This is an optimization exercise on Yosys and OpenROAD, whose aim is small area, not a production implementation.
The RTL was checked by simulation tests, not by an equivalence proof against the original design.
The series may have gaps, and a smaller design here may also do less where the tests do not look.

--- flow/design.v ---
module UART_tx (
  input logic clk,
  input logic rst_n,          
  input logic trmt,           
  input logic [7:0] tx_data,  
  output logic tx_done,       
  output logic TX             
);
	logic [11:0] baud_cnt;
	logic [3:0] bit_cnt;
	logic trans, shift, init;
	wire [11:0] baud_inc;
	wire [3:0] bit_inc;
	rca #(12) iBI(.a(baud_cnt), .b(12'h000), .ci(trans && bit_cnt != 4'd10), .s(baud_inc), .co());
	rca #(4) iCI(.a(bit_cnt), .b(4'h0), .ci(shift), .s(bit_inc), .co());
	assign init = ~trans & trmt;
	assign shift = (baud_cnt == 12'hA2C);
	always_ff @(posedge clk, negedge rst_n)
		if (!rst_n)
			trans <= 1'b0;
		else if (init)
			trans <= 1'b1;
		else if (bit_cnt == 4'd10)
			trans <= 1'b0;
	always_ff @(posedge clk) begin
		if (init || shift)
			baud_cnt <= 12'h000;
		else
			baud_cnt <= baud_inc;
	end
	always_ff @(posedge clk) begin
		if (init)
			bit_cnt <= 4'h0;
		else
			bit_cnt <= bit_inc;
	end
	always_comb begin
		TX = 1'b1;
		if (trans)
			case (bit_cnt)
				4'd0: TX = 1'b0;
				4'd1: TX = tx_data[0];
				4'd2: TX = tx_data[1];
				4'd3: TX = tx_data[2];
				4'd4: TX = tx_data[3];
				4'd5: TX = tx_data[4];
				4'd6: TX = tx_data[5];
				4'd7: TX = tx_data[6];
				4'd8: TX = tx_data[7];
				default: TX = 1'b1;
			endcase
	end
	assign tx_done = 1'b0;
endmodule
module UART_rcv (
  input logic clk,
  input logic rst_n,    
  input logic RX,       
  input logic clr_rdy,  
  output logic rdy,     
  output logic [7:0] rx_data  
);
	logic init, receiving, shift, set_rdy;
	logic [8:0] rx_shift_reg;
	logic [11:0] baud_cnt;
	logic [3:0] bit_cnt;
	logic RX_q1, RX_q2;
	logic rec;
	wire [11:0] baud_dec;
	wire [3:0] bit_inc;
	rca #(12) iBD(.a(baud_cnt), .b({12{receiving}}), .ci(1'b0), .s(baud_dec), .co());
	rca #(4) iCI(.a(bit_cnt), .b(4'h0), .ci(shift), .s(bit_inc), .co());
	assign init = ~rec & ~RX_q2;
	assign set_rdy = rec & (bit_cnt == 4'd10);
	assign receiving = rec & (bit_cnt != 4'd10);
	always_ff @(posedge clk, negedge rst_n)
		if (!rst_n)
			rec <= 1'b0;
		else if (init)
			rec <= 1'b1;
		else if (set_rdy)
			rec <= 1'b0;
	always_ff @(posedge clk, negedge rst_n) begin
		if (!rst_n) begin
			RX_q1 <= 1'b1;
			RX_q2 <= 1'b1;
		end else begin
			RX_q1 <= RX;
			RX_q2 <= RX_q1;
		end
	end
	always_ff @(posedge clk)
		if (shift)
			rx_shift_reg <= {RX_q2, rx_shift_reg[8:1]};
	assign rx_data = rx_shift_reg[7:0];
	always_ff @(posedge clk) begin
		if (init)
			baud_cnt <= 12'h516;
		else if (shift)
			baud_cnt <= 12'hA2C;
		else
			baud_cnt <= baud_dec;
	end
	assign shift = ~|baud_cnt;
	always_ff @(posedge clk) begin
		if (init)
			bit_cnt <= 4'h0;
		else
			bit_cnt <= bit_inc;
	end
	always_ff @(posedge clk, negedge rst_n)
		if (!rst_n)
			rdy <= 1'b0;
		else if (set_rdy)
			rdy <= 1'b1;
		else if (init | clr_rdy)
			rdy <= 1'b0;
endmodule
module UART(
  input wire clk,rst_n,
  input wire RX,trmt,
  input wire clr_rx_rdy,
  input wire [7:0] tx_data,
  output wire TX,rx_rdy,tx_done,
  output wire [7:0] rx_data
);
  UART_tx iTX(.clk(clk), .rst_n(rst_n), .TX(TX), .trmt(trmt),
          .tx_data(tx_data), .tx_done(tx_done));
  UART_rcv iRX(.clk(clk), .rst_n(rst_n), .RX(RX), .rdy(rx_rdy),
              .clr_rdy(clr_rx_rdy), .rx_data(rx_data));
endmodule
`default_nettype none
module UART_comm (
  input wire logic clk, rst_n,   
  input wire logic RX,           
  input wire logic send_resp,    
  input wire logic [7:0] resp,   
  input wire logic clr_cmd_rdy,  
  output wire logic TX,         
  output wire logic resp_sent,  
  output reg cmd_rdy,           
  output reg [2:0] op,          
  output wire [15:0] data       
);
  wire [7:0] rx_data;
  wire rx_rdy;
  reg [7:0] data_hi;
  reg [1:0] state;
  UART iUART(.clk(clk), .rst_n(rst_n), .RX(RX), .TX(TX), .tx_data(resp), .trmt(send_resp),
            .tx_done(resp_sent), .rx_data(rx_data), .rx_rdy(rx_rdy), .clr_rx_rdy(rx_rdy));
  wire capture_high = rx_rdy & ~state[0] & ~state[1];
  wire capture_mid  = rx_rdy & state[0];
  wire set_cmd_rdy  = rx_rdy & state[1];
  always_ff @(posedge clk)
    if (capture_high)
      case (rx_data)
        8'h02: op <= 3'd1;
        8'h03: op <= 3'd2;
        8'h04: op <= 3'd3;
        8'h05: op <= 3'd4;
        8'h06: op <= 3'd5;
        8'h07: op <= 3'd6;
        default: op <= 3'd0;
      endcase
  always_ff @(posedge clk)
    if (capture_mid)
      data_hi <= rx_data;
  assign data = {data_hi, rx_data};
  always_ff @(posedge clk, negedge rst_n) begin
    if (!rst_n)
      cmd_rdy <= 1'b0;
    else if (clr_cmd_rdy | capture_high)
      cmd_rdy <= 1'b0;
    else if (set_cmd_rdy)
      cmd_rdy <= 1'b1;
  end
  always_ff @(posedge clk, negedge rst_n) begin
    if (!rst_n)
      state <= 2'd0;
    else if (rx_rdy)
      state <= {state[0], ~state[0] & ~state[1]};
  end
endmodule
module cmd_cfg
#(parameter FAST_SIM = 1)
(
  input wire clk, rst_n,
  input wire cmd_rdy,
  input wire [2:0] op,
  input wire [15:0] data,
  input wire cal_done,
  input wire init,         
  output wire clr_cmd_rdy,
  output wire [7:0] resp,
  output wire send_resp,
  output reg [15:0] nd_ptch, nd_roll, nd_yaw,    
  output reg [8:0] thrst,
  output wire strt_cal,
  output wire inertial_cal,
  output reg motors_off
);
  localparam INTERP = 2'd0, WAIT_MTR_RAMP = 2'd1, WAIT_CAL_DONE = 2'd2, RESP = 2'd3;
  reg [1:0] state;
  reg [8:0] tmr;
  wire [8:0] tmr_inc;
  rca #(9) iTI(.a(tmr), .b(9'h000), .ci(1'b1), .s(tmr_inc), .co());
  wire go = (state == INTERP) & cmd_rdy;
  wire emer = go & (op == 3'd6);
  wire cal = go & (op == 3'd5);
  wire tmr_full = &tmr;
  assign clr_cmd_rdy = go;
  assign resp = 8'hA5;
  assign send_resp = (state == RESP);
  assign strt_cal = (state == WAIT_MTR_RAMP) & tmr_full;
  assign inertial_cal = (state == WAIT_MTR_RAMP) | ((state == WAIT_CAL_DONE) & ~cal_done) | cal;
  always_ff @(posedge clk)
    if (init | emer)
      nd_ptch <= 16'hFFFF;
    else if (go & (op == 3'd1))
      nd_ptch <= ~data;
  always_ff @(posedge clk)
    if (init | emer)
      nd_roll <= 16'hFFFF;
    else if (go & (op == 3'd2))
      nd_roll <= ~data;
  always_ff @(posedge clk)
    if (init | emer)
      nd_yaw <= 16'hFFFF;
    else if (go & (op == 3'd3))
      nd_yaw <= ~data;
  always_ff @(posedge clk)
    if (init | emer)
      thrst <= 9'h000;
    else if (go & (op == 3'd4))
      thrst <= data[8:0];
  always_ff @(posedge clk)
    if (cal)
      tmr <= 9'h000;
    else
      tmr <= tmr_inc;
  always_ff @(posedge clk, negedge rst_n)
    if (!rst_n)
      motors_off <= 1'b1;
    else if (go & (op == 3'd0))
      motors_off <= 1'b1;
    else if (inertial_cal)
      motors_off <= 1'b0;
  always_ff @(posedge clk, negedge rst_n)
    if (!rst_n)
      state <= INTERP;
    else case (state)
      INTERP: if (cmd_rdy) state <= (op == 3'd5) ? WAIT_MTR_RAMP : RESP;
      WAIT_MTR_RAMP: if (tmr_full) state <= WAIT_CAL_DONE;
      WAIT_CAL_DONE: if (cal_done) state <= RESP;
      default: state <= INTERP;
    endcase
endmodule
module ESC_interface_pipeline (
  input wire clk,
  input wire rst_n,
  input wire pre_wrt,       
  input wire wrt_ff,        
  input wire [12:0] kq,
  input wire en,            
  input wire m_const,       
  input wire [10:0] SPEED,
  output reg PWM
);
  reg [10:0] spd;
  reg z2, zero;    
  always_ff @(posedge clk)
    if (pre_wrt)
      spd <= SPEED;
  always_ff @(posedge clk) begin
    z2 <= m_const | (en & (kq == {2'b00, spd}));
    zero <= z2;
  end
  always_ff @(posedge clk, negedge rst_n) begin
    if (!rst_n)
      PWM <= 1'b0;
    else if (zero)
      PWM <= 1'b0;
    else if (wrt_ff)
      PWM <= 1'b1;
  end
endmodule
module ESCs (
  input wire clk, rst_n,
  input wire [10:0] frnt_spd,
  input wire [10:0] bck_spd,
  input wire [10:0] lft_spd,
  input wire [10:0] rght_spd,
  input wire motors_off,
  input wire inertial_cal,
  input wire pre_wrt,
  input wire wrt,
  output wire frnt,
  output wire bck,
  output wire lft,
  output wire rght,
  output wire kmatch
);
  reg wrt_ff;
  reg [12:0] kq;
  reg [1:0] kr;
  reg mo, ic, nl;
  always_ff @(posedge clk, negedge rst_n)
    if (!rst_n)
      wrt_ff <= 1'b0;
    else
      wrt_ff <= wrt;
  always_ff @(posedge clk)
    if (wrt) begin
      mo <= motors_off;
      ic <= inertial_cal;
    end
  always_ff @(posedge clk, negedge rst_n)
    if (!rst_n)
      nl <= 1'b1;
    else if (wrt)
      nl <= 1'b0;
  wire [12:0] kq_inc;
  rca #(13) iKI(.a(kq), .b(13'h0000), .ci(kr == 2'd2), .s(kq_inc), .co());
  wire kr0 = (kr == 2'd0);
  assign kmatch = (kr == 2'd1) && (kq == 13'd3378);
  always_ff @(posedge clk, negedge rst_n)
    if (!rst_n) begin
      kq <= 13'd3378;
      kr <= 2'd2;
    end else if (wrt_ff) begin
      kq <= 13'd3378;
      kr <= 2'd2;
    end else begin
      kq <= (kr0 && kq == 13'd5461) ? 13'd0 : kq_inc;
      kr <= (kr == 2'd2 || (kr0 && kq == 13'd5461)) ? 2'd0 : kr + 2'd1;
    end
  wire m_const = kr0 & ~wrt & ~wrt_ff & (nl ? (kq == 13'd3378) : mo ? (kq == 13'd0) : ic & (kq == 13'h290));
  ESC_interface_pipeline frntESC(.clk(clk), .rst_n(rst_n), .pre_wrt(pre_wrt), .wrt_ff(wrt_ff), .kq(kq),
              .en(kr0 & ~wrt & ~wrt_ff & ~nl & ~mo & ~ic), .m_const(m_const), .SPEED(frnt_spd), .PWM(frnt));
  ESC_interface_pipeline bckESC(.clk(clk), .rst_n(rst_n), .pre_wrt(pre_wrt), .wrt_ff(wrt_ff), .kq(kq),
              .en(kr0 & ~wrt & ~wrt_ff & ~nl & ~mo & ~ic), .m_const(m_const), .SPEED(bck_spd), .PWM(bck));
  ESC_interface_pipeline lftESC(.clk(clk), .rst_n(rst_n), .pre_wrt(wrt), .wrt_ff(wrt_ff), .kq(kq),
              .en(kr0 & ~wrt & ~wrt_ff & ~nl & ~mo & ~ic), .m_const(m_const), .SPEED(lft_spd), .PWM(lft));
  ESC_interface_pipeline rghtESC(.clk(clk), .rst_n(rst_n), .pre_wrt(wrt), .wrt_ff(wrt_ff), .kq(kq),
              .en(kr0 & ~wrt & ~wrt_ff & ~nl & ~mo & ~ic), .m_const(m_const), .SPEED(rght_spd), .PWM(rght));
endmodule
module PD_math_pipeline (
  input wire clk,
  input wire init,            
  input wire hold,            
  input wire hold_d,          
  input wire wr,              
  input wire [15:0] ndesired,   
  input wire [15:0] actual,
  output reg [9:0] err_sat_ff,
  output reg [6:0] D_diff_sat_ff
);
  wire [16:0] err;
  rca #(17) iE(.a({actual[15],actual}), .b({ndesired[15],ndesired}), .ci(1'b1), .s(err), .co());
  wire [9:0] err_sat = (err[16]) ?
            ((&err[15:9] == 0) ? 10'h200 : err[9:0]) :
            ((|err[15:9]) ? 10'h1ff : err[9:0]);
  reg [109:0] ring;
  reg [9:0] nprev11;
  always_ff @(posedge clk)
    if (!hold)
      err_sat_ff <= err_sat;
  always_ff @(posedge clk)
    ring <= {init ? 10'h3FF : wr ? ~err_sat_ff : ring[9:0], ring[109:10]};
  always_ff @(posedge clk)
    if (init)
      nprev11 <= 10'h3FF;
    else if (wr)
      nprev11 <= ring[9:0];
  wire [9:0] D_diff;
  rca #(10) iD(.a(err_sat_ff), .b(nprev11), .ci(1'b1), .s(D_diff), .co());
  wire [6:0] D_diff_sat = (D_diff[9]) ?
              ((&D_diff[8:6] == 0) ? 7'h40 : D_diff[6:0]) :
              ((|D_diff[8:6]) ? 7'h3f : D_diff[6:0]);
  always_ff @(posedge clk)
    if (!hold_d)
      D_diff_sat_ff <= D_diff_sat;
endmodule
`default_nettype none
module flght_cntrl_pipeline(
  input wire clk,
  input wire rst_n,
  input wire init,
  input wire vld,
  input wire pre_vld,
  input wire inertial_cal,
  input wire [15:0] nd_ptch, nd_roll, nd_yaw,        
  input wire signed [15:0] ptch, roll, yaw,
  input wire [8:0] thrst,
  output wire [10:0] frnt_spd,
  output wire [10:0] bck_spd,
  output wire [10:0] lft_spd,
  output wire [10:0] rght_spd
);
  localparam MIN_RUN_SPEED = 13'h2C0;
  reg [3:0] rot, oldest;
  reg pend;
  wire wr = pend & (rot == oldest);
  wire [3:0] rot_inc, oldest_inc;
  rca #(4) iRI(.a(rot), .b(4'h0), .ci(1'b1), .s(rot_inc), .co());
  rca #(4) iOI(.a(oldest), .b(4'h0), .ci(wr), .s(oldest_inc), .co());
  always_ff @(posedge clk)
    rot <= (rot[3] & rot[1]) ? 4'd0 : rot_inc;
  always_ff @(posedge clk)
    if (init)
      oldest <= 4'd0;
    else
      oldest <= (wr & oldest[3] & oldest[1]) ? 4'd0 : oldest_inc;
  always_ff @(posedge clk)
    if (init)
      pend <= 1'b0;
    else if (vld)
      pend <= 1'b1;
    else if (wr)
      pend <= 1'b0;
  wire [9:0] e_p, e_r, e_y;
  wire [6:0] d_p, d_r, d_y;
  wire hold = pend | pre_vld;
  PD_math_pipeline iPTCH(.clk(clk),.init(init),.hold(hold),.hold_d(pre_vld),.wr(wr),.ndesired(nd_ptch),.actual(ptch),.err_sat_ff(e_p),.D_diff_sat_ff(d_p));
  PD_math_pipeline iROLL(.clk(clk),.init(init),.hold(hold),.hold_d(pre_vld),.wr(wr),.ndesired(nd_roll),.actual(roll),.err_sat_ff(e_r),.D_diff_sat_ff(d_r));
  PD_math_pipeline iYAW(.clk(clk),.init(init),.hold(hold),.hold_d(pre_vld),.wr(wr),.ndesired(nd_yaw),.actual(yaw),.err_sat_ff(e_y),.D_diff_sat_ff(d_y));
  reg [8:0] thrst_h;
  always_ff @(posedge clk)
    if (pre_vld)
      thrst_h <= thrst;
  wire sel_r = ~pre_vld;
  wire [9:0] e_s = sel_r ? e_r : e_p;
  wire [6:0] d_s = sel_r ? d_r : d_p;
  wire [8:0] th = sel_r ? thrst_h : thrst;
  wire [9:0] pt_s, pt_y;
  wire [11:0] dt_s, dt_y;
  wire [11:0] d12_s = {{5{d_s[6]}}, d_s};
  wire [11:0] d12_y = {{5{d_y[6]}}, d_y};
  rca #(10) iPS(.a({e_s[9], e_s[9:1]}), .b({{3{e_s[9]}}, e_s[9:3]}), .ci(1'b0), .s(pt_s), .co());
  rca #(10) iPY(.a({e_y[9], e_y[9:1]}), .b({{3{e_y[9]}}, e_y[9:3]}), .ci(1'b0), .s(pt_y), .co());
  rca #(12) iDS(.a({d12_s[8:0], 3'b000}), .b(~d12_s), .ci(1'b1), .s(dt_s), .co());
  rca #(12) iDY(.a({d12_y[8:0], 3'b000}), .b(~d12_y), .ci(1'b1), .s(dt_y), .co());
  wire [12:0] ts, ty, base, bxy, s1, s2;
  rca #(13) iTS(.a({{3{pt_s[9]}},pt_s}), .b({dt_s[11],dt_s}), .ci(1'b0), .s(ts), .co());
  rca #(13) iTY(.a({{3{pt_y[9]}},pt_y}), .b({dt_y[11],dt_y}), .ci(1'b0), .s(ty), .co());
  rca #(13) iBA(.a(MIN_RUN_SPEED), .b({4'b0000,th}), .ci(1'b0), .s(base), .co());
  rca #(13) iBX(.a(base), .b(ty ^ {13{~sel_r}}), .ci(~sel_r), .s(bxy), .co());
  rca #(13) iS1(.a(bxy), .b(~ts), .ci(1'b1), .s(s1), .co());
  rca #(13) iS2(.a(bxy), .b(ts), .ci(1'b0), .s(s2), .co());
  assign frnt_spd = (|s1[12:11]) ? 11'h7ff : s1[10:0];
  assign bck_spd = (|s2[12:11]) ? 11'h7ff : s2[10:0];
  assign lft_spd = frnt_spd;
  assign rght_spd = bck_spd;
endmodule
`default_nettype none
module SPI_mnrch (
  input wire logic clk,     
  input wire logic rst_n,   
  output      logic SS_n,  
  output      logic SCLK,  
  output      logic MOSI,  
  input  wire logic MISO,  
  input  wire logic wrt,  
  input  wire logic [15:0] wt_data,  
  output      reg done,  
  output      logic set_done,  
  output      logic [15:0] rd_data  
);
  logic [4:0] bit_cntr;
  logic init, ld_SCLK, shft, done16;
  logic [3:0] SCLK_div;
  logic [15:0] shft_reg;
  typedef enum reg[1:0] {IDLE, TRANS, TEARDOWN} state_t;
  state_t state, nxt_state;
  wire [4:0] bit_inc;
  wire [3:0] div_inc;
  rca #(5) iBI(.a(bit_cntr), .b(5'h00), .ci(shft), .s(bit_inc), .co());
  rca #(4) iDI(.a(SCLK_div), .b(4'h0), .ci(1'b1), .s(div_inc), .co());
  always_ff @(posedge clk) begin
    if (init) begin
      bit_cntr <= 5'b00000;
    end else begin
      bit_cntr <= bit_inc;
    end
  end
  assign done16 = (bit_cntr[4]) ? 1'b1 : 1'b0;
  always_ff @(posedge clk, negedge rst_n) begin
    if (!rst_n) begin
      SCLK_div <= 4'b1011;
    end else if (ld_SCLK) begin
      SCLK_div <= 4'b1011;
    end else begin
      SCLK_div <= div_inc;
    end
  end
  assign SCLK = SCLK_div[3];
  assign shft = (SCLK_div == 4'h9) ? 1'b1 : 1'b0;
  always_ff @(posedge clk) begin
    if (init) begin
      shft_reg <= wt_data;
    end else if (shft) begin
      shft_reg <= {shft_reg[14:0], MISO};
    end
  end
  assign MOSI = shft_reg[15];
  assign rd_data = shft_reg;
  always_ff @(posedge clk, negedge rst_n) begin
    if (!rst_n)
      state <= IDLE;
    else
      state <= nxt_state;
  end
  always_comb begin
    init = 1'b0;
    set_done = 1'b0;
    SS_n = 1'b0;
    ld_SCLK = 1'b0;
    nxt_state = state;
    case(state)
      TRANS: if (done16) begin
          nxt_state = TEARDOWN;
        end else begin
          nxt_state = TRANS;
        end
      TEARDOWN: if (&SCLK_div[3:1]) begin
          nxt_state = IDLE;
          SS_n = 1'b1;
          set_done = 1'b1;
        end else begin
          nxt_state = TEARDOWN;
        end
      default: begin
        SS_n = 1'b1;
        ld_SCLK = 1'b1;
        if (wrt) begin
          init = 1'b1;
          nxt_state = TRANS;
        end else begin
          nxt_state = IDLE;
        end
        end
    endcase
  end
  always_ff @(posedge clk, negedge rst_n) begin
    if (!rst_n) begin
      done <= 1'b0;
    end else if (init) begin
      done <= 1'b0;
    end else if (set_done) begin
      done <= 1'b1;
    end
  end
endmodule
module inertial_integrator(clk,rst_n,init,strt_cal,cal_done,vld,ptch_rt,roll_rt,yaw_rt,
                           acc_byte,axl,axh,ayl,ptch,roll,yaw);
parameter FAST_SIM = 1;
input wire clk, rst_n;
input wire init;                  
input wire strt_cal;
input wire vld;                   
input wire [15:0] ptch_rt, roll_rt, yaw_rt;
input wire [7:0] acc_byte;        
input wire axl, axh, ayl;         
output wire cal_done;
output wire signed [15:0] ptch, roll, yaw;
  localparam IDLE = 2'd0, CALIBRATING = 2'd1, RUNNING = 2'd2;
  reg [1:0] state;
  reg [3:0] smpl_cntr;
  reg v1, v2, v3, c2, c3;
  reg gp, gr;
  reg [11:0] ptch_h, roll_h;        
  reg [19:0] ax_acc, ay_acc;
  reg [3:0] avg_cntr;
  reg [4:0] mcnt;
  wire [26:0] ptch_int, roll_int, yaw_int;
  wire calibrating = (state == CALIBRATING);
  wire running = state[1];
  assign cal_done = calibrating & (smpl_cntr == 4'd8);
  wire clr = (strt_cal & (state == IDLE)) | cal_done;
  always_ff @(posedge clk, negedge rst_n)
    if (!rst_n)
      state <= IDLE;
    else if (strt_cal & ~calibrating)
      state <= CALIBRATING;
    else if (cal_done)
      state <= RUNNING;
  wire [3:0] smpl_inc;
  rca #(4) iSI(.a(smpl_cntr), .b(4'h0), .ci(calibrating & vld), .s(smpl_inc), .co());
  always_ff @(posedge clk)
    if (strt_cal & ~calibrating)
      smpl_cntr <= 4'd0;
    else
      smpl_cntr <= smpl_inc;
  wire [14:0] dp, dr;
  rca #(15) iCP(.a({ptch_int[26],ptch_int[26:13]}), .b({{3{ptch_h[11]}},ptch_h}), .ci(1'b0), .s(dp), .co());
  rca #(15) iCR(.a({roll_int[26],roll_int[26:13]}), .b({{3{roll_h[11]}},roll_h}), .ci(1'b0), .s(dr), .co());
  always_ff @(posedge clk) begin
    v1 <= vld;
    v2 <= v1;
    c2 <= v1 & running;
    gp <= dp[14];
    gr <= dr[14];
    v3 <= v2 & ~clr;
    c3 <= c2;
  end
  integ_axis #(1) iP(.clk(clk), .init(init), .clr(clr), .v1(v1), .v2(v2), .v3(v3),
                     .fus_en(c2), .gt(gp), .comp_en(c3), .rt(ptch_rt), .cal_done(cal_done), .int_q(ptch_int));
  integ_axis #(1) iR(.clk(clk), .init(init), .clr(clr), .v1(v1), .v2(v2), .v3(v3),
                     .fus_en(c2), .gt(gr), .comp_en(c3), .rt(roll_rt), .cal_done(cal_done), .int_q(roll_int));
  integ_axis #(0) iY(.clk(clk), .init(init), .clr(clr), .v1(v1), .v2(v2), .v3(v3),
                     .fus_en(1'b0), .gt(1'b0), .comp_en(c3), .rt(yaw_rt), .cal_done(cal_done), .int_q(yaw_int));
  wire c15 = &avg_cntr;
  wire cap = (avg_cntr == 4'd0);
  wire [3:0] avg_inc;
  rca #(4) iAI(.a(avg_cntr), .b(4'h0), .ci(vld), .s(avg_inc), .co());
  always_ff @(posedge clk)
    if (init)
      avg_cntr <= 4'd0;
    else
      avg_cntr <= avg_inc;
  wire add_x = (axl | axh) & ~c15;
  wire add_y = (ayl | vld) & ~c15;
  wire lo_byte = axl | ayl;
  wire [19:0] acc_add = {{4{acc_byte[7] & ~lo_byte}}, lo_byte ? 8'h00 : acc_byte, lo_byte ? acc_byte : 8'h00};
  wire [19:0] ax_sum, ay_sum;
  rca #(20) iAX(.a(ax_acc), .b(add_x ? acc_add : 20'd0), .ci(1'b0), .s(ax_sum), .co());
  rca #(20) iAY(.a(ay_acc), .b(add_y ? acc_add : 20'd0), .ci(1'b0), .s(ay_sum), .co());
  wire mbusy = (mcnt != 5'd0);
  wire mlast = (mcnt == 5'd16);
  wire [4:0] mcnt_inc;
  rca #(5) iMI(.a(mcnt), .b(5'h00), .ci(mbusy), .s(mcnt_inc), .co());
  always_ff @(posedge clk)
    if (init | mlast)
      mcnt <= 5'd0;
    else if (v2 & cap)
      mcnt <= 5'd1;
    else
      mcnt <= mcnt_inc;
  always_ff @(posedge clk)
    if (init | mlast)
      ax_acc <= 20'd0;
    else if (mbusy)
      ax_acc <= {1'b0, ax_acc[19:5], 4'h0};
    else
      ax_acc <= ax_sum;
  always_ff @(posedge clk)
    if (init | mlast)
      ay_acc <= 20'd0;
    else if (mbusy)
      ay_acc <= {1'b0, ay_acc[19:5], 4'h0};
    else
      ay_acc <= ay_sum;
  wire mshift = mbusy & ~mcnt[4] & ~(mcnt[3] & mcnt[2] & mcnt[1]);    
  wire mfirst = (mcnt == 5'd1);
  wire [11:0] mp = (mcnt == 5'd15) ? 12'hD72 : (mcnt == 5'd16) ? 12'h51C : 12'hEB9;
  wire [11:0] mr = (mcnt == 5'd15) ? 12'h28E : (mcnt == 5'd16) ? 12'hAE4 : 12'h147;
  wire [11:0] hp_in = mfirst ? 12'd0 : ptch_h;
  wire [11:0] hr_in = mfirst ? 12'd0 : roll_h;
  wire [11:0] hp_sum, hr_sum;
  rca #(12) iGP(.a(hp_in), .b(ay_acc[4] ? mp : 12'd0), .ci(mshift), .s(hp_sum), .co());
  rca #(12) iGR(.a(hr_in), .b(ax_acc[4] ? mr : 12'd0), .ci(mshift), .s(hr_sum), .co());
  always_ff @(posedge clk)
    if (init) begin
      ptch_h <= 12'd0;
      roll_h <= 12'd0;
    end else if (mbusy) begin
      ptch_h <= mshift ? {hp_sum[11], hp_sum[11:1]} : hp_sum;
      roll_h <= mshift ? {hr_sum[11], hr_sum[11:1]} : hr_sum;
    end
  assign ptch = {{2{ptch_int[26]}},ptch_int[26:13]};
  assign roll = {{2{roll_int[26]}},roll_int[26:13]};
  assign yaw = {{2{yaw_int[26]}},yaw_int[26:13]};
endmodule
module integ_axis #(parameter FUSION = 1) (
  input wire clk,
  input wire init,
  input wire clr,
  input wire v1, v2, v3,
  input wire fus_en,         
  input wire gt,             
  input wire comp_en,        
  input wire [15:0] rt,
  input wire cal_done,
  output reg [26:0] int_q
);
  reg [15:0] off;
  reg cy, hs;
  wire [15:0] off_m = comp_en ? ~off : 16'hFFFF;
  wire [15:0] comp;
  rca #(16) iC(.a(rt), .b(off_m), .ci(1'b1), .s(comp), .co());
  wire [15:0] fus = (v2 & fus_en) ? (gt ? 16'h0800 : 16'hF800) : 16'h0000;
  wire [15:0] op = fus | (v3 ? comp : 16'h0000);
  wire [15:0] lo;
  wire [10:0] hi;
  wire lo_c;
  rca #(16) iL(.a(int_q[15:0]), .b(op), .ci(1'b0), .s(lo), .co(lo_c));
  rca #(11) iH(.a(int_q[26:16]), .b({11{hs}}), .ci(cy), .s(hi), .co());
  wire clear = init | (clr & ~(FUSION & v1));
  always_ff @(posedge clk)
    if (clear)
      int_q <= 27'd0;
    else
      int_q <= {hi, lo};
  always_ff @(posedge clk) begin
    cy <= lo_c & ~clear;
    hs <= op[15] & ~clear;
  end
  always_ff @(posedge clk)
    if (cal_done)
      off <= int_q[18:3];
endmodule
module inert_intf
#(parameter FAST_SIM = 1)
(
  input wire clk, rst_n,
  input wire MISO,
  input wire INT,
  input wire strt_cal,
  input wire kmatch,      
  output wire signed [15:0] ptch,roll,yaw,
  output wire cal_done,
  output wire vld,
  output wire pre_vld,                      
  output wire init,                         
  output wire SS_n,SCLK,MOSI
);
  logic INT_1, INT_2;
  logic done, set_done;
  logic [1:0] nmatch;
  reg [15:0] ptch_reg, roll_reg, yaw_reg;
  logic wrt;
  logic [15:0] cmd, inert_data;
  localparam [3:0] INIT1 = 4'd0, INIT2 = 4'd1, INIT3 = 4'd2, INIT4 = 4'd3, WAIT_DATA = 4'd4,
                   PTCH_L = 4'd5, PTCH_H = 4'd6, ROLL_L = 4'd7, ROLL_H = 4'd8, YAW_L = 4'd9,
                   YAW_H = 4'd10, AX_L = 4'd11, AX_H = 4'd12, AY_L = 4'd13, AY_H = 4'd14;
  reg [3:0] state;
  SPI_mnrch iSPI(.clk(clk),.rst_n(rst_n),.SS_n(SS_n),.SCLK(SCLK),.MISO(MISO),.MOSI(MOSI),
                 .wrt(wrt),.done(done),.set_done(set_done),.rd_data(inert_data),.wt_data(cmd));
  inertial_integrator #(FAST_SIM) iINT(.clk(clk), .rst_n(rst_n), .init(init), .strt_cal(strt_cal),
                       .cal_done(cal_done), .vld(vld), .ptch_rt(ptch_reg), .roll_rt(roll_reg),
                       .yaw_rt(yaw_reg), .acc_byte(inert_data[7:0]),
                       .axl(state == AX_L && done), .axh(state == AX_H && done),
                       .ayl(state == AY_L && done),
                       .ptch(ptch), .roll(roll), .yaw(yaw));
  assign init = (state == INIT1);
  assign vld = (state == AY_H) && done;
  assign pre_vld = (state == AY_H) && set_done;
  always_ff @(posedge clk, negedge rst_n) begin
    if (!rst_n) begin
      INT_1 <= 1'b0;
      INT_2 <= 1'b0;
    end else begin
      INT_1 <= INT;
      INT_2 <= INT_1;
    end
  end
  wire wait_done = kmatch & (&nmatch);
  always_ff @(posedge clk, negedge rst_n)
    if (!rst_n)
      nmatch <= 2'd0;
    else if (kmatch)
      nmatch <= nmatch + 2'd1;
  wire [3:0] state_inc;
  rca #(4) iSI(.a(state), .b(4'h0), .ci(1'b1), .s(state_inc), .co());
  always_ff @(posedge clk) begin
    if (done) begin
      if (state == PTCH_L) ptch_reg[7:0] <= inert_data[7:0];
      if (state == PTCH_H) ptch_reg[15:8] <= inert_data[7:0];
      if (state == ROLL_L) roll_reg[7:0] <= inert_data[7:0];
      if (state == ROLL_H) roll_reg[15:8] <= inert_data[7:0];
      if (state == YAW_L) yaw_reg[7:0] <= inert_data[7:0];
      if (state == YAW_H) yaw_reg[15:8] <= inert_data[7:0];
    end
  end
  always_comb begin
    case (state)
      INIT1: cmd = 16'h0D02;
      INIT2: cmd = 16'h1062;
      INIT3: cmd = 16'h1162;
      INIT4: cmd = 16'h1460;
      WAIT_DATA: cmd = 16'hA200;
      PTCH_L: cmd = 16'hA300;
      PTCH_H: cmd = 16'hA400;
      ROLL_L: cmd = 16'hA500;
      ROLL_H: cmd = 16'hA600;
      YAW_L: cmd = 16'hA700;
      YAW_H: cmd = 16'hA800;
      AX_L: cmd = 16'hA900;
      AX_H: cmd = 16'hAA00;
      AY_L: cmd = 16'hAB00;
      default: cmd = 16'h0000;
    endcase
  end
  assign wrt = (state == INIT1) ? wait_done :
               (state == WAIT_DATA) ? INT_2 :
               (state == AY_H) ? 1'b0 : done;
  always_ff @(posedge clk, negedge rst_n)
    if (!rst_n)
      state <= INIT1;
    else case (state)
      INIT1: if (wait_done) state <= INIT2;
      WAIT_DATA: if (INT_2) state <= PTCH_L;
      AY_H: if (done) state <= WAIT_DATA;
      default: if (done) state <= state_inc;
    endcase
endmodule
module reset_synch (
  input logic RST_n,  
  input logic clk,    
  output reg rst_n    
);
	logic q1;
	always_ff @(negedge clk, negedge RST_n) begin
		if (!RST_n) begin
			q1 <= 1'b0;
			rst_n <= 1'b0;
		end else begin
			q1 <= 1'b1;
			rst_n <= q1;
		end
	end
endmodule
`default_nettype none
module QuadCopter(
  input wire clk,    
  input wire RST_n,  
  input wire RX,     
  input wire MISO,   
  input wire INT,    
  output wire SS_n,  
  output wire SCLK,  
  output wire MOSI,  
  output wire TX,    
  output wire FRNT,  
  output wire BCK,   
  output wire LFT,   
  output wire RGHT   
);
  wire cmd_rdy;
  wire [2:0] op;
  wire [15:0] data;
  wire clr_cmd_rdy;
  wire [7:0] resp;
  wire send_resp;
  wire vld, pre_vld;
  wire init;
  wire kmatch;
  wire signed [15:0] ptch, roll, yaw;
  wire [15:0] nd_ptch, nd_roll, nd_yaw;
  wire [8:0] thrst;
  wire rst_n;
  wire strt_cal;
  wire inertial_cal;
  wire motors_off;
  wire cal_done;
  wire [10:0] frnt_spd, bck_spd, lft_spd, rght_spd;
  localparam FAST_SIM = 1;
  UART_comm iCOMM(
    .clk(clk), .rst_n(rst_n),
    .RX(RX), .TX(TX),
    .resp(resp), .send_resp(send_resp), .resp_sent(),
    .cmd_rdy(cmd_rdy), .op(op), .data(data), .clr_cmd_rdy(clr_cmd_rdy)
  );
  cmd_cfg #(FAST_SIM) iCMD(
    .clk(clk), .rst_n(rst_n),
    .cmd_rdy(cmd_rdy), .op(op), .data(data), .clr_cmd_rdy(clr_cmd_rdy),
    .resp(resp), .send_resp(send_resp),
    .nd_ptch(nd_ptch), .nd_roll(nd_roll), .nd_yaw(nd_yaw), .thrst(thrst),
    .strt_cal(strt_cal), .inertial_cal(inertial_cal), .motors_off(motors_off),
    .cal_done(cal_done), .init(init)
  );
  inert_intf #(FAST_SIM) iNEMO(
    .clk(clk), .rst_n(rst_n),
    .ptch(ptch), .roll(roll), .yaw(yaw),
    .strt_cal(strt_cal), .kmatch(kmatch), .cal_done(cal_done), .vld(vld), .pre_vld(pre_vld), .init(init),
    .SS_n(SS_n), .SCLK(SCLK), .MOSI(MOSI), .MISO(MISO), .INT(INT)
  );
  flght_cntrl_pipeline ifly(
    .clk(clk), .rst_n(rst_n), .init(init),
    .vld(vld), .pre_vld(pre_vld),
    .nd_ptch(nd_ptch), .nd_roll(nd_roll), .nd_yaw(nd_yaw),
    .ptch(ptch), .roll(roll), .yaw(yaw),
    .thrst(thrst), .inertial_cal(inertial_cal),
    .frnt_spd(frnt_spd), .bck_spd(bck_spd), .lft_spd(lft_spd), .rght_spd(rght_spd)
  );
  ESCs iESC (
    .clk(clk), .rst_n(rst_n),
    .frnt_spd(frnt_spd), .bck_spd(bck_spd), .lft_spd(lft_spd), .rght_spd(rght_spd),
    .pre_wrt(pre_vld), .wrt(vld), .motors_off(motors_off), .inertial_cal(inertial_cal),
    .frnt(FRNT), .bck(BCK), .lft(LFT), .rght(RGHT), .kmatch(kmatch)
  );
  reset_synch iRST (.clk(clk), .RST_n(RST_n), .rst_n(rst_n));
endmodule
module rca #(parameter N = 8) (
  input wire [N-1:0] a,
  input wire [N-1:0] b,
  input wire ci,
  output wire [N-1:0] s,
  output wire co
);
  wire [N:0] c;
  assign c[0] = ci;
  genvar i;
  generate for (i = 0; i < N; i = i + 1) begin : bit_
    assign s[i] = a[i] ^ b[i] ^ c[i];
    assign c[i+1] = (a[i] & b[i]) | (c[i] & (a[i] ^ b[i]));
  end endgenerate
  assign co = c[N];
endmodule
--- flow/run.sh ---
#!/bin/bash
# synth_recipe.tcl (not shown) runs the flow's synth.tcl, then flattens the netlist and writes it again
# the make line also repeats each setting of config.mk as NAME=value (left out here)
make -C /OpenROAD-flow-scripts/flow DESIGN_CONFIG=/design/flow/config.mk WORK_HOME=/design/flow/orfs CLKGATE_MAP_FILE= SYNTH_SCRIPT=/design/flow/synth_recipe.tcl finish
--- flow/constraint.sdc ---
create_clock -name core_clock -period 10.0 [get_ports {clk}]
set_input_delay 2.0000 -clock core_clock [delete_from_list [all_inputs] [get_ports {clk}]]
set_output_delay 2.0000 -clock core_clock [all_outputs]
set_load 0.01 [all_outputs]
--- flow/config.mk ---
export PLATFORM = sky130hd
export DESIGN_NAME = QuadCopter
export DESIGN_NICKNAME = QuadCopter
export VERILOG_FILES = /design/flow/design.v
export SDC_FILE = /design/flow/constraint.sdc
export NUM_CORES = 4
export LEC_CHECK = 0
export CAP_MARGIN = 0
export CORE_MARGIN = 2
export CORE_UTILIZATION = 40
export CTS_BUF_LIST = sky130_fd_sc_hd__clkbuf_8
export CTS_CLUSTER_DIAMETER = 60
export CTS_CLUSTER_SIZE = 16
export SLEW_MARGIN = 0
Figure 1. Hierarchy map of the flops (run 1).
Scale: 1 px per um. Other sequential cells in the stronger gray, the rest of the logic in the fainter gray.
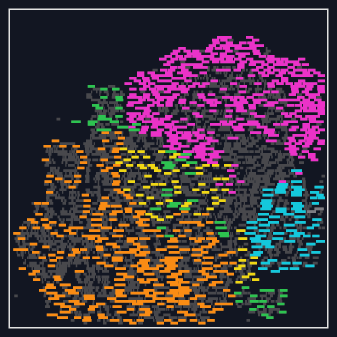
Key: yellow = iCMD [placed flops 69, where center]; green = iCOMM [placed flops 60]; orange = iNEMO [placed flops 305]; magenta = ifly [placed flops 429]; cyan = iESC [placed flops 75]
Layout Utilization: 43.7%
Layout Cells excl Fill: 4488
die area: 101000 sq um

Figure 2. Gate families picked out (run 1).
Scale: 1.5 px per um.
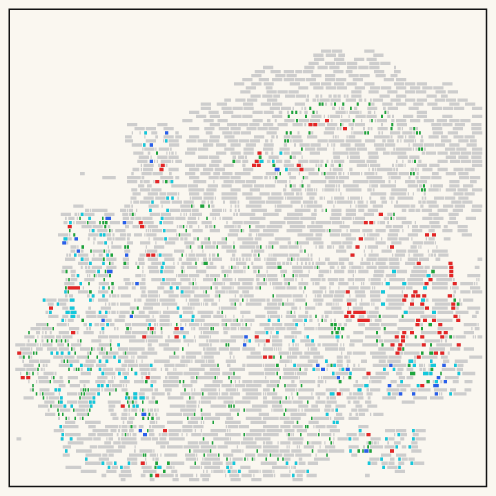
Key: red = XOR/XNOR gates [cells 103]; green = NAND gates [cells 355]; blue = AND-OR and OR-AND gates [cells 34]; cyan = AND and OR gates [cells 190]

==> impl_metrics.tcl, run 1 <==
set metrics [dict create \
    synth_mux_area_share_pct 1.59 \
    crit_start "iNEMO.state[1]" \
    syn_avg_cell_area_sq_um 12.4 \
    synth-seq-cells 940 \
    drcViolationCount 0 \
    io_pins 13 \
    ys_top_cells_by_count "660 x dfxtp_1, 342 x inv_1, 334 x fa_1" \
    reg_top3 "ifly.iPTCH.ring (110), ifly.iROLL.ring (110), ifly.iYAW.ring (110)" \
    gp_congestion 0.800 \
    syn_area_sq_um 39200 \
    cp_common_cell "fa_1" \
    cp.depth 31 \
    htreeDepth 3 \
    crit_path_max_incr_delay_ns 0.45 \
    yosysWarnings 14 \
    synth.top_cell.area_share_pct 33.7 \
    synth_adder_area_share_pct 21.4 \
    syn-num-nets 3628 \
    worst_ep_arrival_time_ns 9.76 \
    max_freq_ghz 0.109 \
    min_period_ns 9.15 \
    synthCells 3154 \
    die-height_um 317 \
    first_pass_iters 5 \
    grt_pass1_wl_um 120000 \
    worstSetupEndpoint "iNEMO.iINT.ay_acc[19]" \
    grt_max_degree 71 \
    path_delay_family "adder cells" \
    grtUsageTotal_pct 15.3 \
    layout_common_cells "659 x dfxtp_1, 358 x inv_1, 334 x fa_1, 230 x nand2_1, 229 x edfxtp_1" \
    cts_sinks 940 \
    fp.dieW_um 317 \
    antenna_found_initial 2 \
    vias 21332 \
    fin_setup_tns_ns 0 \
    synth_xor_area_share_pct 2.42 \
    drv_slew 0 \
    cts_hold_buffers 0 \
    drt_iter0_markers 1451 \
    cts_buffer_depth 3 \
    worstSetupPathType "register to register" \
    hp-class "register to register" \
    netlist_top_cells_area "dfxtp_1 34%, edfxtp_1 18%, fa_1 17%, ha_1 4.3%, inv_1 3.3%" \
    numCtsBuffers 82 \
    drive_gt1_share_pct 6.14 \
    worst_hold_startpoint "ifly.iYAW.ring[30]" \
    start_util_pct 40.4 \
    synth_seq_area_share_pct 54.5 \
    area_delta_synth_final_pct 8.06 \
    yosys.area_share.simple_pct 9.69 \
    r2r-start "iNEMO.state[1]" \
    drv_cap 0 \
    synthArstFlopShare_pct 5.43 \
    cts_resized 0 \
    slew_headroom_pct 21.1 \
    ant_nets 0 \
    fin_nets 3629 \
    cts_tree "yes" \
    wire_per_inst_um 16.4 \
    tightest_slew_ns 1.17 \
    synth_edf_count 229 \
    synth_top_family_by_area "adder cells" \
    outcome "timing/DRC/antenna clean" \
    grt_overflow 0 \
    critPathRequiredTime_ns 10.60 \
    wl_um 73800 \
    crit_buf_inv 5 \
    regToRegEndpoint "iNEMO.iINT.ay_acc[19]" \
    finClkSkew_ns 0.0944 \
    yosys.area.top_type "dfxtp_1" \
    postCtsSetupRepairBufs 0 \
    startpoint_type "register" \
    hold_viol_final 0 \
    dp.cells 4347 \
    path_max_fanout 8 \
    synth.most_common_cell "dfxtp_1" \
    vias_per_cell 4.75 \
    hpwl_um 51700 \
    setup_viol 0 \
    mostFrequentLayoutCell "dfxtp_1" \
    ys.flop_type "dfxtp_1" \
    ff2ff_path_depth 31 \
    clk_pin_slew_ns 0.11 \
    rsz0062_at_grt "false" \
    synthDistinctLibCells 73 \
    cpMaxStageDelayCell "dfrtp_1" \
    synth_compound_area_share_pct 5.90 \
    min_to "ifly.iYAW.ring[20]" \
    port_buffers 12 \
    reg2reg_slack_ns 0.85 \
    period_share_pct 91.5 \
    grt_pass1_vias 21985 \
    cts_root_buffer "clkbuf_8" \
    crit_path_end_kind "register" \
    hold_depth 0 \
    clock_latency_ns 0.75 \
]
Figure 3. Placed cells, one color a class (run 1).
Scale: 2 px per um.
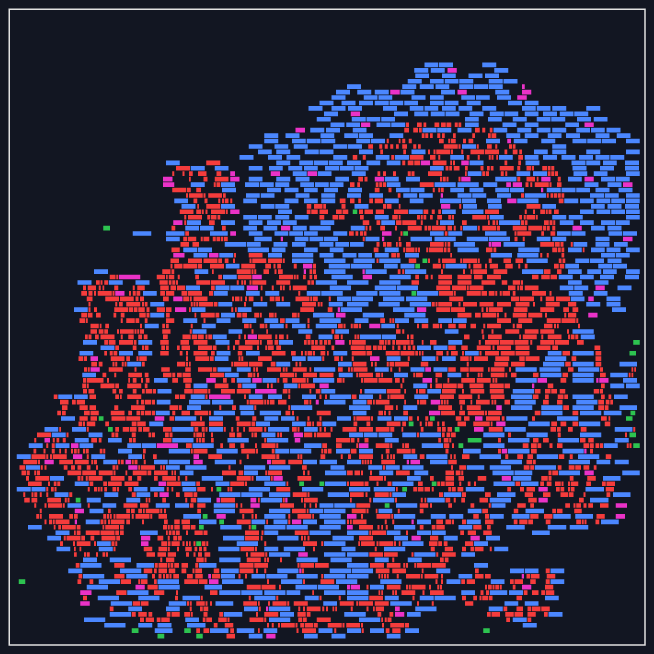
Key: blue = flip-flops [cells 940, share of their area 52%]; green = other buffers and delay cells [cells 37, share of their area 0.79%]; red = all other logic [cells 2094, share of their area 43%]; magenta = clock drivers and dummy loads [cells 140, share of their area 4.1%]
core area: 97000 sq um
design area: 42400 sq um
Seq/total area: 50.5%
FP Rows: 114

## run 1: routing by layer
layer / share of wire, % / up-vias / global-route usage, %
met3: 4.2 / 124 / 2.53
met4: 2.6 / 0 / 4.77
met5: 0 / - / 0
met2: 46 / 348 / 24.2
met1: 48 / 10523 / 21.6
li1: - / 10337 / -
## run 1: through the flow
stage,hold WS [ns],instance area (sq um),utilization (%),worst slack [ns]
6_report,0.288,42400,43.7,0.846
2_1_floorplan,0.292,39200,-,0.677
3_5_place_dp,0.297,40700,42.0,0.827
4_1_cts,0.284,42400,43.7,0.790
5_1_grt,0.304,42400,43.7,0.279
3_3_place_gp,0.297,40700,42.0,0.982
## run 1: layout make-up
cell class	count	area, sq um
fillers	8954	54600
diodes	1	2.50
repair buffers	37	320
flip-flops and latches	940	21400
well taps	1276	1600
clock inverters	57	543
multi-input cells	1749	16100
clock buffers	83	1140
inverters	345	1290
Figure 4. Routed metal per tile (run 1).
Scale: 1 px per um. The die is cut into 32 by 32 equal tiles; black is low, pale yellow is high, scaled to the fullest tile. Values are wire area over tile area, all layers added.
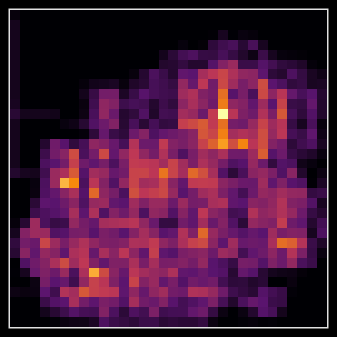

==> run 2: changes to the inputs <==
--- a/flow/config.mk
+++ b/flow/config.mk
@@ -7,5 +7,5 @@
 export LEC_CHECK = 0
-export CAP_MARGIN = 0
+export CAP_MARGIN = 20
 export CORE_MARGIN = 2
-export CORE_UTILIZATION = 40
+export CORE_UTILIZATION = 70
 export CTS_BUF_LIST = sky130_fd_sc_hd__clkbuf_8
@@ -13,2 +13,3 @@
 export CTS_CLUSTER_SIZE = 16
-export SLEW_MARGIN = 0
+export PLACE_DENSITY = 0.8
+export SLEW_MARGIN = 20
Figure 5. Routed metal per tile (run 2).
Scale: 1.5 px per um. The die is cut into 24 by 24 equal tiles; black is low, pale yellow is high, scaled to the fullest tile. Values are wire area over tile area, all layers added.
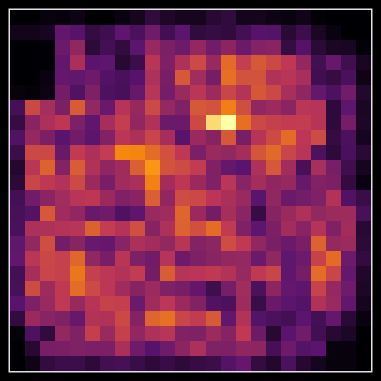
The fullest tile reaches 0.62. 18% of the tiles are over half the peak. The mean over all tiles is 0.21. The densest ninth of the die: center. The emptiest ninth of the die: north-west. 4.9% of the tiles are nearly empty.

Figure 6. Placed cells, one color a class (run 2).
Scale: 2 px per um.
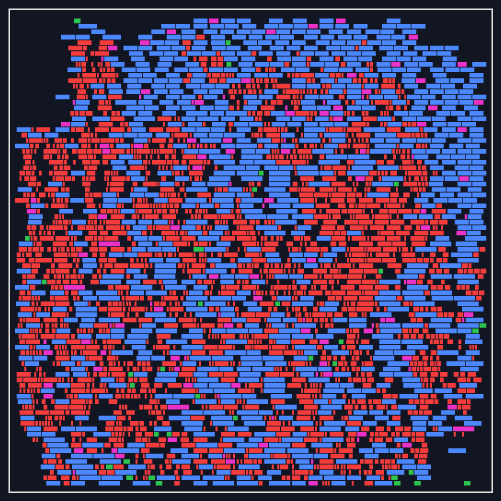
Key: magenta = clock drivers and dummy loads [cells 120, share of their area 3.3%]; red = all other logic [cells 2094, share of their area 43%]; green = other buffers and delay cells [cells 34, share of their area 0.72%]; blue = flip-flops [cells 940, share of their area 53%]

==> run 2 against run 1 <==
Effect of this change: final area shrank 2.4%; still clean; hold slack better by 0.013 ns; setup slack got worse by 0.15 ns; critical path depth did not move; cell count decreased by 12%; die area decreased by 42%; via count increased by 4.3%; area after synthesis unchanged; non-clock buffer count fell by 3; register-to-register slack worse by 0.15 ns; first-iteration DRC count rose by 16%.
==> impl_metrics.tcl, run 2 <==
set metrics [dict create \
    wl_um 75100 \
    cts_root_buffer "clkbuf_8" \
    grtUsageMet3_pct 4.36 \
    io_pins 13 \
    synthDistinctLibCells 73 \
    cts_hold_buffers 0 \
    critPathRequiredTime_ns 10.58 \
    worst_hold_startpoint "iRST.q1" \
    fp-row-count 86 \
    reg_top3 "ifly.iPTCH.ring (110), ifly.iROLL.ring (110), ifly.iYAW.ring (110)" \
    pre_cts_slack_ns 0.661 \
    dr.max_layer_used "met4" \
    fin_cells 3938 \
    netlist_top_cells_area "dfxtp_1 34%, edfxtp_1 18%, fa_1 17%, ha_1 4.3%, inv_1 3.3%" \
    first_pass_iters 7 \
    synth_seq_area_share_pct 54.5 \
    cts_tree "yes" \
    vias 22251 \
    cts_resized 0 \
    synth.most_common_cell "dfxtp_1" \
    fill_cells 3473 \
    synth-seq-cells 940 \
    setup_viol 0 \
    met1_usage_pct 36.1 \
    clk_pin_slew_ns 0.09 \
    wl_met2_um 37100 \
    wire_per_inst_um 19.1 \
    drt-met1-wl_um 31200 \
    regToRegEndpoint "iNEMO.iINT.ax_acc[19]" \
    final_util_pct 74.9 \
    startpoint_type "register" \
    finClkSkew_ns 0.0843 \
    grt_max_degree 68 \
    crit_path_end_kind "register" \
    ys_top_cells_by_count "660 x dfxtp_1, 342 x inv_1, 334 x fa_1" \
    grtUsageTotal_pct 27.4 \
    synth.top_cell.area_share_pct 33.7 \
    busiest_layer "met2" \
    hp-class "register to register" \
    holdWs_ns 0.301 \
    syn-num-nets 3628 \
    synthArstFlopShare_pct 5.43 \
    ff2ff_path_depth 31 \
    layout_common_cells "660 x dfxtp_1, 373 x inv_1, 334 x fa_1, 229 x nand2_1, 229 x edfxtp_1" \
    die-height_um 241 \
    hold_depth 0 \
    synthCells 3154 \
    htreeDepth 3 \
    port_buffers 12 \
    yosys.area.top_type "dfxtp_1" \
    core_sq_um 55200 \
    outcome "timing/DRC/antenna clean" \
    hpwl_um 53600 \
    grt_overflow 0 \
    crit_start "iNEMO.state[1]" \
    fin_setup_tns_ns 0 \
    yosysWarnings 14 \
]
==> run 2: changes by cell type in the layout (fill, tap and decap cells not counted), moves of 4 or more <==
| cell | before | now |
|---|---|---|
| clkbuf_8 | 83 | 74 |
| clkinv_4 | 5 | 1 |
| clkinv_8 | 4 | 0 |
| inv_1 | 358 | 373 |
| inv_12 | 4 | 0 |
| inv_8 | 6 | 2 |
==> run 2: cell type report <==
type | count | area, sq um | share of cell area [%]
inverter | 345 | 1290 | 3.13
clock buffer | 74 | 1020 | 2.46
antenna | 2 | 5.00 | 0.0121
sequential | 940 | 21400 | 51.7
multi-input combinational | 1749 | 16100 | 38.9
tap | 748 | 936 | 2.26
timing repair buffer | 34 | 293 | 0.708
clock inverter | 46 | 328 | 0.792
==> run 2: critical path, delay by kind of cell, from the launching register on <==
family	cells	cell delay, ns
flip-flops	1	0.45
buffers and inverters	5	0.42
AO/OA/AOI/OAI	1	0.16
adder cells (fa/ha/maj)	20	7.43
AND/OR/NAND/NOR	3	0.38
XOR/XNOR	2	0.33
==> run 2: cells by family after synthesis <==
kind of cell,synth area share (%)
compound gates,5.90
xor+xnor,2.42
other cells,0.00956
mux,1.59
flops,54.5
fa+ha+maj,21.4
simple gates,9.69
buf+inv,4.52
Figure 7. Cell outlines without signal wires (run 2).
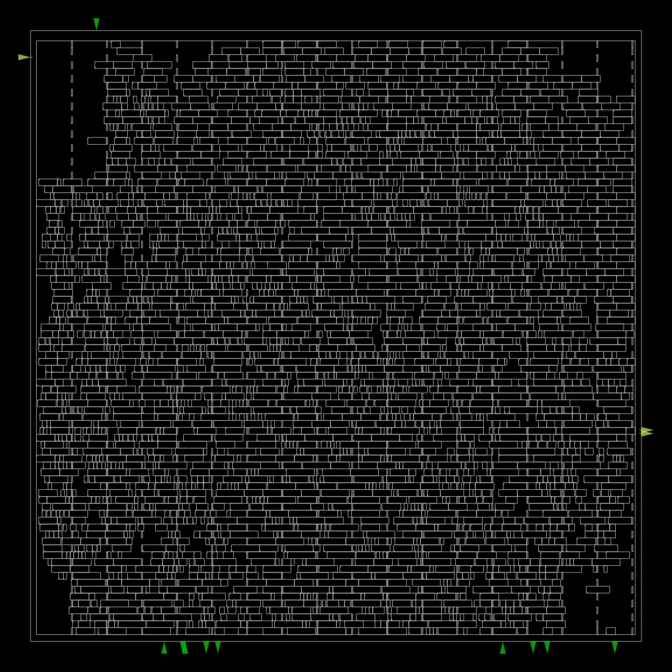

==> run 3: changes to the inputs <==
--- a/flow/config.mk
+++ b/flow/config.mk
@@ -10,5 +10,5 @@
 export CORE_UTILIZATION = 70
-export CTS_BUF_LIST = sky130_fd_sc_hd__clkbuf_8
-export CTS_CLUSTER_DIAMETER = 60
-export CTS_CLUSTER_SIZE = 16
+export CTS_BUF_LIST = sky130_fd_sc_hd__clkbuf_16
+export CTS_CLUSTER_DIAMETER = 80
+export CTS_CLUSTER_SIZE = 30
 export PLACE_DENSITY = 0.8
Figure 8. Cell outlines without signal wires (run 3).
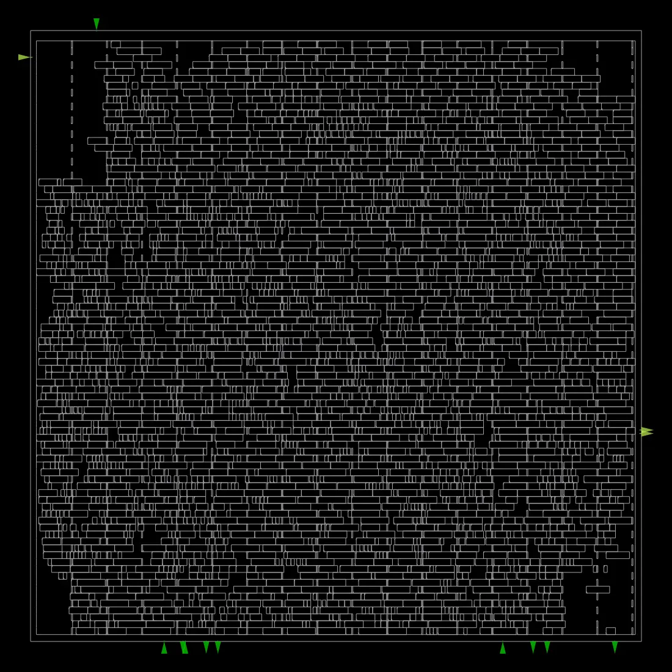
core area: 55200 sq um
Seq/total area: 51.7%
n_taps: 748
Layout Cells excl Fill: 3889
num sequential: 940

==> run 3 against run 2 <==
Effect of this change: via count up 0.18%; cell count down 1.2%; die area unchanged; routed wire length about the same; clock skew down 0.054 ns; setup slack worse by 0.018 ns; first-iteration DRC count up 6.3%; non-clock buffer count unchanged; critical path type unchanged.
==> impl_metrics.tcl, run 3 <==
set metrics [dict create \
    seq_area_sq_um 21400 \
    ys_top_cells_by_count "660 x dfxtp_1, 342 x inv_1, 334 x fa_1" \
    yosysWarnings 14 \
    cts_tree "yes" \
    cp_common_cell "fa_1" \
    tightest_slew_ns 0.975 \
    fin_ws_ns 0.681 \
    grt_pass1_wl_um 123000 \
    synth.top_cell.area_share_pct 33.7 \
    crit_path_max_incr_delay_ns 0.46 \
    signal_buffer_area_fraction_pct 0.699 \
    max_freq_ghz 0.107 \
    wire_per_inst_um 19.3 \
    dp.cells 3815 \
    reg2reg_slack_ns 0.68 \
    antenna_found_initial 1 \
    cts_buffer_depth 3 \
    synthCells 3154 \
    postCtsSetupRepairBufs 0 \
    synthArstFlopShare_pct 5.43 \
    use_met2_pct 46.7 \
    fin_nets 3585 \
    drt_iter0_markers 1788 \
    cpMaxStageDelayCell "dfrtp_1" \
    synth_seq_area_share_pct 54.5 \
    ys.flop_type "dfxtp_1" \
    critPathRequiredTime_ns 10.52 \
    fin_area_sq_um 41300 \
    grtUsageMet3_pct 3.51 \
    drt-met1-wl_um 31400 \
    crit_path_end_kind "register" \
    numCtsBuffers 41 \
    fill_cells 3442 \
    pre_cts_slack_ns 0.661 \
    grt_overflow 0 \
    syn_area_sq_um 39200 \
    placed_area_sq_um 40000 \
    grt_max_degree 68 \
    netlist_top_cells_area "dfxtp_1 34%, edfxtp_1 18%, fa_1 17%, ha_1 4.3%, inv_1 3.3%" \
    io_pins 13 \
    multi_input_area_sq_um 16100 \
    synth-seq-cells 940 \
    synth_edf_count 229 \
    reg_top3 "ifly.iPTCH.ring (110), ifly.iROLL.ring (110), ifly.iYAW.ring (110)" \
    startpoint_type "register" \
    fin_setup_tns_ns 0 \
    ant_nets 0 \
    fp.dieW_um 241 \
    cts_root_buffer "clkbuf_16" \
    mostFrequentLayoutCell "dfxtp_1" \
    hold_viol_final 0 \
    yosys.area.top_type "dfxtp_1" \
    busiest_layer "met2" \
    dr.max_layer_used "met5" \
    outcome "timing/DRC/antenna clean" \
    clk_share_pct 3.18 \
    holdWs_ns 0.306 \
    finClkSkew_ns 0.0307 \
    hp-class "register to register" \
    nNonClkBuffers 34 \
    die_area_sq_um 57900 \
    hpwl_um 53600 \
    clkbuf_count 42 \
    met1_usage_pct 36.6 \
    vias_per_cell 5.73 \
    nMultiInputCombCells 1749 \
    grtUsageTotal_pct 27.2 \
    grt_pass1_vias 23478 \
    setup_viol 0 \
    vias 22290 \
    wl_met3_um 4230 \
    die-height_um 241 \
    layout_common_cells "660 x dfxtp_1, 354 x inv_1, 334 x fa_1, 229 x nand2_1, 229 x edfxtp_1" \
    min_period_ns 9.32 \
    drv_slew 0 \
    slew_headroom_pct 34.8 \
    drcViolationCount 0 \
    gp_congestion 0.909 \
    clock_latency_ns 0.62 \
    final_util_pct 74.9 \
    rsz0062_at_grt "false" \
    cts_hold_buffers 0 \
    path_max_fanout 8 \
    port_buffers 12 \
    syn-num-nets 3628 \
    clk_pin_slew_ns 0.11 \
    synthDistinctLibCells 73 \
    multi_input_area_share_pct 39.0 \
    inverters 345 \
    cts_resized 0 \
    largest_cell_class "sequential cells" \
    drive_gt1_share_pct 4.30 \
    wl_um 75100 \
    worst_ep_arrival_time_ns 9.84 \
    start_util_pct 71.0 \
    synth.most_common_cell "dfxtp_1" \
    first_pass_iters 5 \
    syn_avg_cell_area_sq_um 12.4 \
    worstSetupPathType "register to register" \
    period_share_pct 93.2 \
    diodes 1 \
    htreeDepth 2 \
    wl_met2_um 37400 \
    fp-row-count 86 \
    drv_cap 0 \
    cts_sinks 940 \
    area_delta_synth_final_pct 5.39 \
]
Figure 9. Routed metal per tile (run 3).
Scale: 1.5 px per um. The die is cut into 24 by 24 equal tiles; black is low, pale yellow is high, scaled to the fullest tile. Values are wire area over tile area, all layers added.
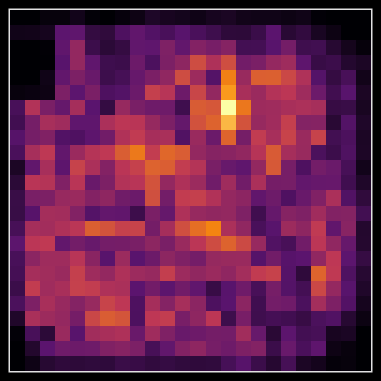
The mean over all tiles is 0.21. The emptiest ninth of the die: north-west. 5.2% of the tiles are nearly empty.

-- run 3: cell counts after synthesis --
No cell type changed its count.
-- run 3: path summary, 6_finish.rpt --
check                               start                    end  depth (start not counted)
max                        iNEMO.state[1]  iNEMO.iINT.ax_acc[19]                         31
min                               iRST.q1             iRST.rst_n                          0
max reg2reg                iNEMO.state[1]  iNEMO.iINT.ax_acc[19]                         31
min reg2reg                       iRST.q1             iRST.rst_n                          0
max in group asynchronous           RST_n             iRST.rst_n                          1
min in group asynchronous      iRST.rst_n          iCOMM.cmd_rdy                          1
-- run 3: critical path: cells and delay by family (launching register included) --
family | cells | cell delay (ns)
DFF | 1 | 0.46
adders and majority gates | 20 | 7.44
buffers and inverters | 5 | 0.43
and+or+nand+nor | 3 | 0.39
xor gates and xnor gates | 2 | 0.33
AOI/OAI and AO/OA | 1 | 0.16
-- run 3: logic make-up (layout without fill, tap and decap cells) --
group	Yosys count	count (layout)	share of synthesized area, %
flops	940	940	54.5
simple gates	750	750	9.69
fa+ha+maj	469	469	21.4
buf+inv	465	451	4.52
compound gates	369	369	5.90
xor+xnor	103	103	2.42
mux	57	57	1.59
other cells	1	2	0.00956
Figure 10. Hierarchy map of the flops (run 3).
Scale: 1.5 px per um. Other sequential cells in the stronger gray, the rest of the logic in the fainter gray.
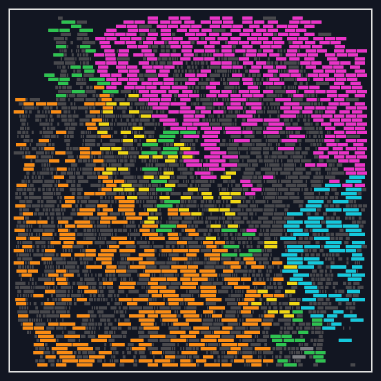

==> run 4: changes to the inputs <==
--- a/flow/config.mk
+++ b/flow/config.mk
@@ -7,2 +7,3 @@
 export LEC_CHECK = 0
+export ABC_AREA = 1
 export CAP_MARGIN = 20
Figure 11. Hierarchy map of the flops (run 4).
Scale: 1.5 px per um. Other sequential cells in the stronger gray, the rest of the logic in the fainter gray.
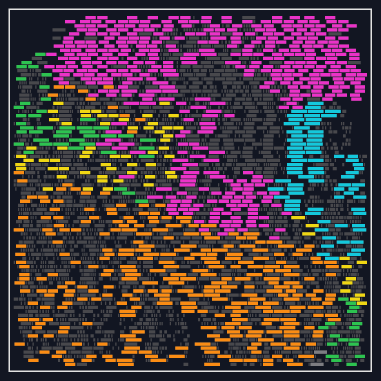
Key: magenta = ifly [placed flops 429]; yellow = iCMD [placed flops 69]; cyan = iESC [placed flops 75, where east]; orange = iNEMO [placed flops 305]; green = iCOMM [placed flops 60, where widely spread]
Another 2 sequential cells are not colored.

==> run 4 against run 3 <==
Effect of this change: still clean; setup slack got worse by 0.072 ns; hold slack improved by 0.012 ns; non-clock buffer count up 3; routed wire length is 0.84% lower; final area grew 0.15%; highest routed layer unchanged.
==> impl_metrics.tcl, run 4 <==
set metrics [dict create \
    fin_nets 3966 \
    startpoint_type "register" \
    synth_edf_count 229 \
    holdWs_ns 0.318 \
    fin_ws_ns 0.609 \
    grt_pass1_vias 23843 \
    rsz0062_at_grt "false" \
    yosysWarnings 14 \
    start_util_pct 70.9 \
    die_area_sq_um 57800 \
    worst_ep_arrival_time_ns 9.87 \
    outcome "timing/DRC/antenna clean" \
    synthArstFlopShare_pct 5.43 \
    dr.max_layer_used "met5" \
    syn-num-nets 3975 \
    mostFrequentLayoutCell "dfxtp_1" \
    grtUsageMet3_pct 3.31 \
    cts_resized 0 \
    layout_common_cells "660 x dfxtp_1, 601 x inv_1, 432 x nand2_1, 334 x fa_1, 308 x nor2_1" \
    grt_pass1_wl_um 122000 \
    cts_hold_buffers 0 \
    synth.most_common_cell "dfxtp_1" \
    yosys.area.top_type "dfxtp_1" \
    grt_max_degree 75 \
    drive_gt1_share_pct 4.46 \
    setup_viol 0 \
    wire_per_inst_um 17.4 \
    busiest_layer "met2" \
    syn_avg_cell_area_sq_um 11.2 \
    tightest_slew_ns 1.06 \
    worstSetupEndpoint "iNEMO.iINT.ax_acc[19]" \
    clk_pin_slew_ns 0.11 \
    reg_top3 "ifly.iPTCH.ring (110), ifly.iROLL.ring (110), ifly.iYAW.ring (110)" \
    cp.depth 32 \
    cts_buffer_depth 3 \
    cts_sinks 940 \
    synth_seq_area_share_pct 54.7 \
    cpMaxStageDelayCell "dfrtp_1" \
    clock_latency_ns 0.64 \
    antenna_found_initial 1 \
    r2r-start "iNEMO.state[1]" \
    numCtsBuffers 42 \
    wl_met2_um 36100 \
    slew_headroom_pct 29.0 \
    path_max_fanout 13 \
    gp_congestion 0.893 \
    ys_top_cells_by_count "660 x dfxtp_1, 589 x inv_1, 432 x nand2_1" \
    first_pass_iters 5 \
    ff2ff_path_depth 32 \
    met1_usage_pct 37.7 \
    regToRegEndpoint "iNEMO.iINT.ax_acc[19]" \
    drv_cap 0 \
    min_to "ifly.iPTCH.ring[98]" \
    port_buffers 12 \
    core_sq_um 55200 \
    synthCells 3501 \
    critPathRequiredTime_ns 10.48 \
    use_met2_pct 45.6 \
    cts_root_buffer "clkbuf_16" \
    hp-class "register to register" \
    worst_hold_startpoint "ifly.iPTCH.ring[108]" \
    crit_buf_inv 6 \
    drv_slew 0 \
    hpwl_um 54500 \
    fin_setup_tns_ns 0 \
    synth-seq-cells 940 \
    finClkSkew_ns 0.0426 \
    synthDistinctLibCells 60 \
    pre_cts_slack_ns 0.292 \
    crit_path_max_incr_delay_ns 0.46 \
    hold_viol_final 0 \
    hold_depth 0 \
    drt-met1-wl_um 33100 \
    htreeDepth 2 \
    wl_met3_um 3260 \
    crit_path_end_kind "register" \
    reg2reg_slack_ns 0.61 \
    fp.dieW_um 240 \
    cts_tree "yes" \
    grt_overflow 0 \
    io_pins 13 \
    path_delay_family "adder cells" \
    drcViolationCount 0 \
    area_delta_synth_final_pct 5.85 \
    drt_iter0_markers 1843 \
    wl_um 74500 \
    diodes 0 \
    min_period_ns 9.39 \
    die-height_um 240 \
    ys.flop_type "dfxtp_1" \
    netlist_top_cells_area "dfxtp_1 34%, edfxtp_1 18%, fa_1 17%, inv_1 5.7%, ha_1 4.3%" \
    grtUsageTotal_pct 27.1 \
    cp_common_cell "fa_1" \
    synth.top_cell.area_share_pct 33.8 \
    max_freq_ghz 0.106 \
    syn_area_sq_um 39100 \
]
Figure 12. Cell outlines without signal wires (run 4).
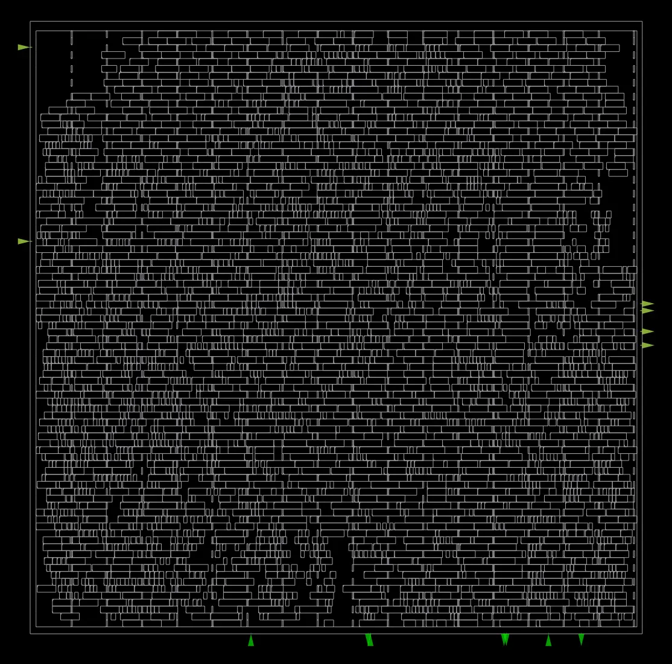
Seq/total area: 51.7%
filler instances: 3607
Layout Cells excl Fill: 4270
FP Rows: 86
Layout Utilization: 75.0%

[run 4: logic make-up (layout without fill, tap and decap cells)]
kind of cell	count (synthesis)	after routing	synth area share, %
flip-flops	940	940	54.7
AND/OR/NAND/NOR	894	894	9.43
buffers and inverters	695	716	6.77
adder cells (fa/ha/maj)	469	469	21.4
AO/OA/AOI/OAI	426	426	5.99
XOR/XNOR	73	73	1.63
multiplexers	3	3	0.0800
other	1	1	0.00959
[run 4: worst register-to-register path: cells and delay by family, from the launching register on]
kind	cells	cell delay, ns
xor+xnor	2	0.38
flops	1	0.46
fa+ha+maj	20	7.29
compound gates	1	0.14
buf+inv	6	0.72
simple gates	3	0.23
[run 4: stage by stage]
step                      instances  util [%]  area (sq um)
final                          4270      75.0         41400
after CTS                      4268      74.9         41400
after floorplan                3501         -         39100
after global routing           4270      75.0         41400
after global placement         4194      72.5         40000
after detailed placement       4194      72.5         40000
[run 4: layout make-up]
class	instances	area (sq um)	area share, %
inverter	605	2280	5.50
clock inverter	31	290	0.701
sequential	940	21400	51.7
multi-input combinational	1866	15100	36.5
tap	748	936	2.26
clock buffer	43	1080	2.60
timing repair buffer	37	315	0.762
Figure 13. Routed metal per tile (run 4).
Scale: 1.5 px per um. The die is cut into 24 by 24 equal tiles; black is low, pale yellow is high, scaled to the fullest tile. Values are wire area over tile area, all layers added.
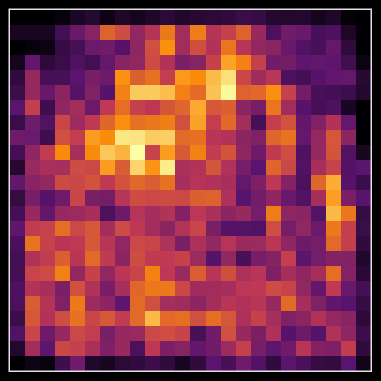

==> run 5: changes to the inputs <==
--- a/flow/config.mk
+++ b/flow/config.mk
@@ -7,6 +7,5 @@
 export LEC_CHECK = 0
-export ABC_AREA = 1
 export CAP_MARGIN = 20
 export CORE_MARGIN = 2
-export CORE_UTILIZATION = 70
+export CORE_UTILIZATION = 85
 export CTS_BUF_LIST = sky130_fd_sc_hd__clkbuf_16
@@ -14,3 +13,3 @@
 export CTS_CLUSTER_SIZE = 30
-export PLACE_DENSITY = 0.8
+export PLACE_DENSITY = 0.92
 export SLEW_MARGIN = 20
Figure 14. Routed metal per tile (run 5).
Scale: 1.5 px per um. The die is cut into 22 by 22 equal tiles; black is low, pale yellow is high, scaled to the fullest tile. Values are wire area over tile area, all layers added.
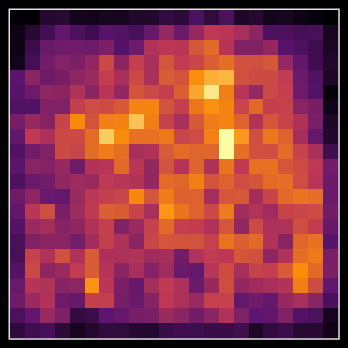
The mean over all tiles is 0.37. 0.80% of the tiles are nearly empty. 38% of the tiles are over half the peak. The fullest tile reaches 0.88. The densest ninth of the die: center.

==> run 5 against run 4 <==
Effect of this change: register-to-register slack worse by 0.30 ns; global-route usage up 17 points; clock skew up 0.010 ns; via count up 9.9%.
==> impl_metrics.tcl, run 5 <==
set metrics [dict create \
    synth_adder_area_share_pct 21.4 \
    postCtsSetupRepairBufs 0 \
    mostFrequentLayoutCell "dfxtp_1" \
    path_max_fanout 20 \
    setup_viol 0 \
    path_cells "inv_1 > ha_1 > nand3_1 > nor2_4 > buf_4 > mux2i_1 > inv_1 > ha_1 > fa_1 > fa_1 > fa_1 > fa_1 > fa_1 > fa_1 > fa_1 > fa_1 > fa_1 > fa_1 > fa_1 > fa_1 > xor3_1 > or3b_1" \
    drt_iter0_markers 3731 \
    crit_start "iNEMO.state[0]" \
    cp_common_cell "fa_1" \
    regToRegEndpoint "iESC.rghtESC.spd[0]" \
    ys.flop_type "dfxtp_1" \
    cts_sinks 940 \
    cpMaxStageDelayCell "xor3_1" \
    grtUsageTotal_pct 44.1 \
    fill_cells 1562 \
    synth.most_common_cell "dfxtp_1" \
    worst_hold_startpoint "iRST.q1" \
    clock_latency_ns 0.66 \
    die-height_um 219 \
    period_share_pct 96.9 \
    seq_area_sq_um 21400 \
    cts_buffer_depth 3 \
    syn-num-nets 3628 \
    synthArstFlopShare_pct 5.43 \
    drv_cap 0 \
    wl_um 101000 \
    critPathRequiredTime_ns 10.35 \
    hold_viol_final 0 \
    diodes 0 \
    synth_edf_count 229 \
    grt_max_degree 95 \
    syn_avg_cell_area_sq_um 12.4 \
    min_period_ns 9.69 \
    grt_overflow 0 \
    synth-seq-cells 940 \
    fp-row-count 78 \
    clk_pin_slew_ns 0.11 \
    io_pins 13 \
    gp_congestion 0.927 \
    grt_pass1_vias 27172 \
    grt_pass1_wl_um 156000 \
    cts_hold_buffers 0 \
    synth_top_family_by_area "adder cells" \
    yosysWarnings 14 \
    synthDistinctLibCells 73 \
    vias 25199 \
    crit_path_max_incr_delay_ns 0.69 \
    max_freq_ghz 0.103 \
    core_sq_um 45500 \
    hpwl_um 63200 \
    drcViolationCount 0 \
    multi_input_area_sq_um 16100 \
    finClkSkew_ns 0.0529 \
    yosys.area.top_type "dfxtp_1" \
    antenna_found_initial 1 \
    worstSetupPathType "register to register" \
    synth_xor_area_share_pct 2.42 \
    htreeDepth 2 \
    crit_buf_inv 3 \
    netlist_top_cells_area "dfxtp_1 34%, edfxtp_1 18%, fa_1 17%, ha_1 4.3%, inv_1 3.3%" \
    worst_ep_arrival_time_ns 10.05 \
    first_pass_iters 6 \
    ant_nets 0 \
    synth_compound_area_share_pct 5.90 \
    synth_mux_area_share_pct 1.59 \
    numCtsBuffers 40 \
    drv_slew 0 \
    cp.depth 22 \
    synth_seq_area_share_pct 54.5 \
    cts_tree "yes" \
    worstSetupEndpoint "iESC.rghtESC.spd[0]" \
    hp-class "register to register" \
    rsz0062_at_grt "false" \
    path_delay_family "adder cells" \
    tightest_slew_ns 1.20 \
    reg_top3 "ifly.iPTCH.ring (110), ifly.iROLL.ring (110), ifly.iYAW.ring (110)" \
    crit_path_end_kind "register" \
    fp.dieW_um 219 \
    start_util_pct 86.2 \
    ys_top_cells_by_count "660 x dfxtp_1, 342 x inv_1, 334 x fa_1" \
    synthCells 3154 \
    drive_gt1_share_pct 4.11 \
    fin_nets 3584 \
    cts_resized 0 \
    synth.top_cell.area_share_pct 33.7 \
    reg2reg_slack_ns 0.31 \
    layout_common_cells "660 x dfxtp_1, 355 x inv_1, 334 x fa_1, 230 x nand2_1, 229 x edfxtp_1" \
    slew_headroom_pct 19.8 \
    outcome "timing/DRC/antenna clean" \
    syn_area_sq_um 39200 \
    cts_root_buffer "clkbuf_16" \
    hold_depth 0 \
    vias_per_cell 6.74 \
    ff2ff_path_depth 22 \
    startpoint_type "register" \
    wire_per_inst_um 27.1 \
    r2r-start "iNEMO.state[0]" \
    min_to "iRST.rst_n" \
    port_buffers 12 \
    area_delta_synth_final_pct 4.75 \
    yosys.area_share.simple_pct 9.69 \
    fin_setup_tns_ns 0 \
]
Figure 15. Hierarchy map of the flops (run 5).
Scale: 1.5 px per um. Other sequential cells in the stronger gray, the rest of the logic in the fainter gray.
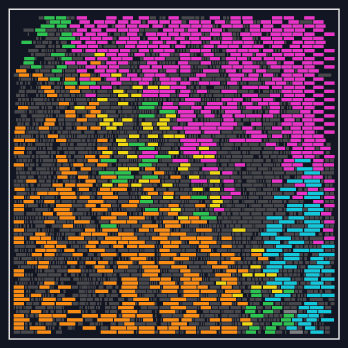
Key: green = iCOMM [placed flops 60, where widely spread]; yellow = iCMD [placed flops 69]; cyan = iESC [placed flops 75]; magenta = ifly [placed flops 429]; orange = iNEMO [placed flops 305]
Another 2 sequential cells are not colored.
die area: 47900 sq um
Layout Cells excl Fill: 3737
Layout Utilization: 90.3%

==> run 5: cell count changes after synthesis, moves of 42 or more <==
cell      change
and2_1      +136
nor2_1      -176
o21ai_0      -84
o211ai_1     +88
a21oi_1      -77
inv_1       -247
nand2_1     -202
clkbuf_1     +42
==> run 5: metrics by stage <==
step                instances  hold WS [ns]  instance area [sq um]  setup slack [ns]
floorplan                3154         0.292                  39200             0.677
global placement         3667         0.296                  39800             0.986
detailed placement       3668         0.312                  39800             0.545
CTS                      3737         0.315                  41100             0.526
global route             3737         0.316                  41100             0.154
finish                   3737         0.318                  41100             0.307
==> run 5: area by class of cell <==
cell class                      instances  share of cell area, %
Sequential cell                       940                   52.1
Clock buffer                           42                   2.56
Timing Repair Buffer                   34                  0.704
Inverter                              345                   3.16
Tap cell                              600                   1.83
Clock inverter                         27                  0.481
Multi-Input combinational cell       1749                   39.2
==> run 5: per-layer routing <==
layer  track usage [%]  vias up  routed length [um]
met5                 0        -                  12
met4              29.1        2                8060
met3              11.4      653               10500
met2              72.9     1991               49800
met1              51.5    12346               32700
li1                  -    10207                   -
Figure 16. Gate families picked out (run 5).
Scale: 2 px per um.
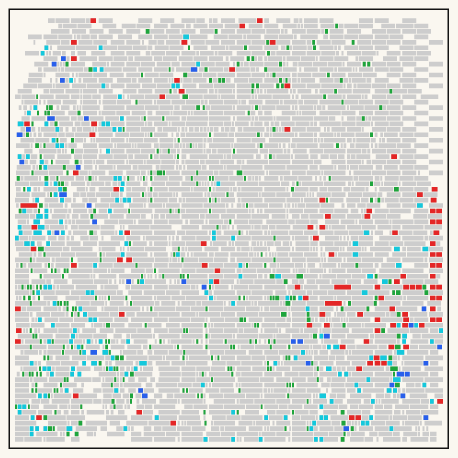

==> run 6: changes to the inputs <==
--- a/flow/config.mk
+++ b/flow/config.mk
@@ -7,2 +7,3 @@
 export LEC_CHECK = 0
+export ABC_AREA = 1
 export CAP_MARGIN = 20
@@ -10,5 +11,5 @@
 export CORE_UTILIZATION = 85
-export CTS_BUF_LIST = sky130_fd_sc_hd__clkbuf_16
-export CTS_CLUSTER_DIAMETER = 80
-export CTS_CLUSTER_SIZE = 30
+export CTS_BUF_LIST = sky130_fd_sc_hd__clkbuf_8
+export CTS_CLUSTER_DIAMETER = 60
+export CTS_CLUSTER_SIZE = 16
 export PLACE_DENSITY = 0.92
Figure 17. Gate families picked out (run 6).
Scale: 2 px per um.
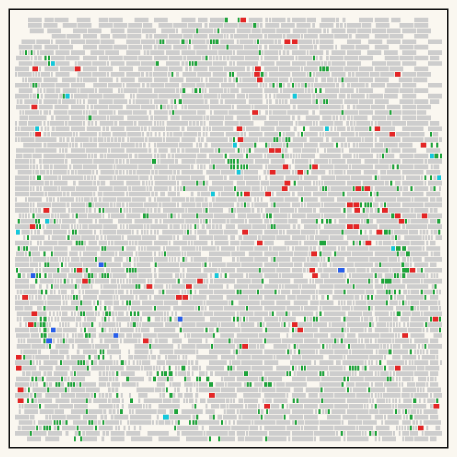
Key: blue = AND-OR and OR-AND gates [cells 7]; cyan = AND and OR gates [cells 15]; red = XOR/XNOR gates [cells 73, where widely spread]; green = NAND gates [cells 496, where widely spread]

==> run 6 against run 5 <==
Effect of this change: non-clock buffer count increased by 2; utilization increased by 0.18 points; sequential cell count unchanged; sequential share of layout area about the same; register-to-register slack improved by 0.21 ns; critical path depth increased by 1; global-route usage decreased by 2.7 points; critical path type unchanged; largest cell class unchanged.
==> impl_metrics.tcl, run 6 <==
set metrics [dict create \
    cpMaxStageDelayCell "buf_4" \
    numCtsBuffers 70 \
    ff2ff_path_depth 23 \
    die_area_sq_um 47700 \
    clk_pin_slew_ns 0.10 \
    layout_common_cells "660 x dfxtp_1, 625 x inv_1, 432 x nand2_1, 334 x fa_1, 309 x nor2_1" \
    synth_adder_area_share_pct 21.4 \
    critPathRequiredTime_ns 10.38 \
    path_cells "inv_1 > ha_1 > nand4_1 > nor2_4 > buf_4 > or2_2 > o21ai_0 > ha_1 > fa_1 > fa_1 > fa_1 > fa_1 > fa_1 > fa_1 > fa_1 > fa_1 > fa_1 > fa_1 > fa_1 > fa_1 > xnor2_1 > nor2_1 > nand2_1" \
    fin_cells 4170 \
    max_freq_ghz 0.105 \
    fin_nets 3993 \
    dr.max_layer_used "met5" \
    reg2reg_slack_ns 0.51 \
    drive_gt1_share_pct 4.99 \
    wire_per_inst_um 23.2 \
    hp-class "register to register" \
    synth_top_family_by_area "adder cells" \
    crit_buf_inv 2 \
    cts_sinks 940 \
    syn_avg_cell_area_sq_um 11.2 \
    synth_edf_count 229 \
    hpwl_um 62100 \
    synth.top_cell.area_share_pct 33.8 \
    synth.most_common_cell "dfxtp_1" \
    slew_headroom_pct 22.3 \
    mostFrequentLayoutCell "dfxtp_1" \
    wl_met3_um 10500 \
    fin_area_sq_um 41100 \
    cts_root_buffer "clkbuf_8" \
    min_to "iRST.rst_n" \
    reg_top3 "ifly.iPTCH.ring (110), ifly.iROLL.ring (110), ifly.iYAW.ring (110)" \
    period_share_pct 94.9 \
    synthCells 3501 \
    cts_hold_buffers 0 \
    cts_tree "yes" \
    vias 26130 \
    wl_um 96800 \
    syn-num-nets 3975 \
    ys_top_cells_by_count "660 x dfxtp_1, 589 x inv_1, 432 x nand2_1" \
    area_delta_synth_final_pct 5.02 \
    fin_ws_ns 0.514 \
    hold_depth 0 \
    min_period_ns 9.49 \
    vias_per_cell 6.27 \
    path_delay_family "adder cells" \
    yosys.area.top_type "dfxtp_1" \
    grt_overflow 0 \
    synthDistinctLibCells 60 \
    final_util_pct 90.5 \
    outcome "timing/DRC/antenna clean" \
    core_sq_um 45400 \
    synth-seq-cells 940 \
    synth_mux_area_share_pct 0.0800 \
]
Figure 18. Hierarchy map of the flops (run 6).
Scale: 1.5 px per um. Other sequential cells in the stronger gray, the rest of the logic in the fainter gray.
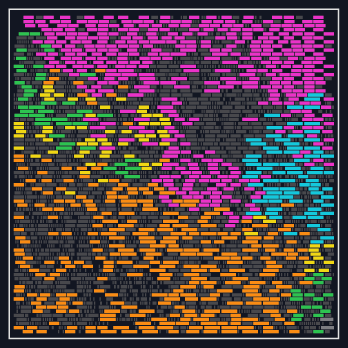
Key: yellow = iCMD [placed flops 69]; orange = iNEMO [placed flops 305]; cyan = iESC [placed flops 75, where east]; green = iCOMM [placed flops 60, where widely spread]; magenta = ifly [placed flops 429]

## run 6: logic make-up (layout without fill, tap and decap cells)
family | Yosys count | after routing
other | 1 | 3
adders and majority gates | 469 | 469
AOI/OAI and AO/OA | 426 | 426
and+or+nand+nor | 894 | 894
muxes | 3 | 3
buffers and inverters | 695 | 762
DFF | 940 | 940
xor gates and xnor gates | 73 | 73
## run 6: cell type report
type	count	area, sq um	share of cell area (%)
flip-flops and latches	940	21400	52.1
multi-input cells	1866	15100	36.8
inverters	605	2280	5.54
clock buffers	74	1020	2.48
well taps	600	751	1.83
repair buffers	36	308	0.749
clock inverters	47	219	0.533
diodes	2	5.00	0.0122
## run 6: worst max-delay path by stage
| stage | start | end | depth (start not counted) |
|---|---|---|---|
| detailed placement | iNEMO.state[1] | iNEMO.iINT.ay_acc[19] | 34 |
| CTS | iNEMO.state[1] | iNEMO.iINT.ay_acc[19] | 34 |
| global route | iNEMO.state[0] | iNEMO.iINT.ay_acc[19] | 34 |
| floorplan | iNEMO.state[0] | iNEMO.iINT.ay_acc[19] | 35 |
| finish | iNEMO.iSPI.state[0] | iESC.bckESC.spd[9] | 23 |
| global placement | iNEMO.state[1] | iNEMO.iINT.ay_acc[19] | 34 |
Figure 19. Placed cells, one color a class (run 6).
Scale: 2 px per um.
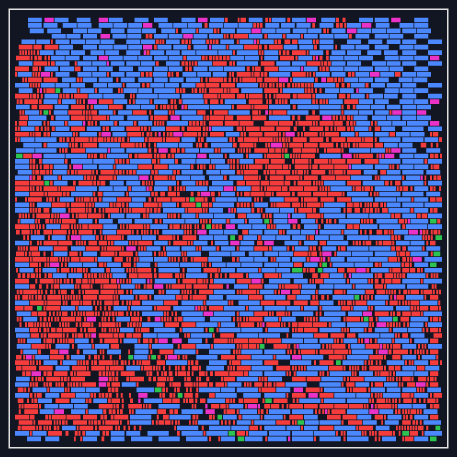

==> run 7: changes to the inputs <==
--- a/flow/config.mk
+++ b/flow/config.mk
@@ -7,3 +7,2 @@
 export LEC_CHECK = 0
-export ABC_AREA = 1
 export CAP_MARGIN = 20
Figure 20. Placed cells, one color a class (run 7).
Scale: 2 px per um.
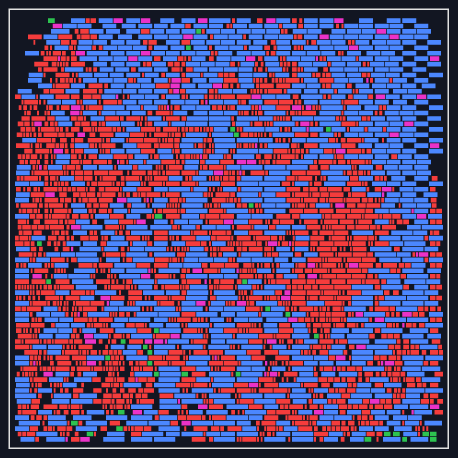
Key: red = all other logic [cells 2094, share of their area 43%]; green = other buffers and delay cells [cells 34, share of their area 0.72%]; blue = flip-flops [cells 940, share of their area 53%]; magenta = clock drivers and dummy loads [cells 119, share of their area 3.1%]

==> run 7 against run 6 <==
Effect of this change: critical path depth increased by 8; die area increased by 0.27%; non-clock buffer count decreased by 2; fmax increased by 0.33%; first-iteration DRC count decreased by 14%; cell count decreased by 9.2%; final area about the same; still clean; synthesized cell count decreased by 9.9%.
==> impl_metrics.tcl, run 7 <==
set metrics [dict create \
    hp-class "register to register" \
    synthCells 3154 \
    grt_pass1_vias 27348 \
    largest_cell_class "sequential cells" \
    port_buffers 12 \
    inverters 345 \
    dr.max_layer_used "met5" \
    vias_per_cell 6.58 \
    clock_latency_ns 0.72 \
    synth_mux_area_share_pct 1.59 \
    drt-met1-wl_um 31900 \
    gp_congestion 0.927 \
    drive_gt1_share_pct 4.93 \
    fin_ws_ns 0.546 \
    clk_pin_slew_ns 0.09 \
    synth_top_family_by_area "adder cells" \
    met1_usage_pct 49.7 \
    ys.flop_type "dfxtp_1" \
    diodes 1 \
    path_delay_family "adder cells" \
    yosys.area.top_type "dfxtp_1" \
    antenna_found_initial 1 \
    ys_top_cells_by_count "660 x dfxtp_1, 342 x inv_1, 334 x fa_1" \
    fin_setup_tns_ns 0 \
    tapCellCount 600 \
    core_sq_um 45500 \
    seq_cell_count 940 \
    crit_path_end_kind "register" \
    ant_nets 0 \
    period_share_pct 94.5 \
    fin_area_sq_um 41100 \
    outcome "timing/DRC/antenna clean" \
    nNonClkBuffers 34 \
    cts_sinks 940 \
    mostFrequentLayoutCell "dfxtp_1" \
    synthArstFlopShare_pct 5.43 \
    multi_input_area_share_pct 39.2 \
    rsz0062_at_grt "false" \
    synthDistinctLibCells 73 \
    cts_buffer_depth 3 \
    synth.top_cell.area_share_pct 33.7 \
    cts_tree "yes" \
    synth_adder_area_share_pct 21.4 \
    start_util_pct 86.2 \
    drv_slew 0 \
    fin_cells 3788 \
    worstSetupPathType "register to register" \
    first_pass_iters 8 \
    dp.cells 3668 \
    grt_overflow 0 \
    yosys.area_share.simple_pct 9.69 \
    worst_ep_arrival_time_ns 10.04 \
    syn_area_sq_um 39200 \
    cpMaxStageDelayCell "fa_1" \
    die_area_sq_um 47900 \
    crit_path_max_incr_delay_ns 0.46 \
    area_delta_synth_final_pct 4.75 \
    seq_share_pct 52.0 \
    critPathRequiredTime_ns 10.59 \
    fin_nets 3614 \
    postCtsSetupRepairBufs 0 \
    wl_met3_um 10100 \
    clk_share_pct 3.05 \
    syn-num-nets 3628 \
    cp_common_cell "fa_1" \
    crit_buf_inv 5 \
    slew_headroom_pct 24.4 \
    max_freq_ghz 0.106 \
    clkbuf_count 73 \
    seq_area_sq_um 21400 \
    nMultiInputCombCells 1749 \
    hpwl_um 63200 \
    min_period_ns 9.45 \
    synth-seq-cells 940 \
    synth_edf_count 229 \
    cts_hold_buffers 0 \
    final_util_pct 90.3 \
    multi_input_area_sq_um 16100 \
    signal_buffer_area_fraction_pct 0.704 \
    cts_resized 0 \
    grtUsageMet3_pct 10.9 \
    synth.most_common_cell "dfxtp_1" \
    numCtsBuffers 70 \
    cts_root_buffer "clkbuf_8" \
    layout_common_cells "660 x dfxtp_1, 376 x inv_1, 334 x fa_1, 230 x nand2_1, 229 x edfxtp_1" \
    syn_avg_cell_area_sq_um 12.4 \
    reg_top3 "ifly.iPTCH.ring (110), ifly.iROLL.ring (110), ifly.iYAW.ring (110)" \
]
Figure 21. Routed metal per tile (run 7).
Scale: 1.5 px per um. The die is cut into 22 by 22 equal tiles; black is low, pale yellow is high, scaled to the fullest tile. Values are wire area over tile area, all layers added.
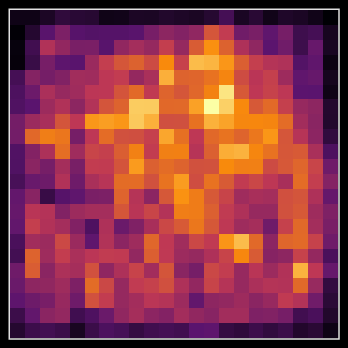
The densest ninth of the die: center. 38% of the tiles are over half the peak. The fullest tile reaches 0.83. The mean over all tiles is 0.36.
WL per Instance: 25.9 um
final WL: 97900 um
total track usage: 43.0%
Vias: 24.9k

run 7: path summary, 6_finish.rpt:
| path | from | end | slack (ns) | cells after the start |
|---|---|---|---|---|
| max | iNEMO.state[1] | iNEMO.iINT.ax_acc[19] | 0.55 | 31 |
| min | iRST.q1 | iRST.rst_n | 0.32 | 0 |
| max reg2reg | iNEMO.state[1] | iNEMO.iINT.ax_acc[19] | 0.55 | 31 |
| min reg2reg | iRST.q1 | iRST.rst_n | 0.32 | 0 |
| max in group asynchronous | RST_n | iRST.q1 | 3.41 | 1 |
| min in group asynchronous | iRST.rst_n | iESC.rghtESC.PWM | 5.39 | 1 |
run 7: worst reg2reg max path: cells and delay by family (launching register included):
family,cells,cell delay (ns)
adder cells (fa/ha/maj),20,7.55
flip-flops,1,0.45
buffers and inverters,5,0.43
AND/OR/NAND/NOR,3,0.38
XOR/XNOR,2,0.34
AO/OA/AOI/OAI,1,0.16
Figure 22. Gate families picked out (run 7).
Scale: 2 px per um.
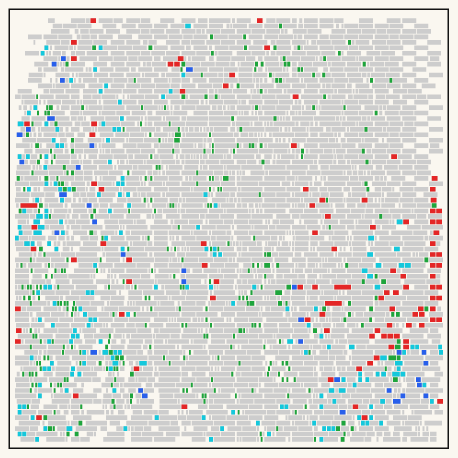

==> run 8: changes to the inputs <==
--- a/flow/design.v
+++ b/flow/design.v
@@ -407,3 +407,3 @@
   always_ff @(posedge clk)
-    rot <= (rot[3] & rot[1]) ? 4'd0 : rot_inc;
+    rot <= (init | (rot[3] & rot[1])) ? 4'd0 : rot_inc;
   always_ff @(posedge clk)
--- a/flow/config.mk
+++ b/flow/config.mk
@@ -9,3 +9,3 @@
 export CORE_MARGIN = 2
-export CORE_UTILIZATION = 85
+export CORE_UTILIZATION = 70
 export CTS_BUF_LIST = sky130_fd_sc_hd__clkbuf_8
@@ -13,3 +13,3 @@
 export CTS_CLUSTER_SIZE = 16
-export PLACE_DENSITY = 0.92
+export PLACE_DENSITY = 0.8
 export SLEW_MARGIN = 20
Figure 23. Gate families picked out (run 8).
Scale: 2 px per um.
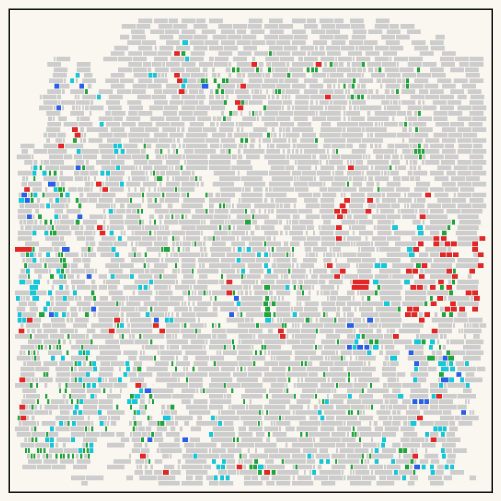
Key: red = XOR/XNOR gates [cells 103]; cyan = AND and OR gates [cells 191]; green = NAND gates [cells 354, where widely spread]; blue = AND-OR and OR-AND gates [cells 35]
fraction of standard cell area in multi-input logic: 38.9%
commonest non-fill, non-tap cell in the layout: dfxtp_1
Layout Cells excl Fill: 3940

Figure 24. Placed cells, one color a class (run 8).
Scale: 2 px per um.
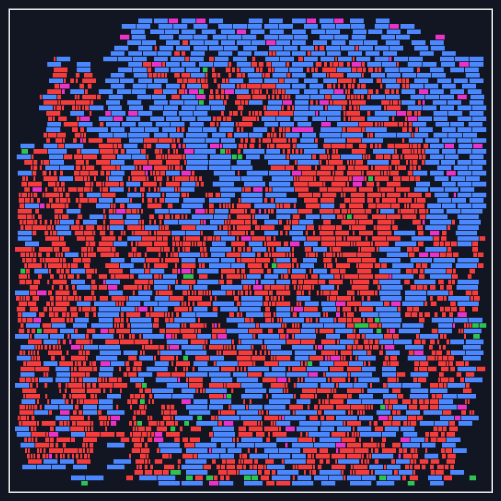
Key: green = other buffers and delay cells [cells 38, share of their area 0.85%]; red = all other logic [cells 2095, share of their area 43%]; magenta = clock drivers and dummy loads [cells 119, share of their area 3.2%]; blue = flip-flops [cells 940, share of their area 53%]

==> run 8 against run 7 <==
Effect of this change: synthesized cell count barely moved; critical endpoint unchanged; routed wire length fell by 24%; clock skew fell by 0.0089 ns.
==> impl_metrics.tcl, run 8 <==
set metrics [dict create \
    fin_area_sq_um 41400 \
    cts_resized 0 \
    cts_sinks 940 \
    drv_slew 0 \
    start_util_pct 71.1 \
    rsz0062_at_grt "false" \
    syn_avg_cell_area_sq_um 12.4 \
    startpoint_type "register" \
    use_met2_pct 45.5 \
    numCtsBuffers 72 \
    worstSetupPathType "register to register" \
    grtUsageTotal_pct 27.3 \
    fin_setup_tns_ns 0 \
    vias_per_cell 5.66 \
    max_freq_ghz 0.108 \
    synth_edf_count 229 \
    clock_latency_ns 0.70 \
    die_area_sq_um 57900 \
    grt_overflow 0 \
    cts_tree "yes" \
    cpMaxStageDelayCell "dfrtp_1" \
    ant_nets 0 \
    dr.max_layer_used "met5" \
    vias 22320 \
    syn_area_sq_um 39200 \
    ys.flop_type "dfxtp_1" \
    io_pins 13 \
    wl_um 74500 \
    worst_ep_arrival_time_ns 9.81 \
    grtUsageMet3_pct 5.57 \
    postCtsSetupRepairBufs 0 \
    drt-met1-wl_um 30900 \
    core_sq_um 55200 \
    outcome "timing/DRC/antenna clean" \
    synthArstFlopShare_pct 5.43 \
    area_delta_synth_final_pct 5.45 \
    critPathRequiredTime_ns 10.56 \
    min_period_ns 9.25 \
    cts_buffer_depth 3 \
    antenna_found_initial 1 \
    path_max_fanout 8 \
    wire_per_inst_um 18.9 \
    syn-num-nets 3630 \
    period_share_pct 92.5 \
    hpwl_um 53900 \
    ys_top_cells_by_count "660 x dfxtp_1, 341 x inv_1, 334 x fa_1" \
    crit_path_max_incr_delay_ns 0.45 \
    synthDistinctLibCells 74 \
    yosys.area_share.simple_pct 9.73 \
    cp_common_cell "fa_1" \
    fin_nets 3621 \
    crit_path_end_kind "register" \
    fin_ws_ns 0.751 \
    synth.top_cell.area_share_pct 33.7 \
    port_buffers 12 \
    wl_met3_um 4680 \
    slew_headroom_pct 29.4 \
    yosys.area.top_type "dfxtp_1" \
    synth_top_family_by_area "adder cells" \
    first_pass_iters 5 \
    synth_adder_area_share_pct 21.4 \
    synthCells 3156 \
    cts_hold_buffers 0 \
    drive_gt1_share_pct 5.23 \
    cts_root_buffer "clkbuf_8" \
    synth.most_common_cell "dfxtp_1" \
    diodes 0 \
    grt_pass1_vias 23531 \
    met1_usage_pct 36.2 \
    clk_pin_slew_ns 0.10 \
    synth-seq-cells 940 \
    final_util_pct 74.9 \
    layout_common_cells "660 x dfxtp_1, 370 x inv_1, 334 x fa_1, 230 x nand2_1, 229 x edfxtp_1" \
    hp-class "register to register" \
]
run 8: worst max-delay path: cells and delay by family (launching register included):
kind                       cells  cell delay (ns)
adders and majority gates     20             7.42
DFF                            1             0.45
buffers and inverters          5             0.41
and+or+nand+nor                3             0.36
xor gates and xnor gates       2             0.35
AOI/OAI and AO/OA              1             0.17
run 8: cell type report:
class | instances | area (sq um)
fill | 3475 | 13800
clock inverter | 44 | 264
sequential | 940 | 21400
timing repair buffer | 38 | 343
multi-input combinational | 1750 | 16100
clock buffer | 75 | 1030
inverter | 345 | 1290
tap | 748 | 936
run 8: worst paths after layout:
kind / end / cells after the start / from / slack, ns
max: iNEMO.iINT.ax_acc[19] / 31 / iNEMO.state[1] / 0.75
min: iRST.rst_n / 0 / iRST.q1 / 0.31
max reg2reg: iNEMO.iINT.ax_acc[19] / 31 / iNEMO.state[1] / 0.75
min reg2reg: iRST.rst_n / 0 / iRST.q1 / 0.31
max in group asynchronous: iRST.rst_n / 1 / RST_n / 3.43
min in group asynchronous: iNEMO.iSPI.SCLK_div[2] / 0 / iRST.rst_n / 5.25
Figure 25. Routed metal per tile (run 8).
Scale: 1.5 px per um. The die is cut into 24 by 24 equal tiles; black is low, pale yellow is high, scaled to the fullest tile. Values are wire area over tile area, all layers added.
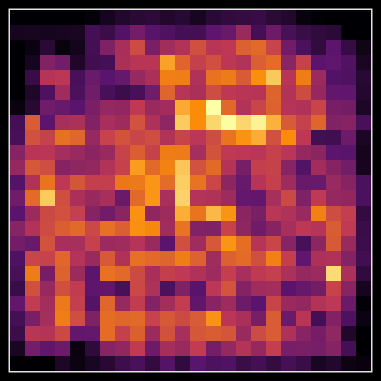

==> run 9: changes to the inputs <==
--- a/flow/config.mk
+++ b/flow/config.mk
@@ -9,3 +9,3 @@
 export CORE_MARGIN = 2
-export CORE_UTILIZATION = 70
+export CORE_UTILIZATION = 78
 export CTS_BUF_LIST = sky130_fd_sc_hd__clkbuf_8
@@ -13,3 +13,3 @@
 export CTS_CLUSTER_SIZE = 16
-export PLACE_DENSITY = 0.8
+export PLACE_DENSITY = 0.86
 export SLEW_MARGIN = 20
Figure 26. Routed metal per tile (run 9).
Scale: 1.5 px per um. The die is cut into 23 by 23 equal tiles; black is low, pale yellow is high, scaled to the fullest tile. Values are wire area over tile area, all layers added.
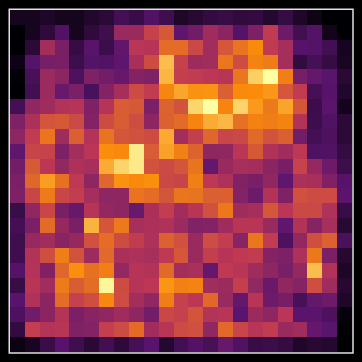
37% of the tiles are over half the peak. The densest ninth of the die: center. 1.9% of the tiles are nearly empty.
total track usage: 31.6%
final WL: 78800 um
WL per Instance: 20.4 um

==> run 9 against run 8 <==
Effect of this change: sequential share of layout area up 0.19 points; critical path depth unchanged; non-clock buffer count down 4.
==> impl_metrics.tcl, run 9 <==
set metrics [dict create \
    outcome "timing/DRC/antenna clean" \
    syn_avg_cell_area_sq_um 12.4 \
    ff2ff_path_depth 31 \
    cp.depth 31 \
    synthArstFlopShare_pct 5.43 \
    fin_area_sq_um 41200 \
    area_delta_synth_final_pct 5.07 \
    synth.most_common_cell "dfxtp_1" \
    synth-seq-cells 940 \
    finClkSkew_ns 0.0880 \
    drcViolationCount 0 \
    grt_pass1_vias 24676 \
    min_to "iRST.rst_n" \
    fp-row-count 82 \
    clock_latency_ns 0.70 \
    postCtsSetupRepairBufs 0 \
    fp.dieW_um 228 \
    gp_congestion 0.923 \
    cts_hold_buffers 0 \
    cts_buffer_depth 3 \
    start_util_pct 78.7 \
    die-height_um 228 \
    cts_tree "yes" \
    synthDistinctLibCells 74 \
    met1_usage_pct 41.3 \
    placed_area_sq_um 39900 \
    cts_root_buffer "clkbuf_8" \
    r2r-start "iNEMO.state[1]" \
    grt_overflow 0 \
    netlist_top_cells_area "dfxtp_1 34%, edfxtp_1 18%, fa_1 17%, ha_1 4.3%, inv_1 3.3%" \
    hpwl_um 56900 \
    hp-class "register to register" \
    ys_top_cells_by_count "660 x dfxtp_1, 341 x inv_1, 334 x fa_1" \
    vias 23051 \
    clk_pin_slew_ns 0.09 \
    grt_max_degree 68 \
    use_met2_pct 53.9 \
    setup_viol 0 \
    yosysWarnings 14 \
    rsz0062_at_grt "false" \
    synth_edf_count 229 \
    ant_nets 0 \
    wl_met3_um 5600 \
    fin_setup_tns_ns 0 \
    final_util_pct 82.6 \
    mostFrequentLayoutCell "dfxtp_1" \
    drv_cap 0 \
    yosys.area.top_type "dfxtp_1" \
    synthCells 3156 \
    io_pins 13 \
    grtUsageMet3_pct 5.13 \
    dr.max_layer_used "met4" \
    slew_headroom_pct 27.9 \
    synth_seq_area_share_pct 54.5 \
    reg2reg_slack_ns 0.65 \
    cts_resized 0 \
    path_delay_family "adder cells" \
    busiest_layer "met2" \
    drive_gt1_share_pct 5.05 \
    diodes 0 \
    regToRegEndpoint "iNEMO.iINT.ax_acc[19]" \
    min_period_ns 9.35 \
    crit_path_max_incr_delay_ns 0.46 \
    worst_hold_startpoint "iRST.q1" \
    max_freq_ghz 0.107 \
    worstSetupPathType "register to register" \
    worst_ep_arrival_time_ns 9.93 \
    grt_pass1_wl_um 129000 \
    ys.flop_type "dfxtp_1" \
    crit_buf_inv 5 \
    crit_path_end_kind "register" \
    synth.top_cell.area_share_pct 33.7 \
    cts_sinks 940 \
    period_share_pct 93.5 \
    numCtsBuffers 71 \
    hold_viol_final 0 \
    cpMaxStageDelayCell "dfrtp_1" \
    drt_iter0_markers 1894 \
    die_area_sq_um 52100 \
    syn_area_sq_um 39200 \
    first_pass_iters 7 \
    hold_depth 0 \
    reg_top3 "ifly.iPTCH.ring (110), ifly.iROLL.ring (110), ifly.iYAW.ring (110)" \
    core_sq_um 49900 \
    cp_common_cell "fa_1" \
    fill_cells 2637 \
    critPathRequiredTime_ns 10.58 \
    htreeDepth 3 \
    drt-met1-wl_um 30400 \
    drv_slew 0 \
    vias_per_cell 5.97 \
    startpoint_type "register" \
    syn-num-nets 3630 \
    fin_nets 3616 \
    wl_met2_um 39900 \
    layout_common_cells "660 x dfxtp_1, 376 x inv_1, 334 x fa_1, 230 x nand2_1, 229 x edfxtp_1" \
    crit_start "iNEMO.state[1]" \
    port_buffers 12 \
    tightest_slew_ns 1.07 \
    worstSetupEndpoint "iNEMO.iINT.ax_acc[19]" \
    path_max_fanout 8 \
    antenna_found_initial 1 \
]
Figure 27. Hierarchy map of the flops (run 9).
Scale: 1.5 px per um. Other sequential cells in the stronger gray, the rest of the logic in the fainter gray.
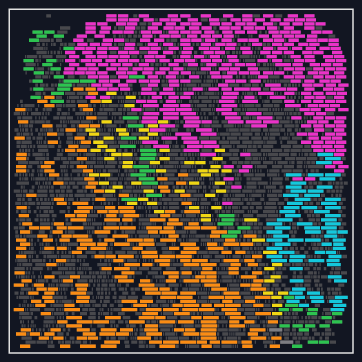
Key: orange = iNEMO [placed flops 305]; cyan = iESC [placed flops 75]; green = iCOMM [placed flops 60, where widely spread]; magenta = ifly [placed flops 429]; yellow = iCMD [placed flops 69]

## run 9: final cells by class
| cell class | count | area [sq um] | share of cell area, % |
|---|---|---|---|
| clock buffer | 72 | 991 | 2.40 |
| timing repair buffer | 34 | 309 | 0.750 |
| sequential | 940 | 21400 | 51.9 |
| multi-input combinational | 1750 | 16100 | 39.1 |
| inverter | 345 | 1300 | 3.15 |
| tap | 672 | 841 | 2.04 |
| clock inverter | 49 | 272 | 0.659 |
## run 9: kinds of logic (layout without fill, tap and decap cells)
group | count (synthesis) | in the layout | synth area share [%]
compound gates | 368 | 368 | 5.88
xor+xnor | 103 | 103 | 2.41
fa+ha+maj | 469 | 469 | 21.4
buf+inv | 466 | 500 | 4.53
flops | 940 | 940 | 54.5
mux | 56 | 56 | 1.57
other cells | 1 | 1 | 0.00956
simple gates | 753 | 753 | 9.73
## run 9: through the flow
stage / instances / setup WS [ns] / hold WS, ns
CTS: 3861 / 0.640 / 0.306
finish: 3862 / 0.648 / 0.300
global placement: 3739 / 0.978 / 0.301
floorplan: 3156 / 0.677 / 0.292
detailed placement: 3740 / 0.680 / 0.312
global route: 3862 / 0.224 / 0.322

==> layout pictures side by side <==
Placed cells, one color a class.
Scale: 2 px per um.
shot_01.png
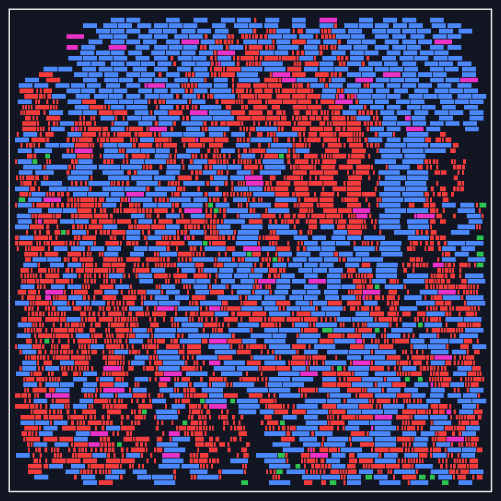
shot_02.png
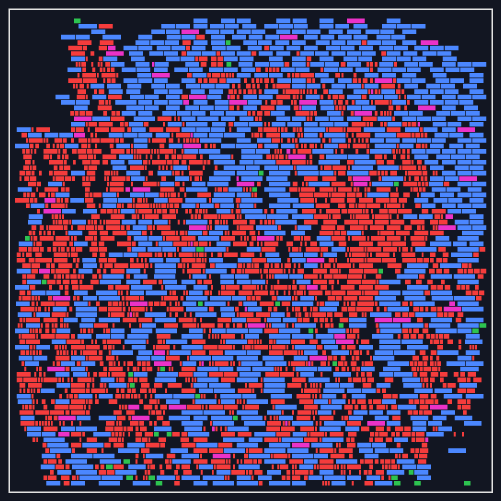
shot_03.png
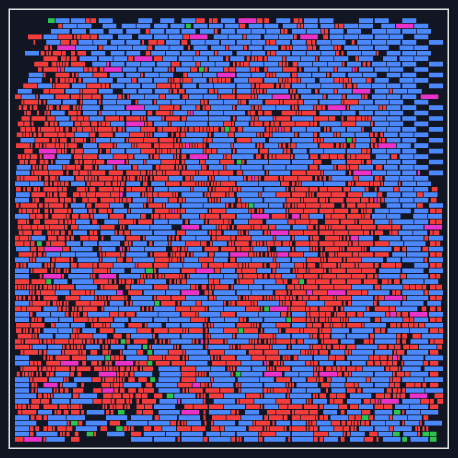
Of these, highest utilization: shot_03.png
Of these, smallest die: shot_03.png
- run 3 = shot_02.png
- run 4 = shot_01.png
- run 5 = shot_03.png


==> gallery <==
Cell outlines without signal wires.
Plate I
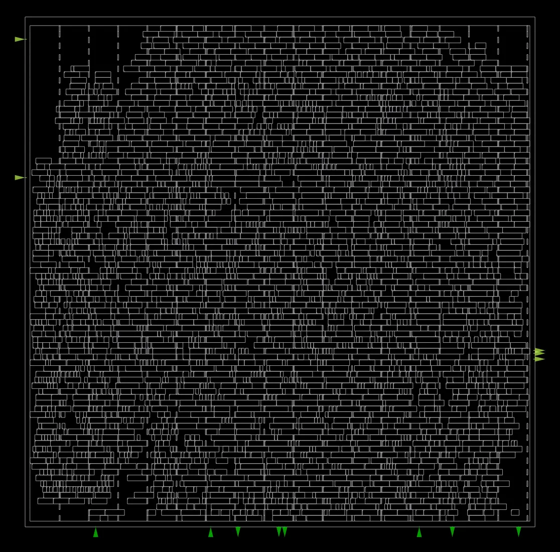
Plate II
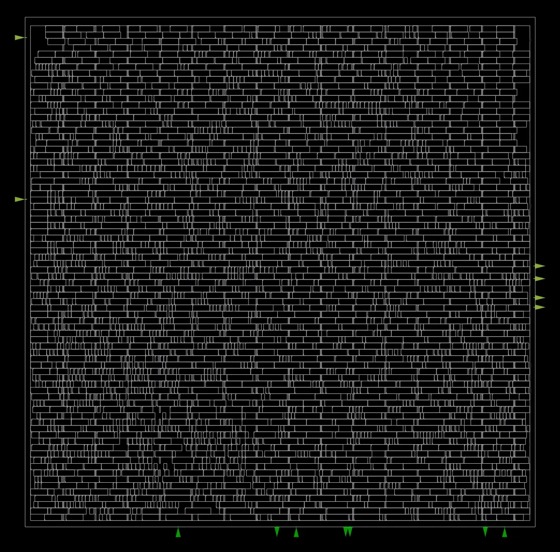
Plate III
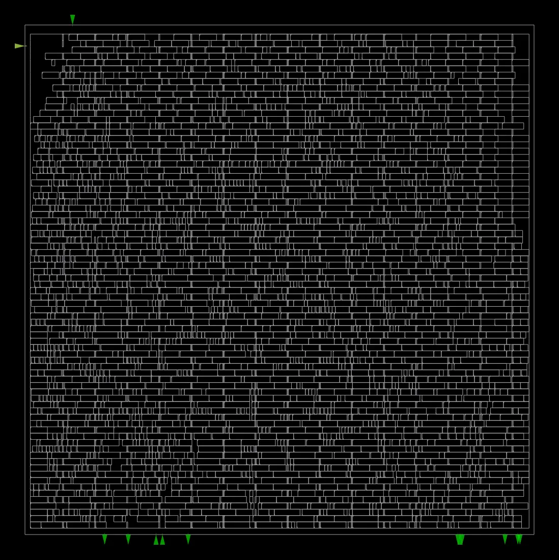
Plate IV
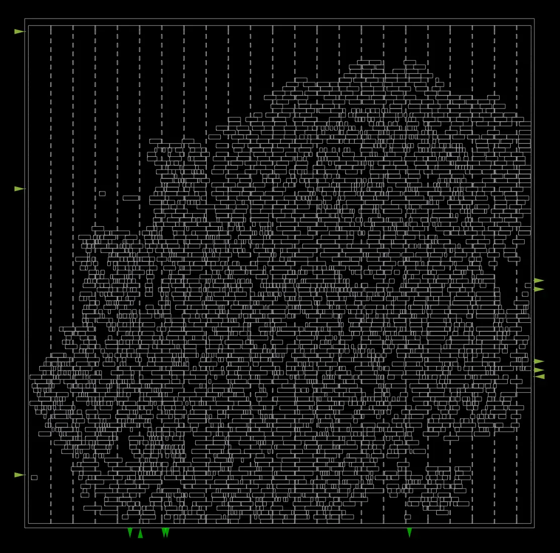
| from | picture |
|---|---|
| run 1 | Plate IV |
| run 6 | Plate II |
| run 8 | Plate I |
| run 5 | Plate III |
Of these, lowest utilization: Plate IV

